This is an optimization exercise on Yosys and OpenROAD, whose aim is small area, a short achievable clock period and few clock cycles, not a production implementation.
In this exercise RTL edits were held to simulation tests only and were not proved equivalent to the original.
Some runs may be left out. An edit can pass the tests and still lose a function that they never use.

==> config.mk <==
export PLATFORM = sky130hd
export DESIGN_NAME = CPU
export DESIGN_NICKNAME = CPU
export VERILOG_FILES = /design/flow/design.v
export SDC_FILE = /design/flow/constraint.sdc
export NUM_CORES = 4
export LEC_CHECK = 0
export CAP_MARGIN = 20
export CORE_MARGIN = 2
export CORE_UTILIZATION = 40
export PLACE_DENSITY = 0.6
export SLEW_MARGIN = 20
==> design.v <==
`timescale 1ns / 1ps
module MUX_Alu (in2_muxcontrol, alu_reg2, imm_ext, alu_in2);
    input wire in2_muxcontrol;
    input wire [31:0] alu_reg2, imm_ext;
    output wire [31:0] alu_in2;
    assign alu_in2 = (in2_muxcontrol) ? alu_reg2 : imm_ext;      
endmodule
`timescale 1ns / 1ps
module MUX_Mem (wv_muxcontrol, read_data, alu_result, write_value);
    input wire wv_muxcontrol;
    input wire [31:0] read_data, alu_result;
    output wire [31:0] write_value;
    assign write_value = (wv_muxcontrol) ? read_data : alu_result;      
endmodule
`timescale 1ns / 1ps
module ALU(reset, alu_control, alu_in1, alu_in2, en_exe_pulse, alu_result, flag, alu_result_reg, flag_reg);
    input reset;
    input wire [4:0] alu_control;
    input wire [31:0] alu_in1, alu_in2;
    input wire en_exe_pulse;
    input wire [31:0] alu_result_reg;
    input wire [1:0] flag_reg;
    output reg [31:0] alu_result;
    output reg [1:0] flag;              
    parameter ADD = 5'b00010;            
    parameter ADDI = 5'b00011;
    parameter SUB = 5'b00100;            
    parameter SUBI = 5'b00101;
    parameter MUL = 5'b00110;            
    parameter MULI = 5'b00111;
    parameter MOD = 5'b01000;            
    parameter MODI = 5'b01001;
    parameter AND = 5'b01010;            
    parameter OR = 5'b01011;             
    parameter XOR = 5'b01100;            
    parameter NOT = 5'b01101;            
    parameter LSFT = 5'b11100;           
    parameter RSFT = 5'b11101;           
    parameter LAD = 5'b10110;            
    parameter STR = 5'b10111;            
    parameter MOV = 5'b01110;            
    parameter MOVEQ = 5'b10000;          
    parameter MOVL = 5'b10010;           
    parameter MOVG = 5'b10100;           
    parameter MOVI = 5'b01111;           
    parameter MOVIEQ = 5'b10001;         
    parameter MOVIL = 5'b10011;          
    parameter MOVIG = 5'b10101;          
    always @(*) begin
        alu_result = alu_result_reg;
        flag = flag_reg;
        if (en_exe_pulse) begin
            case (alu_control)
                ADD, ADDI: begin
                    alu_result = alu_in1 + alu_in2;
                end
                SUB, SUBI: begin
                    alu_result = alu_in1 - alu_in2;
                    if (reset) begin
                        flag = 2'b00;
                    end
                    else begin
                        if (alu_in1 > alu_in2) begin             
                            flag = 2'b11;
                        end
                        else if (alu_in1 == alu_in2) begin       
                            flag = 2'b01;
                        end
                        else begin                               
                            flag = 2'b10;
                        end
                    end
                end
                MUL, MULI: begin
                    alu_result = alu_in1 * alu_in2;
                end
                MOD, MODI: begin
                    alu_result = (alu_in2 == 32'd0) ? alu_in1 : alu_in1 % alu_in2;    
                end
                AND: begin
                    alu_result = alu_in1 & alu_in2;
                end
                OR: begin
                    alu_result = alu_in1 | alu_in2;
                end
                XOR: begin
                    alu_result = alu_in1 ^ alu_in2;
                end
                NOT: begin
                    alu_result = ~alu_in1;
                end
                LSFT: begin
                    alu_result = alu_in1 << alu_in2;
                end
                RSFT: begin
                    alu_result = alu_in1 >> alu_in2;
                end
                LAD: begin
                    alu_result = alu_in1 + alu_in2;
                end
                STR: begin
                    alu_result = alu_in1 + alu_in2;
                end
                MOV, MOVI: begin
                    alu_result = alu_in2;
                end
                MOVEQ, MOVIEQ: begin
                    if(flag_reg == 2'b01) alu_result = alu_in2;
                    else alu_result = alu_result_reg;
                end
                MOVL, MOVIL: begin
                    if(flag_reg == 2'b10) alu_result = alu_in2;
                    else alu_result = alu_result_reg;
                end
                MOVG, MOVIG: begin
                    if(flag_reg == 2'b11) alu_result = alu_in2;
                    else alu_result = alu_result_reg;
                end
                default: begin
                    alu_result = alu_result_reg;
                end
            endcase
        end
    end 
endmodule
`timescale 1ns / 1ps
module PC (clk, reset, opcode, imm_ext, flag, en_exe_pulse, ins_address);
    input clk, reset;
    input wire [4:0] opcode;
    input wire [31:0] imm_ext;
    input wire [1:0] flag;                                       
    input wire en_exe_pulse;                                     
    output reg [31:0] ins_address;                               
    parameter JMP = 5'b11000;
    parameter BEQ = 5'b11001;
    parameter BL = 5'b11010;
    parameter BG = 5'b11011;
    always @(posedge clk) begin
        if (reset) begin
            ins_address <= 32'b0;                                
        end
        else begin
            if(en_exe_pulse) begin
                case (opcode)
                JMP: begin
                    ins_address <= imm_ext;   
                end
                BEQ: begin
                    if (flag == 2'b01) begin
                        ins_address <= imm_ext;  
                    end
                    else begin
                        ins_address <= ins_address + 32'd4;      
                    end
                end
                BL: begin
                    if (flag == 2'b10) begin
                        ins_address <= imm_ext;  
                    end
                    else begin
                        ins_address <= ins_address + 32'd4;      
                    end
                end
                BG: begin
                    if (flag == 2'b11) begin
                        ins_address <= imm_ext;  
                    end
                    else begin
                        ins_address <= ins_address + 32'd4;      
                    end
                end
                default: begin
                    ins_address <= ins_address + 32'd4;          
                end
                endcase
            end
        end    
    end
endmodule
`timescale 1ns / 1ps
module Register_File (clk, reset, Rs, Rt, Rd, write_value, regwrite, read_value1, read_value2);
    input clk, reset;
    input wire [3:0] Rs, Rt;                                     
    input wire [3:0] Rd;                                         
    input wire [31:0] write_value;
    input wire regwrite;
    output reg [31:0] read_value1, read_value2;
    reg [31:0] Register [0:15];                                  
    integer i;
    always @(posedge clk) begin
        if (reset) begin
            for (i = 0; i < 16; i = i + 1) begin
                Register[i] <= 32'b0;                           
            end
        end else if (regwrite && Rd != 4'b0000) begin
            Register[Rd] <= write_value;                        
        end
    end
    always @(*) begin
        read_value1 = Register[Rs];                              
        read_value2 = Register[Rt];                              
    end
endmodule
`timescale 1ns / 1ps
module Datapath (clk, reset, opcode, imm_ext, en_exe_pulse, in2_muxcontrol, wv_muxcontrol, Rd, Rs, Rt, read_data, regwrite, ins_address, flag, read_value2, alu_result);
    input clk, reset;
    input wire [4:0] opcode;                 
    input wire [31:0] imm_ext;               
    input wire en_exe_pulse;                 
    input wire in2_muxcontrol;               
    input wire wv_muxcontrol;                
    input wire [3:0] Rd;                     
    input wire [3:0] Rs, Rt;                 
    input wire [31:0] read_data;             
    input wire regwrite;                     
    output wire [31:0] ins_address;          
    output wire [1:0] flag;                  
    output wire [31:0] alu_result;           
    output wire [31:0] read_value2;          
    wire [31:0] alu_in2;                     
    wire [31:0] read_value1;                 
    wire [31:0] write_value;                 
    reg [31:0] alu_result_reg;
    reg [1:0] flag_reg;
    PC PC_inst(
        .clk(clk), 
        .reset(reset), 
        .opcode(opcode), 
        .imm_ext(imm_ext),
        .flag(flag_reg), 
        .en_exe_pulse(en_exe_pulse),
        .ins_address(ins_address)
    );
    MUX_Alu MUX_Alu_inst (
        .in2_muxcontrol(in2_muxcontrol),
        .alu_reg2(read_value2),
        .imm_ext(imm_ext),
        .alu_in2(alu_in2)
    );
    ALU ALU_inst (
        .reset(reset),
        .alu_control(opcode),
        .alu_in1(read_value1),
        .alu_in2(alu_in2),
        .en_exe_pulse(en_exe_pulse),
        .alu_result(alu_result),
        .flag(flag),
        .alu_result_reg(alu_result_reg),
        .flag_reg(flag_reg)
    );
    MUX_Mem MUX_Mem_inst (
        .wv_muxcontrol(wv_muxcontrol),
        .read_data(read_data),
        .alu_result(alu_result),
        .write_value(write_value)
    );
    Register_File Register_File_inst (
        .clk(clk),
        .reset(reset),
        .Rs(Rs),
        .Rt(Rt),
        .Rd(Rd),
        .write_value(write_value),
        .regwrite(regwrite),
        .read_value1(read_value1),
        .read_value2(read_value2)
    );
    always @(posedge clk) begin
        if (reset) begin
            alu_result_reg <= 32'b0;
            flag_reg <= 2'b00;
        end
        else begin
            alu_result_reg <= alu_result;
            flag_reg <= flag;
        end
    end
endmodule
`timescale 1ns / 1ps
module Control_Unit(clk, reset, Instruction, opcode, Rd, Rs, Rt, imm_ext, flag, in2_muxcontrol, wv_muxcontrol, alu_control, regwrite, mem_load, mem_store, en_fetch_pulse, en_exe_pulse);
    input clk, reset;
    input [1:0] flag;                    
    input [31:0] Instruction;            
    output reg [4:0] opcode;
    output reg [3:0] Rd, Rs, Rt;
    output reg [31:0] imm_ext;
    output reg in2_muxcontrol;           
    output reg wv_muxcontrol;            
    output reg [4:0] alu_control;        
    output reg regwrite;                 
    output reg mem_store;                
    output reg mem_load;                 
    output reg en_fetch_pulse;
    reg en_fetch, en_fetch_reg;
    output reg en_exe_pulse;
    reg en_exe, en_exe_reg;
    reg [4:0] Current_state, Next_state; 
    parameter Initial = 5'b00000;
    parameter Fetch = 5'b00001;
    parameter Decode = 5'b11110;
    parameter Write_back = 5'b11111;
    parameter ADD = 5'b00010;            
    parameter ADDI = 5'b00011;
    parameter SUB = 5'b00100;            
    parameter SUBI = 5'b00101;
    parameter MUL = 5'b00110;            
    parameter MULI = 5'b00111;
    parameter MOD = 5'b01000;            
    parameter MODI = 5'b01001;
    parameter AND = 5'b01010;            
    parameter OR = 5'b01011;             
    parameter XOR = 5'b01100;            
    parameter NOT = 5'b01101;            
    parameter MOV = 5'b01110;            
    parameter MOVI = 5'b01111;           
    parameter MOVEQ = 5'b10000;          
    parameter MOVIEQ = 5'b10001;         
    parameter MOVL = 5'b10010;           
    parameter MOVIL = 5'b10011;          
    parameter MOVG = 5'b10100;           
    parameter MOVIG = 5'b10101;          
    parameter LAD = 5'b10110;            
    parameter STR = 5'b10111;            
    parameter JMP = 5'b11000;            
    parameter BEQ = 5'b11001;            
    parameter BL = 5'b11010;             
    parameter BG = 5'b11011;             
    parameter LSFT = 5'b11100;           
    parameter RSFT = 5'b11101;           
    always @ (posedge clk) begin
	    if(reset)
		    Current_state <= Initial;
	    else 
		    Current_state <= Next_state;
    end
    always @ (*) begin
        case (Current_state)
		    Initial: begin
			    Next_state = Fetch;
		    end
		    Fetch: begin
			    Next_state = Decode;
		    end
		    Decode: begin
                case (opcode)
                    ADD:    Next_state = ADD;
                    ADDI:   Next_state = ADDI;
                    SUB:    Next_state = SUB;
                    SUBI:   Next_state = SUBI;
                    MUL:    Next_state = MUL;
                    MULI:   Next_state = MULI;
                    MOD:    Next_state = MOD;
                    MODI:   Next_state = MODI;
                    AND:    Next_state = AND;
                    OR:     Next_state = OR;
                    XOR:    Next_state = XOR;
                    NOT:    Next_state = NOT;
                    MOV:    Next_state = MOV;
                    MOVI:   Next_state = MOVI;
                    MOVEQ:  Next_state = MOVEQ;
                    MOVIEQ: Next_state = MOVIEQ;
                    MOVL:   Next_state = MOVL;
                    MOVIL:  Next_state = MOVIL;
                    MOVG:   Next_state = MOVG;
                    MOVIG:  Next_state = MOVIG;
                    LAD:    Next_state = LAD;
                    STR:    Next_state = STR;
                    JMP:    Next_state = JMP;
                    BEQ:    Next_state = BEQ;
                    BL:     Next_state = BL;
                    BG:     Next_state = BG;
                    LSFT:   Next_state = LSFT;
                    RSFT:   Next_state = RSFT;
                    default: Next_state = Current_state;
                endcase
			    Next_state = opcode;
		    end
            Write_back: begin
			    Next_state = Fetch;
		    end
            ADD: begin
                Next_state = Write_back;
            end
            ADDI: begin
                Next_state = Write_back;
            end
            SUB: begin
                Next_state = Write_back;
            end
            SUBI: begin
                Next_state = Write_back;
            end
            MUL: begin
                Next_state = Write_back;
            end
            MULI: begin
                Next_state = Write_back;
            end
            MOD: begin
                Next_state = Write_back;
            end
            MODI: begin
                Next_state = Write_back;
            end
            AND: begin
                Next_state = Write_back;
            end
            OR: begin
                Next_state = Write_back;
            end
            XOR: begin
                Next_state = Write_back;
            end
            NOT: begin
                Next_state = Write_back;
            end
            LSFT: begin
                Next_state = Write_back;
            end
            RSFT: begin
                Next_state = Write_back;
            end
            MOV: begin
                Next_state = Write_back;
            end
            MOVEQ: begin
                Next_state = Write_back;
            end
            MOVL: begin
                Next_state = Write_back;
            end
            MOVG: begin
                Next_state = Write_back;
            end
            MOVI: begin
                Next_state = Write_back;
            end
            MOVIEQ: begin
                Next_state = Write_back;
            end
            MOVIL: begin
                Next_state = Write_back;
            end
            MOVIG: begin
                Next_state = Write_back;
            end
            JMP: begin
                Next_state = Fetch;
            end
            BEQ: begin
                Next_state = Fetch;
            end
            BL: begin
                Next_state = Fetch;
            end
            BG: begin
                Next_state = Fetch;
            end
            LAD: begin
                Next_state = Fetch;                      
            end
            STR: begin
                Next_state = Fetch;                      
            end
            default: begin
                Next_state = Current_state;
            end
        endcase
    end
    always @ (posedge clk) begin
        if (en_fetch_pulse) begin
            opcode <= Instruction[31:27];         
            Rd <= Instruction[26:23];             
            Rs <= Instruction[22:19];             
            Rt <= Instruction[18:15];             
            imm_ext <= {{17{Instruction[14]}}, Instruction[14:0]};      
        end
    end
    reg cond_fail;
    always @ (*) begin
        case (opcode)
            MOVEQ, MOVIEQ: cond_fail = (flag != 2'b01);
            MOVL, MOVIL:   cond_fail = (flag != 2'b10);
            MOVG, MOVIG:   cond_fail = (flag != 2'b11);
            default:       cond_fail = 1'b0;
        endcase
    end
    always @ (posedge clk) begin
        if(reset) begin
            en_fetch_reg <= 1'b0;
            en_exe_reg <= 1'b0;
        end
        else begin
            en_fetch_reg <= en_fetch;
            en_exe_reg <= en_exe;
        end
    end
    always @ (en_fetch or en_fetch_reg) begin
        en_fetch_pulse = en_fetch & (~en_fetch_reg);
    end
    always @ (en_exe or en_exe_reg) begin
        en_exe_pulse = en_exe & (~en_exe_reg);
    end
    always @ (*) begin
	    if(reset) begin                                  
            en_fetch = 1'b0;                            
            en_exe = 1'b0;                              
		    alu_control = 5'b00000;                     
            regwrite = 1'b0;                            
            in2_muxcontrol = 1'b0;                      
            wv_muxcontrol = 1'b0;                       
            mem_store = 1'b0;                           
            mem_load = 1'b0;                            
	    end
	    else begin
            case (Current_state)
                Initial: begin
                    en_fetch = 1'b0;                    
                    en_exe = 1'b0;                      
                    alu_control = 5'b00000;             
                    regwrite = 1'b0;                    
                    in2_muxcontrol = 1'b0;              
                    wv_muxcontrol = 1'b0;               
                    mem_store = 1'b0;                   
                    mem_load = 1'b0;                    
                end
                Fetch: begin
                    en_fetch = 1'b1;                    
                    en_exe = 1'b0;
                    alu_control = Fetch;                
                    regwrite = 1'b0;
                    in2_muxcontrol = 1'b0;              
                    wv_muxcontrol = 1'b0;               
                    mem_store = 1'b0;
                    mem_load = 1'b0;
                end
                Decode: begin
                    en_fetch = 1'b0;
                    en_exe = 1'b0;
                    alu_control = Decode;               
                    regwrite = 1'b0;
                    in2_muxcontrol = 1'b0;              
                    wv_muxcontrol = 1'b0;               
                    mem_store = 1'b0;
                    mem_load = 1'b0;
                end
                Write_back: begin
                    en_fetch = 1'b0;
                    en_exe = 1'b0;
                    alu_control = Write_back;           
                    regwrite = ~cond_fail;
                    in2_muxcontrol = 1'b0;              
                    wv_muxcontrol = 1'b0;               
                    mem_store = 1'b0;
                    mem_load = 1'b0;
                end
                ADD: begin
                    en_fetch = 1'b0;
                    en_exe = 1'b1;                      
                    alu_control = ADD;                  
                    regwrite = 1'b0;                    
                    in2_muxcontrol = 1'b1;              
                    wv_muxcontrol = 1'b0;               
                    mem_load = 1'b0;
                    mem_store = 1'b0;
                end
                ADDI: begin
                    en_fetch = 1'b0;
                    en_exe = 1'b1;                      
                    alu_control = ADDI;                 
                    regwrite = 1'b0;                    
                    in2_muxcontrol = 1'b0;              
                    wv_muxcontrol = 1'b0;               
                    mem_load = 1'b0;
                    mem_store = 1'b0;
                end
                SUB: begin
                    en_fetch = 1'b0;
                    en_exe = 1'b1;                      
                    alu_control = SUB;                  
                    regwrite = 1'b0;                    
                    in2_muxcontrol = 1'b1;              
                    wv_muxcontrol = 1'b0;               
                    mem_load = 1'b0;
                    mem_store = 1'b0;
                end
                SUBI: begin
                    en_fetch = 1'b0;
                    en_exe = 1'b1;                      
                    alu_control = SUBI;                 
                    regwrite = 1'b0;                    
                    in2_muxcontrol = 1'b0;              
                    wv_muxcontrol = 1'b0;               
                    mem_load = 1'b0;
                    mem_store = 1'b0;
                end
                MUL: begin
                    en_fetch = 1'b0;
                    en_exe = 1'b1;                      
                    alu_control = MUL;                  
                    regwrite = 1'b0;                    
                    in2_muxcontrol = 1'b1;              
                    wv_muxcontrol = 1'b0;               
                    mem_load = 1'b0;
                    mem_store = 1'b0;
                end
                MULI: begin
                    en_fetch = 1'b0;
                    en_exe = 1'b1;                      
                    alu_control = MULI;                 
                    regwrite = 1'b0;                    
                    in2_muxcontrol = 1'b0;              
                    wv_muxcontrol = 1'b0;               
                    mem_load = 1'b0;
                    mem_store = 1'b0;
                end
                MOD: begin
                    en_fetch = 1'b0;
                    en_exe = 1'b1;                      
                    alu_control = MOD;                  
                    regwrite = 1'b0;                    
                    in2_muxcontrol = 1'b1;              
                    wv_muxcontrol = 1'b0;               
                    mem_load = 1'b0;
                    mem_store = 1'b0;
                end
                MODI: begin
                    en_fetch = 1'b0;
                    en_exe = 1'b1;                      
                    alu_control = MODI;                 
                    regwrite = 1'b0;                    
                    in2_muxcontrol = 1'b0;              
                    wv_muxcontrol = 1'b0;               
                    mem_load = 1'b0;
                    mem_store = 1'b0;
                end
                AND: begin
                    en_fetch = 1'b0;
                    en_exe = 1'b1;                      
                    alu_control = AND;                  
                    regwrite = 1'b0;                    
                    in2_muxcontrol = 1'b1;              
                    wv_muxcontrol = 1'b0;               
                    mem_load = 1'b0;
                    mem_store = 1'b0;
                end
                OR: begin
                    en_fetch = 1'b0;
                    en_exe = 1'b1;                      
                    alu_control = OR;                   
                    regwrite = 1'b0;                    
                    in2_muxcontrol = 1'b1;              
                    wv_muxcontrol = 1'b0;               
                    mem_load = 1'b0;
                    mem_store = 1'b0;
                end
                XOR: begin
                    en_fetch = 1'b0;
                    en_exe = 1'b1;                      
                    alu_control = XOR;                  
                    regwrite = 1'b0;                    
                    in2_muxcontrol = 1'b1;              
                    wv_muxcontrol = 1'b0;               
                    mem_load = 1'b0;
                    mem_store = 1'b0;
                end
                NOT: begin
                    en_fetch = 1'b0;
                    en_exe = 1'b1;                      
                    alu_control = NOT;                  
                    regwrite = 1'b0;                    
                    in2_muxcontrol = 1'b0;              
                    wv_muxcontrol = 1'b0;               
                    mem_load = 1'b0;
                    mem_store = 1'b0;
                end
                LSFT: begin
                    en_fetch = 1'b0;
                    en_exe = 1'b1;                      
                    alu_control = LSFT;                 
                    regwrite = 1'b0;                    
                    in2_muxcontrol = 1'b0;              
                    wv_muxcontrol = 1'b0;               
                    mem_load = 1'b0;
                    mem_store = 1'b0;
                end
                RSFT: begin
                    en_fetch = 1'b0;
                    en_exe = 1'b1;                      
                    alu_control = RSFT;                 
                    regwrite = 1'b0;                    
                    in2_muxcontrol = 1'b0;              
                    wv_muxcontrol = 1'b0;               
                    mem_load = 1'b0;
                    mem_store = 1'b0;
                end
                MOV: begin
                    en_fetch = 1'b0;
                    en_exe = 1'b1;                      
                    alu_control = MOV;                  
                    regwrite = 1'b0;                    
                    in2_muxcontrol = 1'b1;              
                    wv_muxcontrol = 1'b0;               
                    mem_load = 1'b0;
                    mem_store = 1'b0;
                end
                MOVI: begin
                    en_fetch = 1'b0;
                    en_exe = 1'b1;                      
                    alu_control = MOVI;                 
                    regwrite = 1'b0;                    
                    in2_muxcontrol = 1'b0;              
                    wv_muxcontrol = 1'b0;               
                    mem_load = 1'b0;
                    mem_store = 1'b0;
                end
                MOVEQ: begin
                    en_fetch = 1'b0;
                    en_exe = 1'b1;                       
                    alu_control = MOVEQ;                
                    regwrite = 1'b0;                    
                    in2_muxcontrol = 1'b1;              
                    wv_muxcontrol = 1'b0;               
                    mem_load = 1'b0;
                    mem_store = 1'b0;
                end
                MOVL: begin
                    en_fetch = 1'b0;
                    en_exe = 1'b1;                       
                    alu_control = MOVL;                 
                    regwrite = 1'b0;                    
                    in2_muxcontrol = 1'b1;              
                    wv_muxcontrol = 1'b0;               
                    mem_load = 1'b0;
                    mem_store = 1'b0;
                end
                MOVG: begin
                    en_fetch = 1'b0;
                    en_exe = 1'b1;                       
                    alu_control = MOVG;                 
                    regwrite = 1'b0;                    
                    in2_muxcontrol = 1'b1;              
                    wv_muxcontrol = 1'b0;               
                    mem_load = 1'b0;
                    mem_store = 1'b0;
                end
                MOVIEQ: begin
                    en_fetch = 1'b0;
                    en_exe = 1'b1;                       
                    alu_control = MOVIEQ;               
                    regwrite = 1'b0;                    
                    in2_muxcontrol = 1'b0;              
                    wv_muxcontrol = 1'b0;               
                    mem_load = 1'b0;
                    mem_store = 1'b0;
                end
                MOVIL: begin
                    en_fetch = 1'b0;
                    en_exe = 1'b1;                       
                    alu_control = MOVIL;                
                    regwrite = 1'b0;                    
                    in2_muxcontrol = 1'b0;              
                    wv_muxcontrol = 1'b0;               
                    mem_load = 1'b0;
                    mem_store = 1'b0;
                end
                MOVIG: begin
                    en_fetch = 1'b0;
                    en_exe = 1'b1;                       
                    alu_control = MOVIG;                
                    regwrite = 1'b0;                    
                    in2_muxcontrol = 1'b0;              
                    wv_muxcontrol = 1'b0;               
                    mem_load = 1'b0;
                    mem_store = 1'b0;
                end
                LAD: begin
                    en_fetch = 1'b0;
                    en_exe = 1'b1;                      
                    alu_control = LAD;                  
                    regwrite = 1'b1;
                    in2_muxcontrol = 1'b0;              
                    wv_muxcontrol = 1'b1;               
                    mem_load = 1'b1;                    
                    mem_store = 1'b0;
                end
                STR: begin
                    en_fetch = 1'b0;
                    en_exe = 1'b1;                      
                    alu_control = STR;                  
                    regwrite = 1'b0;
                    in2_muxcontrol = 1'b0;              
                    wv_muxcontrol = 1'b0;               
                    mem_load = 1'b0;
                    mem_store = 1'b1;                   
                end
                JMP: begin
                    en_fetch = 1'b0;
                    en_exe = 1'b1;                      
                    alu_control = JMP;                  
                    mem_load = 1'b0;
                    mem_store = 1'b0;
                    regwrite = 1'b0;
                    in2_muxcontrol = 1'b0;
                    wv_muxcontrol = 1'b0;
                end
                BEQ: begin
                    en_fetch = 1'b0;
                    en_exe = 1'b1;                      
                    alu_control = BEQ;                  
                    regwrite = 1'b0;
                    in2_muxcontrol = 1'b0;
                    wv_muxcontrol = 1'b0;
                    mem_load = 1'b0;
                    mem_store = 1'b0;
                end
                BL: begin
                    en_fetch = 1'b0;
                    en_exe = 1'b1;                      
                    alu_control = BL;                   
                    regwrite = 1'b0;
                    in2_muxcontrol = 1'b0;
                    wv_muxcontrol = 1'b0;
                    mem_load = 1'b0;
                    mem_store = 1'b0;
                end
                BG: begin
                    en_fetch = 1'b0;
                    en_exe = 1'b1;                      
                    alu_control = BG;                   
                    regwrite = 1'b0;
                    in2_muxcontrol = 1'b0;
                    wv_muxcontrol = 1'b0;
                    mem_load = 1'b0;
                    mem_store = 1'b0;
                end
                default: begin                           
                    en_fetch = 1'b0;                    
                    en_exe = 1'b0;                      
                    alu_control = 5'b00000;
                    regwrite = 1'b0;
                    in2_muxcontrol = 1'b0;
                    wv_muxcontrol = 1'b0;
                    mem_store = 1'b0;
                    mem_load = 1'b0;
                end       
            endcase
        end
    end
endmodule
module CPU (clk, reset, Instruction, read_data, mem_load, mem_store, ins_address, read_value2, alu_result, en_fetch_pulse, en_exe_pulse);
    input clk, reset;                            
    input wire [31:0] Instruction;               
    input wire [31:0] read_data;                 
    output wire mem_load;                        
    output wire mem_store;                       
    output wire [31:0] ins_address;              
    output wire [31:0] read_value2;              
    output wire [31:0] alu_result;               
    output wire en_fetch_pulse;
    output wire en_exe_pulse;                    
    wire [4:0] opcode;                           
    wire [3:0] Rd, Rs, Rt;                       
    wire [31:0] imm_ext;                         
    wire [4:0] alu_control;                      
    wire regwrite;                               
    wire in2_muxcontrol;                         
    wire wv_muxcontrol;                          
    wire [1:0] flag;                             
    Control_Unit Control_Unit_inst (
        .clk(clk),
        .reset(reset),
        .Instruction(Instruction),
        .opcode(opcode),
        .Rd(Rd),
        .Rs(Rs),
        .Rt(Rt),
        .imm_ext(imm_ext),
        .flag(flag),
        .in2_muxcontrol(in2_muxcontrol),
        .wv_muxcontrol(wv_muxcontrol),
        .alu_control(alu_control),
        .regwrite(regwrite),
        .mem_load(mem_load),
        .mem_store(mem_store),
        .en_fetch_pulse(en_fetch_pulse), 
        .en_exe_pulse(en_exe_pulse)
    );
    Datapath Datapath_inst (
        .clk(clk),
        .reset(reset),
        .opcode(opcode),
        .imm_ext(imm_ext),
        .en_exe_pulse(en_exe_pulse),
        .in2_muxcontrol(in2_muxcontrol),
        .wv_muxcontrol(wv_muxcontrol),
        .Rd(Rd),
        .Rs(Rs),
        .Rt(Rt),
        .read_data(read_data),
        .regwrite(regwrite),
        .ins_address(ins_address), 
        .flag(flag),  
        .read_value2(read_value2),
        .alu_result(alu_result)
    );
endmodule
==> run.sh <==
#!/bin/bash
# synth_recipe.tcl (not shown) runs the flow's synth.tcl, then flattens the netlist and writes it again
# the make line also repeats each setting of config.mk as NAME=value (left out here)
make -C /OpenROAD-flow-scripts/flow DESIGN_CONFIG=/design/flow/config.mk WORK_HOME=/design/flow/orfs CLKGATE_MAP_FILE= SYNTH_SCRIPT=/design/flow/synth_recipe.tcl finish
==> constraint.sdc <==
create_clock -name core_clock -period 125.0 [get_ports {clk}]
set_input_delay 25.0000 -clock core_clock [delete_from_list [all_inputs] [get_ports {clk}]]
set_output_delay 25.0000 -clock core_clock [all_outputs]
set_load 0.01 [all_outputs]
### Signal wires by layer, run 1

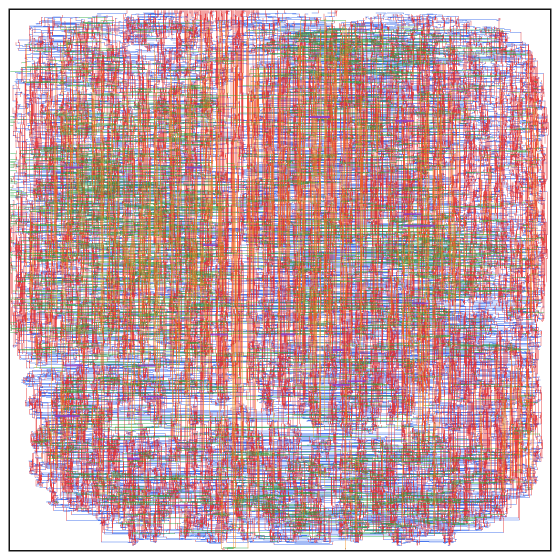
[orange] metal 4 | wire length: 39.0 mm
[red] metal 2 | wire length: 201 mm
[blue] metal 1 | wire length: 188 mm
[green] metal 3 | wire length: 58.4 mm
[purple] metal 5 | wire length: 295 µm
via count: 91319
routed wire length: 487 mm

### Pin map, run 1

Bar = 100 µm. Pins as bars across the die edge, other pins in gray.
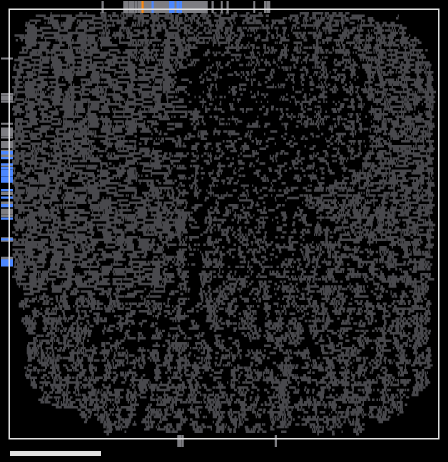
[blue] read_value2 | pins: 32 | direction: output | edge: 25 left, 7 top
[orange] en_exe_pulse | pins: 1 | direction: output | edge: top
die width: 473 µm
Die Ht: 473 µm
# port buffers: 165

### Wiring heat map, run 1

Bar = 100 µm. 24 x 24 tiles, from dark blue (low) to red (high), scaled to the fullest tile. Values are wire area over tile area, all layers added.
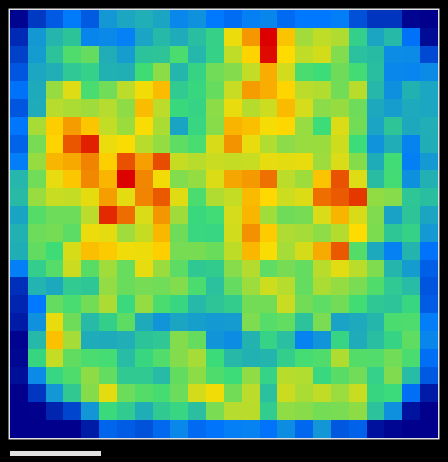
mean over tiles: 0.39
fullest tile: 0.76
tiles over half the peak: 56%
emptiest ninth of the die: bottom left
nearly empty tiles: 2.8%

==> run notes, run 1 <==
hold_buf cts: 0
r2r setup slk: 48350 ps
Final Hold Viols: 0
Placer Congestion: 1.08
GR Util met2: 0.619
Mean Syn Cell Area: 8.51 µm²
Well Taps: 2871
register bit total from synthesis: 625
crit path to: alu_result[31]
CTS tree: yes
area grow syn2layout: 18.5%
Nets: 12416
WP buf/inv: 46
Detailed Routing Iterations Pass 1: 8
largest family of logic cells by synthesized area: adder cells
H-tree depth reported by CTS: 3
Final Critical Period: 122260 ps
vias per cell: 6.47
number of routed nets with antenna violations: 0
total setup buffers inserted after CTS: 1
clkbuf count: 87
endpoints failing setup: 0
hold path cells: 1
EDFF count, synth: 544
leading cell type in the layout, fill and taps excluded: nor2_1
mux cell area share after synthesis: 0.110
flip-flop and latch count: 625
Non-CTS buffers: 1344
DRC violations left: 0
most frequent cells in the layout: 1352 x nor2_1, 1134 x buf_4, 1063 x nand2_1, 759 x inv_1, 746 x ha_1
Slew Viols, Final: 0
Seq/Total Area, Yosys: 0.204
post-cts sizing count: 56
Synth top area share: 0.186
inverters: 785
Hold Crit Start: Control_Unit_inst.Rt[1]
Longest Clk Path Bufs: 3
critical path depth: 343
skew final: 26.6 ps
Async SR Flop Fraction: 0
met1 wire length: 188 mm
CP max stage delay: 660 ps
most frequent cell on the critical path: buf_4
max reg flops: 512
Worst-Margin Slew: 1230 ps
metal3 WL: 58.4 mm
Tcrit/Tclk final: 0.978
Sequential Area: 18000 µm²
Max Cap Viol: 0
Synth Area in XOR/XNOR: 0.0464
adder-cell area share of the yosys netlist: 0.201
Synth Instances: 10326
synth cell count leaders: 1372 x nor2_1, 1098 x nand2_1, 765 x inv_1
die area: 224000 µm²
Worst R2R Path Depth: 346
NonClk Buf Share: 0.105
Critical Path Source Type: primary input
Final Instance Count excl. Fillers: 14123
fin area: 104000 µm²
Setup CP Type: in -> out
first-pass GRT wire length: 676 mm
fraction of area in multi-input gates: 0.636
Synth Area in Simple Gates: 0.178
comb_multi_in: 8357
GR Util met3: 0.114
post-synthesis compound-gate area fraction: 0.198
CTS buffer count: 74
status: complete, no violations
Synth area leader: edfxtp_1
DP HPWL: 372 mm
count leader, synth: nor2_1
YS warnings: 5
DRT iter0 DRCs: 12309
Ports: 166
Filler cells: 21265
slowest stage cell, crit path: a2111oi_4
post-route setup TNS: 0 ps
initial antenna violation count: 35
Final clock-cell share: 0.0230
number of library cell types mapped by synthesis: 132
# clock sinks: 625
Cells after DPL: 13925
ant diodes: 10
CP Data Required Time: 100000 ps
Overflow after GRT: 0
drt wl/cell: 34.5 µm
main area contributors after synthesis: edfxtp_1 19%, ha_1 11%, fa_1 9.4%
Clock Root Buffer: clkbuf_16
family with the most delay on the worst path: compound AO/OA/AOI/OAI gates
slew margin rel.: 0.175
final core area utilization: 0.475
Testbench counts for the RTL of run 1, summed over its fixed seeds: cycles 44,598.
==> run 2: a larger rewrite; changed files in full <==
removed: run.sh
==> design.v <==
`timescale 1ns / 1ps
module AddrAdder (a, imm, sn, sum);
    input  wire [31:0] a;
    input  wire [14:0] imm;
    input  wire        sn;                
    output wire [31:0] sum;
    assign sum = a + {{8{~sn}}, {9{imm[14]}}, imm};
endmodule
`timescale 1ns / 1ps
module CPU (clk, reset, Instruction, read_data, mem_load, mem_store, ins_address, read_value2, alu_result, en_fetch_pulse, en_exe_pulse);
    input clk, reset;
    input wire [31:0] Instruction;
    input wire [31:0] read_data;
    output wire mem_load;
    output wire mem_store;
    output wire [31:0] ins_address;
    output wire [31:0] read_value2;
    output wire [31:0] alu_result;
    output wire en_fetch_pulse;
    output wire en_exe_pulse;
    localparam [4:0] ADD=5'b00010, ADDI=5'b00011, SUB=5'b00100, SUBI=5'b00101,
                     MUL=5'b00110, MULI=5'b00111, MOD=5'b01000, MODI=5'b01001,
                     AND=5'b01010, OR=5'b01011, XOR=5'b01100, NOT=5'b01101,
                     MOV=5'b01110, MOVI=5'b01111, MOVEQ=5'b10000, MOVIEQ=5'b10001,
                     MOVL=5'b10010, MOVIL=5'b10011, MOVG=5'b10100, MOVIG=5'b10101,
                     LAD=5'b10110, STR=5'b10111, JMP=5'b11000, BEQ=5'b11001,
                     BL=5'b11010, BG=5'b11011, LSFT=5'b11100, RSFT=5'b11101;
    localparam ROWS = 4;                  
    localparam NCH  = 32 / ROWS;          
    localparam CW   = 3;                  
    reg [31:0] pc;
    reg        fq;                        
    reg        ev;                        
    reg [31:0] ir;                        
    reg [31:0] A, B;                      
    reg [14:0] aimm;                      
    reg        asn;                       
    reg        is_ld, is_st;
    reg [1:0]  flags;
    reg        mbusy;                     
    reg        m_mod;                     
    reg [3:0]  m_rd;
    reg [CW-1:0] mcnt;
    reg [31:0] acc;
    reg [31:0] rf [1:15];
    wire [4:0]  op  = ir[31:27];
    wire [3:0]  rd  = ir[26:23];
    wire [14:0] imm = ir[14:0];
    wire [31:0] imm_ext = {{17{imm[14]}}, imm};
    wire [31:0] addr;
    AddrAdder u_addr (.a(A), .imm(aimm), .sn(asn), .sum(addr));
    wire        alu  = ~mbusy & ((op == ADD) | (op == ADDI) | (op == SUB) | (op == SUBI) |
                                 (op == MOD) | (op == MODI));
    wire        sub  = ~((op == ADD) | (op == ADDI));
    wire [33:0] as;
    wire lt = ~as[33];                    
    wire eq = ~|as[31:0];
    wire [1:0] new_flags = lt ? 2'b10 : (eq ? 2'b01 : 2'b11);
    wire is_sub = ~mbusy & ((op == SUB) | (op == SUBI));
    function [31:0] rev(input [31:0] v);
        integer k;
        for (k = 0; k < 32; k = k + 1) rev[k] = v[31 - k];
    endfunction
    wire shbig = |imm[14:5];
    wire [31:0] shin = (op == LSFT) ? rev(A) : A;
    wire [31:0] sht  = shbig ? 32'd0 : (shin >> imm[4:0]);
    reg [3:0] tt;
    always @(*) begin
        case (op)
            AND:     tt = 4'b1000;
            OR:      tt = 4'b1110;
            XOR:     tt = 4'b0110;
            NOT:     tt = 4'b0011;
            default: tt = 4'b1010;       
        endcase
    end
    reg [31:0] lu;
    integer q;
    always @(*) begin
        for (q = 0; q < 32; q = q + 1) lu[q] = tt[{A[q], B[q]}];
    end
    wire is_mod = mbusy ? m_mod  : ((op == MOD) | (op == MODI));
    wire is_mul = mbusy ? ~m_mod : ((op == MUL) | (op == MULI));
    function [CW-1:0] hichunk(input [31:0] v);
        integer k;
        begin
            hichunk = 0;
            for (k = 1; k < NCH; k = k + 1)
                if (|v[ROWS*k +: ROWS]) hichunk = k;
        end
    endfunction
    wire [CW-1:0] hia = hichunk(A);
    wire [CW-1:0] hib = hichunk(B);
    wire ser_a = is_mod | alu | (hia < hib);     
    wire [31:0] ser = ser_a ? A : B;
    wire [31:0] par = ser_a ? B : A;
    wire [CW-1:0] mc = mbusy ? mcnt : (ser_a ? hia : hib);
    wire [ROWS-1:0] sbits = ser[ROWS*mc +: ROWS];
    wire neg = is_mod | (alu & sub);
    wire [32:0] addend = neg ? {1'b1, ~par} : {1'b0, par};
    reg  [31:0] r;
    reg  [32:0] s, opd;
    reg  [33:0] y, as0;
    integer j;
    always @(*) begin
        r = mbusy ? acc : 32'd0;
        as0 = 34'd0;
        for (j = 0; j < ROWS; j = j + 1) begin
            s = {r, is_mod & sbits[ROWS-1-j]};
            opd = (is_mod | sbits[ROWS-1-j]) ? addend : 33'd0;
            if (j == 0 && alu) begin
                s = {1'b0, A};
                opd = addend;
            end
            y = {1'b0, s} + {1'b0, opd} + {33'd0, neg};
            if (j == 0) as0 = y;
            r = (is_mod & ~y[33]) ? s[31:0] : y[31:0];
        end
    end
    assign as = as0;
    wire mtrivial = lt | (B == 32'd0);
    wire mfirst_done = is_mod ? mtrivial : (mc == 0);
    wire mlastc = mbusy ? (mcnt == 0) : mfirst_done;
    wire mod_wait = ev & (is_mod | is_mul) & ~mlastc;
    wire [31:0] mod_res = (~mbusy & mtrivial) ? A : r;
    reg cond;
    always @(*) begin
        case (op[2:1])
            2'b00: cond = (flags == 2'b01);
            2'b01: cond = (flags == 2'b10);
            default: cond = (flags == 2'b11);
        endcase
    end
    reg [31:0] res;
    reg        wr;
    always @(*) begin
        res = 32'd0;
        wr  = 1'b1;
        if (mbusy) res = r;
        else case (op)
            ADD, ADDI, SUB, SUBI: res = as[31:0];
            MUL, MULI:         res = r;
            MOD, MODI:         res = mod_res;
            AND, OR, XOR, NOT, MOV, MOVI: res = lu;
            MOVEQ, MOVIEQ, MOVL, MOVIL, MOVG, MOVIG: begin res = lu; wr = cond; end
            LAD:               res = read_data;
            LSFT:              res = rev(sht);
            RSFT:              res = sht;
            default:           wr = 1'b0;
        endcase
    end
    wire [3:0] wrd = mbusy ? m_rd : rd;
    wire we = ev & ~mod_wait & wr & (wrd != 4'd0);
    wire fetch = fq;
    wire [4:0] iop = Instruction[31:27];
    wire [1:0] fl = (ev & is_sub) ? new_flags : flags;
    reg taken;
    always @(*) begin
        case (iop)
            JMP: taken = 1'b1;
            BEQ: taken = (fl == 2'b01);
            BL:  taken = (fl == 2'b10);
            BG:  taken = (fl == 2'b11);
            default: taken = 1'b0;
        endcase
    end
    wire [31:0] src = mbusy ? ir : Instruction;
    wire [4:0]  sop = src[31:27];
    wire [3:0]  srs = src[22:19];
    wire [3:0]  srt = src[18:15];
    wire b_imm = (sop == ADDI) | (sop == SUBI) | (sop == MULI) | (sop == MODI) |
                 (sop == MOVI) | (sop == MOVIEQ) | (sop == MOVIL) | (sop == MOVIG);
    wire [31:0] ra = (srs == 4'd0) ? 32'd0 : (we & (wrd == srs)) ? res : rf[srs];
    wire [31:0] rb = (srt == 4'd0) ? 32'd0 : (we & (wrd == srt)) ? res : rf[srt];
    wire load_ab = (fetch | mbusy) & ~mod_wait;
    always @(posedge clk) begin
        if (reset) begin
            pc <= 32'd0;
            fq <= 1'b0;
            ev <= 1'b0;
            flags <= 2'b00;
            mbusy <= 1'b0;
        end else begin
            fq <= ~mod_wait;
            ev <= fq | mbusy;
            mbusy <= mod_wait;
            if (ev & is_sub) flags <= new_flags;
            if (fetch)
                pc <= taken ? {{17{Instruction[14]}}, Instruction[14:0]} : pc + 32'd4;
        end
    end
    always @(posedge clk) begin
        mcnt <= (is_mod & ~mbusy) ? hia : mc - 1'b1;
        acc <= (is_mod & ~mbusy) ? 32'd0 : r;     
        if (~mbusy) begin
            m_mod <= is_mod;
            m_rd <= rd;
        end
        if (fetch) ir <= Instruction;
        aimm <= src[14:0];                    
        asn <= ~src[14];
        if (load_ab) begin
            A <= ra;
            B <= b_imm ? {{17{src[14]}}, src[14:0]} : rb;
            is_ld <= (sop == LAD);
            is_st <= (sop == STR);
        end
    end
    wire [31:0] wd = reset ? 32'd0 : res;
    genvar g;
    generate
        for (g = 1; g < 16; g = g + 1) begin : regs
            always @(posedge clk) begin
                if (reset | (we & (wrd == g))) rf[g] <= wd;
            end
        end
    endgenerate
    assign ins_address    = pc;
    assign en_fetch_pulse = fetch;
    assign en_exe_pulse   = ev & ~mbusy & (is_ld | is_st);
    assign mem_load       = is_ld;
    assign mem_store      = is_st;
    assign alu_result     = addr;
    assign read_value2    = B;
endmodule
==> flow/run.sh <==
#!/bin/bash
# The standard layout (standard.sh, every ORFS step unchanged), with
# one difference: the buffers that buffer_ports puts on every input and
# output port are buf_2 cells instead of the default choice, a slow
# clock-delay buffer. make's full output goes to flow_make.log; ORFS keeps
# each step's own log under orfs/logs/.
set -euo pipefail
export BUFFER_PORTS_ARGS="-buffer_cell sky130_fd_sc_hd__buf_2"
bash standard.sh > flow_make.log 2>&1
==> standard.sh <==
#!/bin/bash
# synth_recipe.tcl (not shown) runs the flow's synth.tcl, then flattens the netlist and writes it again
# the make line also repeats each setting of config.mk as NAME=value (left out here)
make -C /OpenROAD-flow-scripts/flow DESIGN_CONFIG=/design/flow/config.mk WORK_HOME=/design/flow/orfs CLKGATE_MAP_FILE= SYNTH_SCRIPT=/design/flow/synth_recipe.tcl "${@:-finish}"
==> config.mk <==
export PLATFORM = sky130hd
export DESIGN_NAME = CPU
export DESIGN_NICKNAME = CPU
export VERILOG_FILES = /design/flow/design.v
export SDC_FILE = /design/flow/constraint.sdc
export NUM_CORES = 4
export LEC_CHECK = 0
export CAP_MARGIN = 20
export CORE_MARGIN = 2
export CORE_UTILIZATION = 65
export PLACE_DENSITY = 0.75
export SLEW_MARGIN = 20
export SYNTH_HIERARCHICAL = 1
export SYNTH_MINIMUM_KEEP_SIZE = 0
### Track usage over the die, run 2

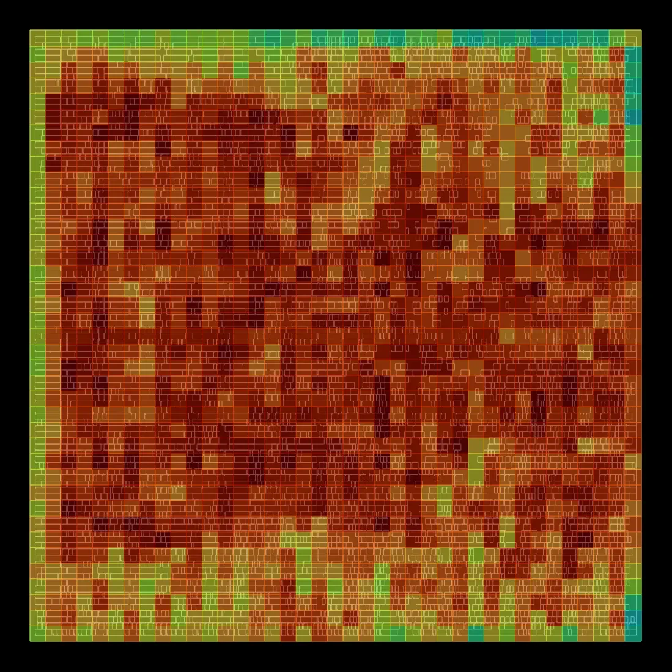
GR Util met3: 0.234
GR Layer Usage met1: 0.625
drt wl/cell: 34.8 µm

### Wiring heat map, run 2

Bar = 100 µm. 27 x 27 tiles, from dark blue (low) to red (high), scaled to the fullest tile. Values are wire area over tile area, all layers added.
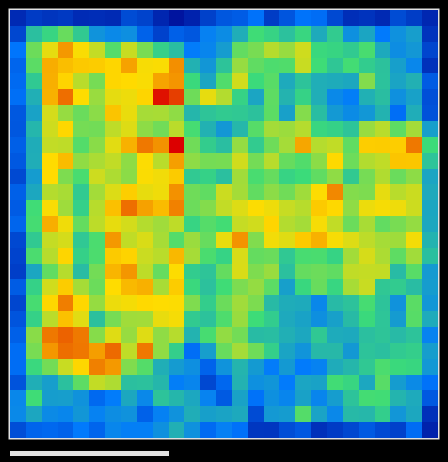
fullest tile: 1.1
mean over tiles: 0.54
tiles over half the peak: 51%
routed wire length: 203 mm
gr usage total: 0.541

### Sequential cells colored by netlist name, run 2

Other sequential cells in the stronger gray, the rest of the logic in the fainter gray.
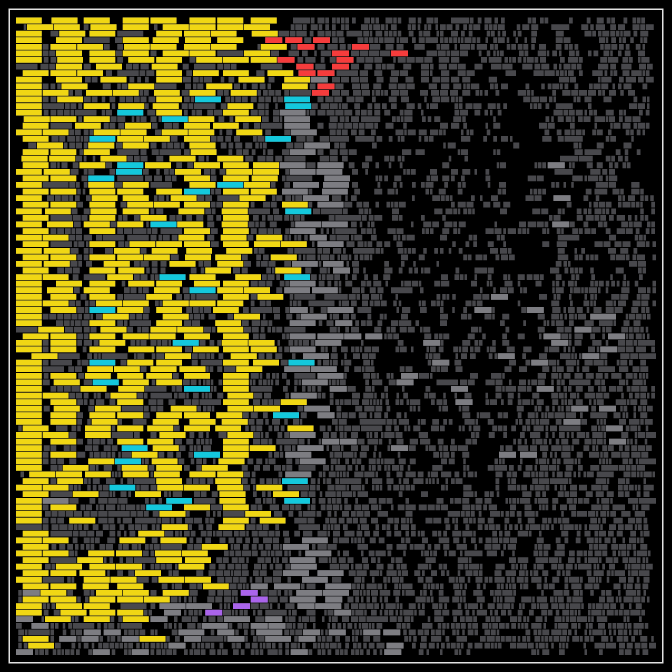
[red] aimm | placed flops: 15 | where: top middle
[purple] m_rd | placed flops: 4
[cyan] A | placed flops: 32
[yellow] rf | placed flops: 480

==> run notes, run 2 <==
synth cell count leaders: 579 x edfxtp_1, 403 x nor2_1, 377 x nand2_1
CP Data Required Time: 100000 ps (about the same)
Non-CTS buffers: 318 (-76%)
Max Cap Viol: 0 (unchanged)
family with the most delay on the worst path: compound AO/OA/AOI/OAI gates
Die Ht: 270 µm (-43%)
GRT Max-Usage Layer: met2
CTS tree: yes
flip-flop and latch count: 671 (+7.4%)
critical path depth: 10 (-97%)
vias per cell: 7.96 (+23%)
Final Hold Viols: 0 (unchanged)
ant diodes: 13 (+3)
Filler cells: 5116 (-76%)
Mean Syn Cell Area: 9.62 µm² (+13%)
die area: 72600 µm² (-67%)
fin area: 50500 µm² (-52%)
Synth Area in XOR/XNOR: 0.0365 (-0.00993)
skew final: 35.6 ps (+8.99 ps)
count leader, synth: edfxtp_1
Worst R2R Path Depth: 74 (-79%)
CTS buffer count: 70 (-5.4%)
max reg flops: 480 (-6.3%)
post-cts sizing count: 0 (-100%)
Synth Area in Simple Gates: 0.140 (-0.0376)
hold_buf cts: 0 (unchanged)
Synth Instances: 4764 (-54%)
comb_multi_in: 3685 (-56%)
number of routed nets with antenna violations: 0 (unchanged)
Well Taps: 940 (-67%)
Hold Crit Start: pc[0]
Synth area leader: edfxtp_1
slowest stage cell, crit path: ha_1
fraction of area in multi-input gates: 0.502 (-0.134)
Ports: 166 (unchanged)
H-tree depth reported by CTS: 3 (unchanged)
# port buffers: 165 (unchanged)
register bit total from synthesis: 671 (+7.4%)
number of library cell types mapped by synthesis: 113 (-14%)
Final clock-cell share: 0.0488 (+0.0258)
via count: 46363 (-49%)
YS warnings: 40 (+35)
main area contributors after synthesis: edfxtp_1 38%, ha_1 4.4%, a22oi_1 4.4%
Synth top area share: 0.379 (+0.194)
area grow syn2layout: 10.1%
reg2reg start: A[28]
DRT iter0 DRCs: 9225 (-25%)
Seq/Total Area, Yosys: 0.420 (+0.215)
Detailed Routing Iterations Pass 1: 17 (+9)
slew margin rel.: 0.103 (-0.0721)
endpoints failing setup: 0 (unchanged)
mux cell area share after synthesis: 0.0556 (-0.0544)
status: complete, no violations
CP max stage delay: 450 ps (-210 ps)
Placer Congestion: 1.07 (-1.2%)
hold path cells: 2 (+1)
# clock sinks: 671 (+7.4%)
Async SR Flop Fraction: 0 (unchanged)
crit path to: alu_result[30]
first-pass GRT wire length: 290 mm (-57%)
met1 wire length: 64.2 mm (-66%)
inverters: 69 (-91%)
NonClk Buf Share: 0.0391 (-0.0660)
Critical Path Source Type: flop
DP HPWL: 133 mm (-64%)
post-synthesis compound-gate area fraction: 0.259 (+0.0612)
DRC violations left: 0 (unchanged)
Overflow after GRT: 0 (unchanged)
total setup buffers inserted after CTS: 0 (-1)
clkbuf count: 86 (-1.1%)
metal3 WL: 33.1 mm (-43%)
largest family of logic cells by synthesized area: compound AO/OA/AOI/OAI gates
Nets: 5050 (-59%)
Cells after DPL: 5682 (-59%)
Tcrit/Tclk final: 0.228 (-0.750)
EDFF count, synth: 579 (+6.4%)
GR Util met2: 0.774 (+0.155)
most frequent cells in the layout: 579 x edfxtp_1, 377 x nand2_1, 370 x nor2_1, 367 x a21oi_1, 266 x a22oi_1
Clock Root Buffer: clkbuf_16
Setup CP Type: reg -> out
post-route setup TNS: 0 ps (unchanged)
Sequential Area: 19200 µm² (+6.9%)
Final Instance Count excl. Fillers: 5823 (-59%)
adder-cell area share of the yosys netlist: 0.0546 (-0.146)
WP buf/inv: 2 (-96%)
die width: 270 µm (-43%)
Longest Clk Path Bufs: 3 (unchanged)
Worst-Margin Slew: 1350 ps (+111 ps)
initial antenna violation count: 20 (-43%)
Testbench counts for the RTL of run 2, summed over its fixed seeds: cycles 13,996.
## Run 3: what changed since run 2
--- a/design.v
+++ b/design.v
@@ -6,3 +6,8 @@
     output wire [31:0] sum;
-    assign sum = a + {{8{~sn}}, {9{imm[14]}}, imm};
+    wire [15:0] lo = {1'b0, a[14:0]} + {1'b0, imm};
+    wire        c  = lo[15];
+    wire [16:0] inc = a[31:15] + 17'd1;
+    wire [16:0] dec = a[31:15] - 17'd1;
+    assign sum[14:0]  = lo[14:0];
+    assign sum[31:15] = (c & sn) ? inc : (~c & ~sn) ? dec : a[31:15];
 endmodule
--- a/config.mk
+++ b/config.mk
@@ -9,4 +9,4 @@
 export CORE_MARGIN = 2
-export CORE_UTILIZATION = 65
-export PLACE_DENSITY = 0.75
+export CORE_UTILIZATION = 50
+export PLACE_DENSITY = 0.6
 export SLEW_MARGIN = 20
### Wiring heat map, run 3

Bar = 100 µm. 31 x 31 tiles, from dark blue (low) to red (high), scaled to the fullest tile. Values are wire area over tile area, all layers added.
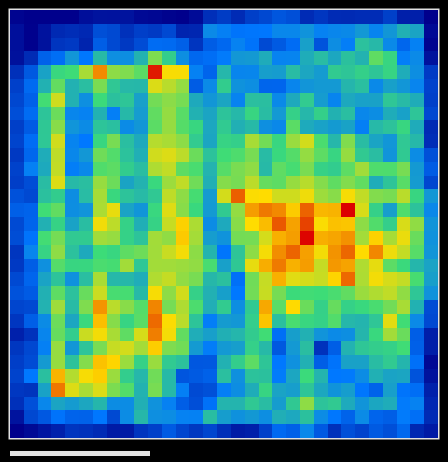
gr usage total: 0.428
routed wire length: 206 mm
via count: 43924
drt wl/cell: 34.1 µm

### Sequential cells colored by netlist name, run 3

Other sequential cells in the stronger gray, the rest of the logic in the fainter gray.
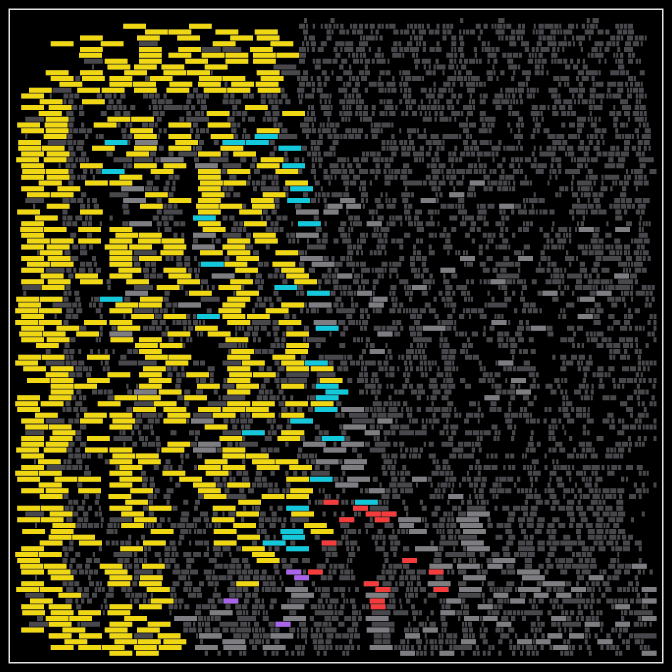
[yellow] rf | placed flops: 480
[red] aimm | placed flops: 15 | where: bottom middle
[cyan] A | placed flops: 32
[purple] m_rd | placed flops: 4 | where: bottom middle
not colored: 140

### Track usage over the die, run 3

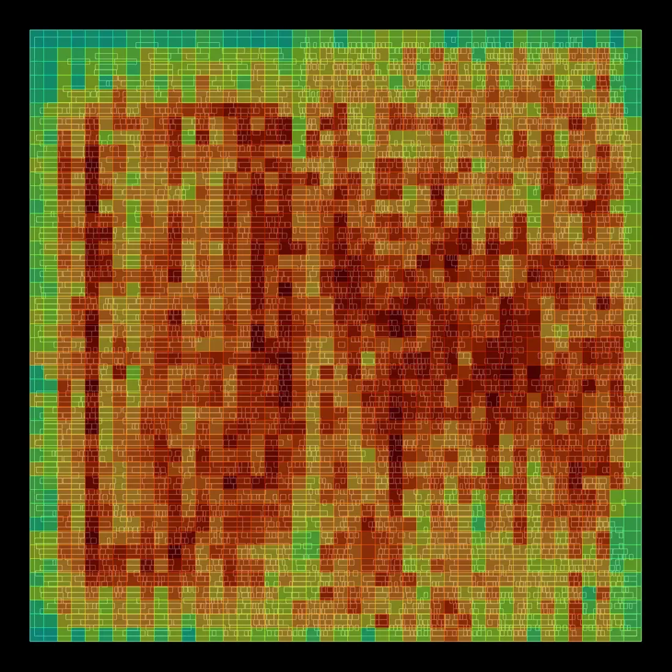
GR Util met3: 0.117
GRT Max-Usage Layer: met2

==> run notes, run 3 <==
DRC violations left: 0 (unchanged)
register bit total from synthesis: 671 (unchanged)
Setup CP Type: reg -> out
crit path to: alu_result[25]
adder-cell area share of the yosys netlist: 0.0512 (-0.00339)
initial antenna violation count: 13 (-35%)
flip-flop and latch count: 671 (unchanged)
Synth Instances: 4717 (-0.99%)
Placer Congestion: 1.03 (-3.7%)
fin area: 50800 µm² (+0.63%)
Synth top area share: 0.383 (+0.00320)
ant diodes: 2 (-11)
WP buf/inv: 2 (unchanged)
GR Util met2: 0.650 (-0.124)
endpoints failing setup: 0 (unchanged)
Final clock-cell share: 0.0503 (+0.00154)
comb_multi_in: 3643 (-1.1%)
largest family of logic cells by synthesized area: compound AO/OA/AOI/OAI gates
slowest stage cell, crit path: edfxtp_1
total setup buffers inserted after CTS: 0 (unchanged)
Mean Syn Cell Area: 9.63 µm² (+0.15%)
first-pass GRT wire length: 292 mm (+0.42%)
Worst-Margin Slew: 1220 ps (-126 ps)
main area contributors after synthesis: edfxtp_1 38%, mux2i_1 4.5%, a22oi_1 4.4%
die width: 305 µm (+13%)
CP max stage delay: 670 ps (+220 ps)
EDFF count, synth: 579 (unchanged)
synth cell count leaders: 579 x edfxtp_1, 407 x nor2_1, 370 x nand2_1
Well Taps: 1176 (+25%)
Synth area leader: edfxtp_1
Synth Area in XOR/XNOR: 0.0368 (+0.000308)
YS warnings: 40 (unchanged)
Async SR Flop Fraction: 0 (unchanged)
DP HPWL: 137 mm (+3.1%)
Nets: 5027 (-0.46%)
CTS buffer count: 75 (+7.1%)
Final Hold Viols: 0 (unchanged)
vias per cell: 7.27 (-8.7%)
NonClk Buf Share: 0.0429 (+0.00385)
skew final: 71.0 ps (+35.5 ps)
met1 wire length: 74.9 mm (+17%)
most frequent cells in the layout: 579 x edfxtp_1, 373 x nor2_1, 370 x nand2_1, 349 x a21oi_1, 266 x a22oi_1
status: complete, no violations
Cells after DPL: 5904 (+3.9%)
mux cell area share after synthesis: 0.0591 (+0.00355)
number of routed nets with antenna violations: 0 (unchanged)
post-route setup TNS: 0 ps (unchanged)
Sequential Area: 19200 µm² (unchanged)
Worst R2R Path Depth: 78 (+5.4%)
post-cts sizing count: 0 (unchanged)
inverters: 70 (+1.4%)
hold_buf cts: 0 (unchanged)
GR Layer Usage met1: 0.539 (-0.0854)
Seq/Total Area, Yosys: 0.423 (+0.00353)
number of library cell types mapped by synthesis: 109 (-3.5%)
clkbuf count: 88 (+2.3%)
Non-CTS buffers: 345 (+8.5%)
CTS tree: yes
slew margin rel.: 0.182 (+0.0784)
Overflow after GRT: 0 (unchanged)
hold path cells: 2 (unchanged)
# port buffers: 165 (unchanged)
Max Cap Viol: 0 (unchanged)
# clock sinks: 671 (unchanged)
Testbench counts for the RTL of run 3, summed over its fixed seeds: cycles 13,996.
## Run 4: what changed since run 3
--- a/config.mk
+++ b/config.mk
@@ -9,4 +9,6 @@
 export CORE_MARGIN = 2
-export CORE_UTILIZATION = 50
-export PLACE_DENSITY = 0.6
+export CORE_UTILIZATION = 58
+export CTS_CLUSTER_DIAMETER = 60
+export CTS_CLUSTER_SIZE = 25
+export PLACE_DENSITY = 0.68
 export SLEW_MARGIN = 20
### Path with the least slack, run 4

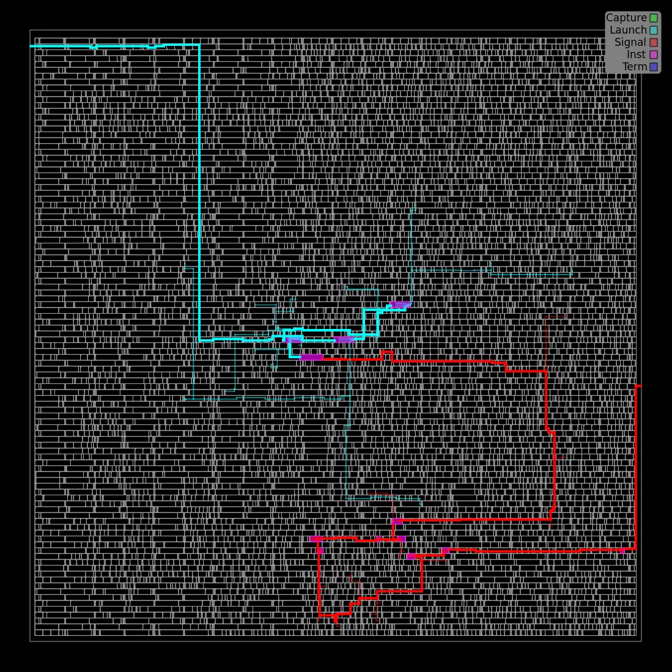
final core area utilization: 0.640
Final Instance Count excl. Fillers: 5834
post-route setup TNS: 0 ps

### Signal wires by layer, run 4

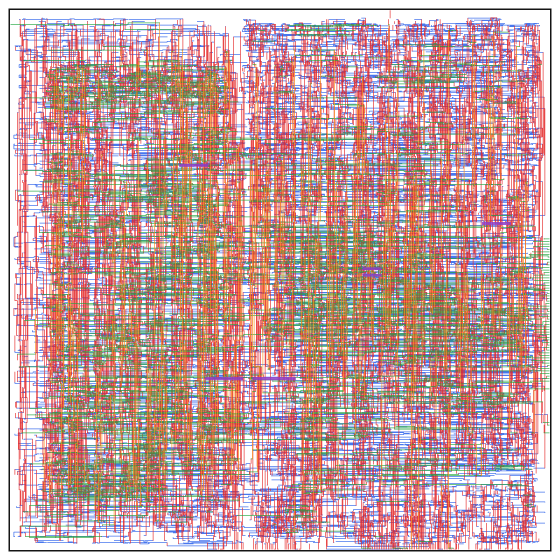
[purple] metal 5 | wire length: 83.7 µm
[green] metal 3 | wire length: 27.9 mm
[blue] metal 1 | wire length: 68.1 mm
[red] metal 2 | wire length: 82.4 mm
[orange] metal 4 | wire length: 15500 µm
routed wire length: 194 mm
drt wl/cell: 33.2 µm
gr usage total: 0.463
via count: 43852

### Pin map, run 4

Bar = 100 µm. Pins as bars across the die edge, other pins in gray.
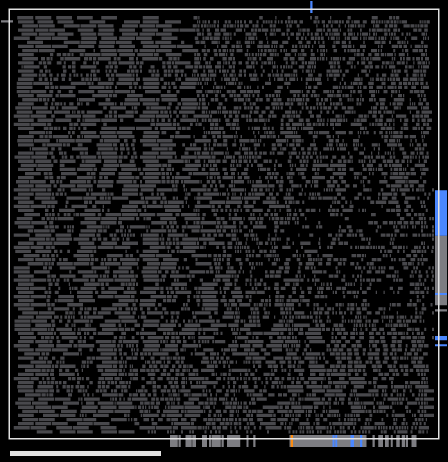
[orange] en_exe_pulse | pins: 1 | direction: output | edge: bottom
[blue] read_value2 | pins: 32 | direction: output | edge: 26 right, 5 bottom, 1 top

==> run notes, run 4 <==
Hold Crit Start: pc[0]
crit path to: alu_result[17]
share of cells above drive strength 1: 0.123
Synth area leader: edfxtp_1
CP Data Required Time: 100000 ps
main area contributors after synthesis: edfxtp_1 38%, mux2i_1 4.5%, a22oi_1 4.4%
Detailed Routing Iterations Pass 1: 10
die width: 284 µm (-7.1%)
critical path depth: 8
comb_multi_in: 3643 (unchanged)
Seq/Total Area, Yosys: 0.423 (unchanged)
Synth top area share: 0.383 (unchanged)
Critical Path Source: A[7]
slew margin rel.: 0.0925 (-0.0890)
EDFF count, synth: 579 (unchanged)
crit path DAT: 3940 ps
Nets: 4970 (-1.1%)
Slew Viols, Final: 0
YS warnings: 40 (unchanged)
synth cell count leaders: 579 x edfxtp_1, 407 x nor2_1, 370 x nand2_1
Top Metal Used: met5
post-synthesis compound-gate area fraction: 0.252
RSZ-0062 raised after global routing: no
endpoints failing setup: 0 (unchanged)
largest net degree at the start of global routing: 85
H-tree depth reported by CTS: 2
number of routed nets with antenna violations: 0 (unchanged)
Sequential Area: 19200 µm² (unchanged)
GR Layer Usage met1: 0.579 (+0.0394)
worst-skew pair later-pin latency: 670 ps
CTS tree: yes
RR Endpoint: rf[3][6]
inverters: 70 (unchanged)
CTS buffer count: 48 (-36%)
Die Ht: 284 µm
DRT iter0 DRCs: 8076
initial antenna violation count: 16 (+3)
total setup buffers inserted after CTS: 0 (unchanged)
Cells after DPL: 5738 (-2.8%)
Cell Chain, Critical Path: ha_1 -> a21bo_2 -> nor3_1 -> o2bb2ai_2 -> buf_4 -> mux2i_1 -> xor2_1 -> buf_2
Ports: 166
worst hold endpoint: pc[0]
hold path cells: 2 (unchanged)
vias per cell: 7.52 (+3.4%)
met1 wire length: 68.1 mm (-9.2%)
Reg clk slew, reported paths: 80 ps
Final Hold Viols: 0 (unchanged)
Synth Area in Simple Gates: 0.143
post-cts sizing count: 0 (unchanged)
status: complete, no violations
GR Util met2: 0.689 (+0.0385)
met2 routed WL: 82.4 mm
area grow syn2layout: 9.13%
die area: 80600 µm²
Setup WS pre-CTS: 96420 ps
GR Util met3: 0.149 (+0.0316)
DRC violations left: 0 (unchanged)
Final Critical Period: 28940 ps
mux cell area share after synthesis: 0.0591 (unchanged)
# clock sinks: 671 (unchanged)
flip-flop and latch count: 671 (unchanged)
WP buf/inv: 2 (unchanged)
Hold Slack: 466 ps
fin area: 49600 µm² (-2.3%)
Placer Congestion: 1.06 (+3.4%)
register name with the most flops: rf
leading cell type in the layout, fill and taps excluded: edfxtp_1
Setup WS post-layout: 96060 ps
Worst setup EP type: output port
cell area after synthesis: 45400 µm²
first-pass GRT wire length: 276 mm (-5.4%)
register bit total from synthesis: 671 (unchanged)
Hold Crit Class: reg -> reg
Rows: 102
hold_buf cts: 0 (unchanged)
Setup CP Type: reg -> out
register share of the cell area: 0.388
slowest stage cell, crit path: edfxtp_1
core area: 77500 µm²
reg2reg start: A[28]
Filler cells: 6483
Worst-Margin Slew: 1350 ps (+136 ps)
Tcrit/Tclk final: 0.232
max reg flops: 480
fraction of area in multi-input gates: 0.505
clkbuf count: 51 (-42%)
Critical Path Source Type: flop
Overflow after GRT: 0 (unchanged)
Clock Root Buffer: clkbuf_16
Max Cap Viol: 0 (unchanged)
starting density of the core: 0.587
Synth Area in XOR/XNOR: 0.0368 (unchanged)
number of library cell types mapped by synthesis: 109 (unchanged)
Final clock-cell share: 0.0360 (-0.0143)
NonClk Buf Share: 0.0394 (-0.00357)
CP max stage delay: 750 ps (+80 ps)
Mean Syn Cell Area: 9.63 µm² (unchanged)
fmax: 0.0346 GHz
vias in the first global route: 40478
Non-CTS buffers: 315 (-8.7%)
CP max FO: 20
skew final: 55.7 ps (-15.3 ps)
most frequent cells in the layout: 579 x edfxtp_1, 374 x nor2_1, 370 x nand2_1, 347 x a21oi_1, 266 x a22oi_1
r2r setup slk: 102560 ps
Area after DPL: 47800 µm²
Async SR Flop Fraction: 0 (unchanged)
family with the most delay on the worst path: flip-flops
footprint of the multi-input gates: 25000 µm²
Longest Clk Path Bufs: 3
adder-cell area share of the yosys netlist: 0.0512 (unchanged)
metal3 WL: 27.9 mm
ant diodes: 9 (+7)
DP HPWL: 128 mm (-6.6%)
# port buffers: 165 (unchanged)
Synth Instances: 4717 (unchanged)
count leader, synth: edfxtp_1
largest family of logic cells by synthesized area: compound AO/OA/AOI/OAI gates
top_reg_cell synth: edfxtp_1
cell class ranked first by area: multi-input combinational cells
Well Taps: 1040 (-12%)
Worst R2R Path Depth: 78 (unchanged)
GRT Max-Usage Layer: met2
## Run 5: what changed since run 4
==> run.sh (new file) <==
#!/bin/bash
# synth_recipe.tcl (not shown) runs the flow's synth.tcl, then flattens the netlist and writes it again
# the make line also repeats each setting of config.mk as NAME=value (left out here)
make -C /OpenROAD-flow-scripts/flow DESIGN_CONFIG=/design/flow/config.mk WORK_HOME=/design/flow/orfs CLKGATE_MAP_FILE= SYNTH_SCRIPT=/design/flow/synth_recipe.tcl finish
--- a/config.mk
+++ b/config.mk
@@ -9,6 +9,4 @@
 export CORE_MARGIN = 2
-export CORE_UTILIZATION = 58
-export CTS_CLUSTER_DIAMETER = 60
-export CTS_CLUSTER_SIZE = 25
-export PLACE_DENSITY = 0.68
+export CORE_UTILIZATION = 50
+export PLACE_DENSITY = 0.6
 export SLEW_MARGIN = 20
removed: flow/run.sh
removed: standard.sh
### Pin map, run 5

Bar = 100 µm. Pins as bars across the die edge, other pins in gray.
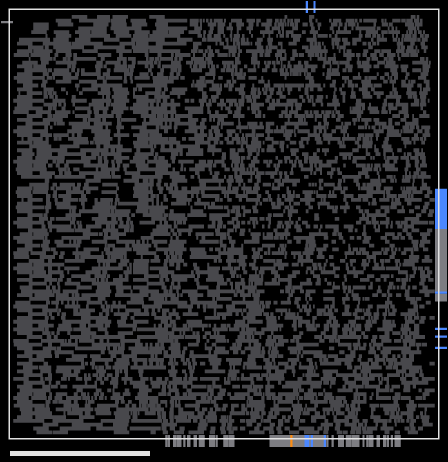
[blue] read_value2 | pins: 32 | direction: output | edge: 25 right, 5 bottom, 2 top
[orange] en_exe_pulse | pins: 1 | direction: output | edge: bottom
Die Ht: 305 µm
die width: 305 µm

### Signal wires by layer, run 5

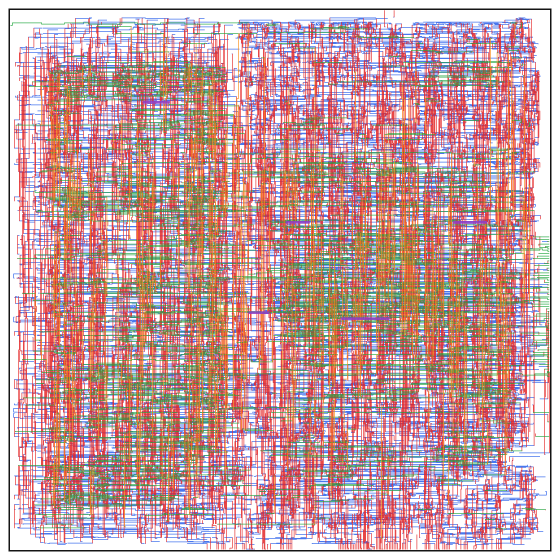
[orange] metal 4 | wire length: 15400 µm
[red] metal 2 | wire length: 89.8 mm
[purple] metal 5 | wire length: 79.1 µm
[green] metal 3 | wire length: 26.5 mm
[blue] metal 1 | wire length: 76.6 mm
via count: 43755
gr usage total: 0.432
routed wire length: 208 mm

### Sequential cells colored by netlist name, run 5

Other sequential cells in the stronger gray, the rest of the logic in the fainter gray.
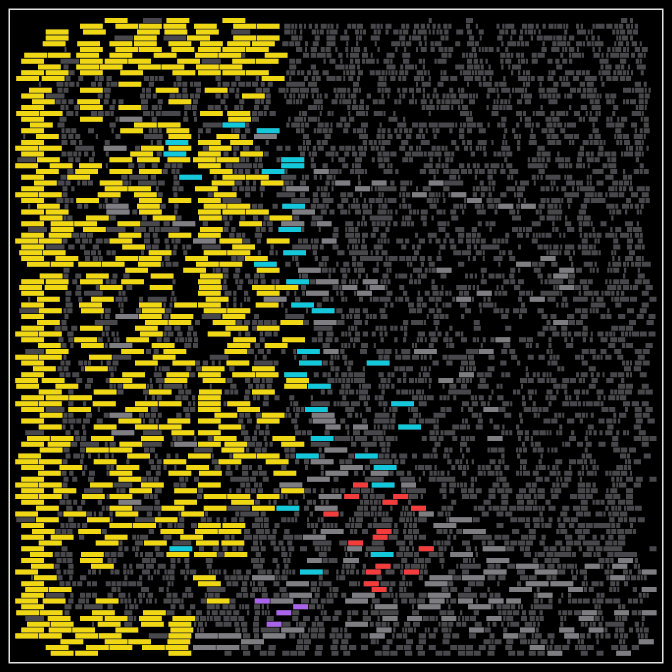
Sequential Area: 19200 µm²

==> run notes, run 5 <==
status: complete, no violations
RR Endpoint: rf[11][6]
Final Instance Count excl. Fillers: 6028 (+3.3%)
Synth Area in XOR/XNOR: 0.0368 (unchanged)
Top Metal Used: met5
top_reg_cell synth: edfxtp_1
core area: 90000 µm² (+16%)
slew margin rel.: 0.159 (+0.0663)
fraction of area in multi-input gates: 0.488 (-0.0167)
# clock sinks: 671 (unchanged)
Reg clk slew, reported paths: 70 ps (about the same)
critical path depth: 7 (-1)
largest net degree at the start of global routing: 79 (-7.1%)
Nets: 5014 (+0.89%)
Final Critical Period: 29430 ps (+483 ps)
Filler cells: 7976 (+23%)
register share of the cell area: 0.374 (-0.0133)
Hold Slack: 468 ps (+1.39 ps)
vias in the first global route: 40343 (-0.33%)
slowest stage cell, crit path: edfxtp_1
Overflow after GRT: 0 (unchanged)
adder-cell area share of the yosys netlist: 0.0512 (unchanged)
Well Taps: 1176 (+13%)
clkbuf count: 86 (+69%)
number of library cell types mapped by synthesis: 109 (unchanged)
post-synthesis compound-gate area fraction: 0.252 (unchanged)
Setup WS post-layout: 95570 ps (-483 ps)
hold path cells: 2 (unchanged)
main area contributors after synthesis: edfxtp_1 38%, mux2i_1 4.5%, a22oi_1 4.4%
Slew Viols, Final: 0 (unchanged)
GR Util met2: 0.657 (-0.0314)
Final Hold Viols: 0 (unchanged)
Setup CP Type: reg -> out
Worst-Margin Slew: 1250 ps (-102 ps)
worst hold endpoint: pc[0]
reg2reg start: A[28]
Critical Path Source Type: flop
Async SR Flop Fraction: 0 (unchanged)
comb_multi_in: 3643 (unchanged)
Hold Crit Start: pc[0]
register name with the most flops: rf
CTS buffer count: 74 (+54%)
H-tree depth reported by CTS: 3 (+1)
metal3 WL: 26.5 mm (-4.9%)
DRC violations left: 0 (unchanged)
Cells after DPL: 5893 (+2.7%)
crit path DAT: 4430 ps (+490 ps)
# port buffers: 165 (unchanged)
WP buf/inv: 1 (-1)
Mean Syn Cell Area: 9.63 µm² (unchanged)
DRT iter0 DRCs: 7386 (-8.5%)
YS warnings: 40 (unchanged)
count leader, synth: edfxtp_1
Setup WS pre-CTS: 96340 ps (-80.7 ps)
first-pass GRT wire length: 294 mm (+6.4%)
worst-skew pair later-pin latency: 670 ps (about the same)
Ports: 166 (unchanged)
r2r setup slk: 101520 ps (-1040 ps)
family with the most delay on the worst path: compound AO/OA/AOI/OAI gates
cell class ranked first by area: multi-input combinational cells
flip-flop and latch count: 671 (unchanged)
Synth Instances: 4717 (unchanged)
Seq/Total Area, Yosys: 0.423 (unchanged)
Max Cap Viol: 0 (unchanged)
GR Layer Usage met1: 0.550 (-0.0292)
DP HPWL: 138 mm (+8.3%)
mux cell area share after synthesis: 0.0591 (unchanged)
CP max stage delay: 780 ps (+30 ps)
post-route setup TNS: 0 ps (unchanged)
CP max FO: 11 (-45%)
area grow syn2layout: 13.0%
ant diodes: 4 (-5)
Cell Chain, Critical Path: ha_1 -> and3_1 -> a2111oi_0 -> o2bb2ai_2 -> mux2i_1 -> xor2_1 -> clkdlybuf4s50_1
Longest Clk Path Bufs: 3 (unchanged)
Rows: 110 (+7.8%)
final core area utilization: 0.571 (-0.0696)
Hold Crit Class: reg -> reg
Final clock-cell share: 0.0468 (+0.0108)
hold_buf cts: 0 (unchanged)
share of cells above drive strength 1: 0.0978 (-0.0255)
footprint of the multi-input gates: 25100 µm² (+0.13%)
post-cts sizing count: 0 (unchanged)
Tcrit/Tclk final: 0.235 (+0.00386)
inverters: 70 (unchanged)
fin area: 51400 µm² (+3.6%)
EDFF count, synth: 579 (unchanged)
met1 wire length: 76.6 mm (+12%)
initial antenna violation count: 9 (-7)
starting density of the core: 0.505 (-0.0818)

## what the ideal ports hide
The flow's constraints put no driver on any port. The routed layouts listed below were extracted and timed again, unchanged, in two steps.
Step 1 (the two cells are an assumption about what drives the block):
set clk [get_ports {clk}]
set_driving_cell -lib_cell sky130_fd_sc_hd__clkbuf_16 $clk
set_driving_cell -lib_cell sky130_fd_sc_hd__buf_2 [delete_from_list [all_inputs] $clk]
Step 2 moves the port delays by t, midway between the first and last clock arrival at a register: inputs arrive t later, outputs are due t later. That takes back most of the time a late clock gives input paths.
a / b / c = ideal / step 1 / step 2; a / b = the first two.
run | shift t [ns] | setup slack, ns | clock arrival spread, ns | slew at the worst register clock pin (ns) | worst slew at a driven data input, ns
run 1 | 0.696 | 2.743 / 2.716 / 2.716 | 0.026 / 0.026 | 0.07 / 0.07 | 0.13
run 2 | 0.704 | 96.479 / 96.406 / 96.381 | 0.037 / 0.038 | 0.07 / 0.07 | 0.18
run 3 | 0.708 | 95.955 / 95.885 / 96.413 | 0.071 / 0.071 | 0.07 / 0.07 | 0.06
run 4 | 0.719 | 96.057 / 95.982 / 96.572 | 0.055 / 0.056 | 0.10 / 0.10 | 0.07
run 5 | 0.715 | 95.574 / 95.506 / 96.221 | 0.047 / 0.048 | 0.07 / 0.07 | 0.06
After both steps setup and hold are still met in every run listed. The setup slack of run 2, which loses most, moves by -0.073 ns with the drivers and by -0.098 ns with both steps.
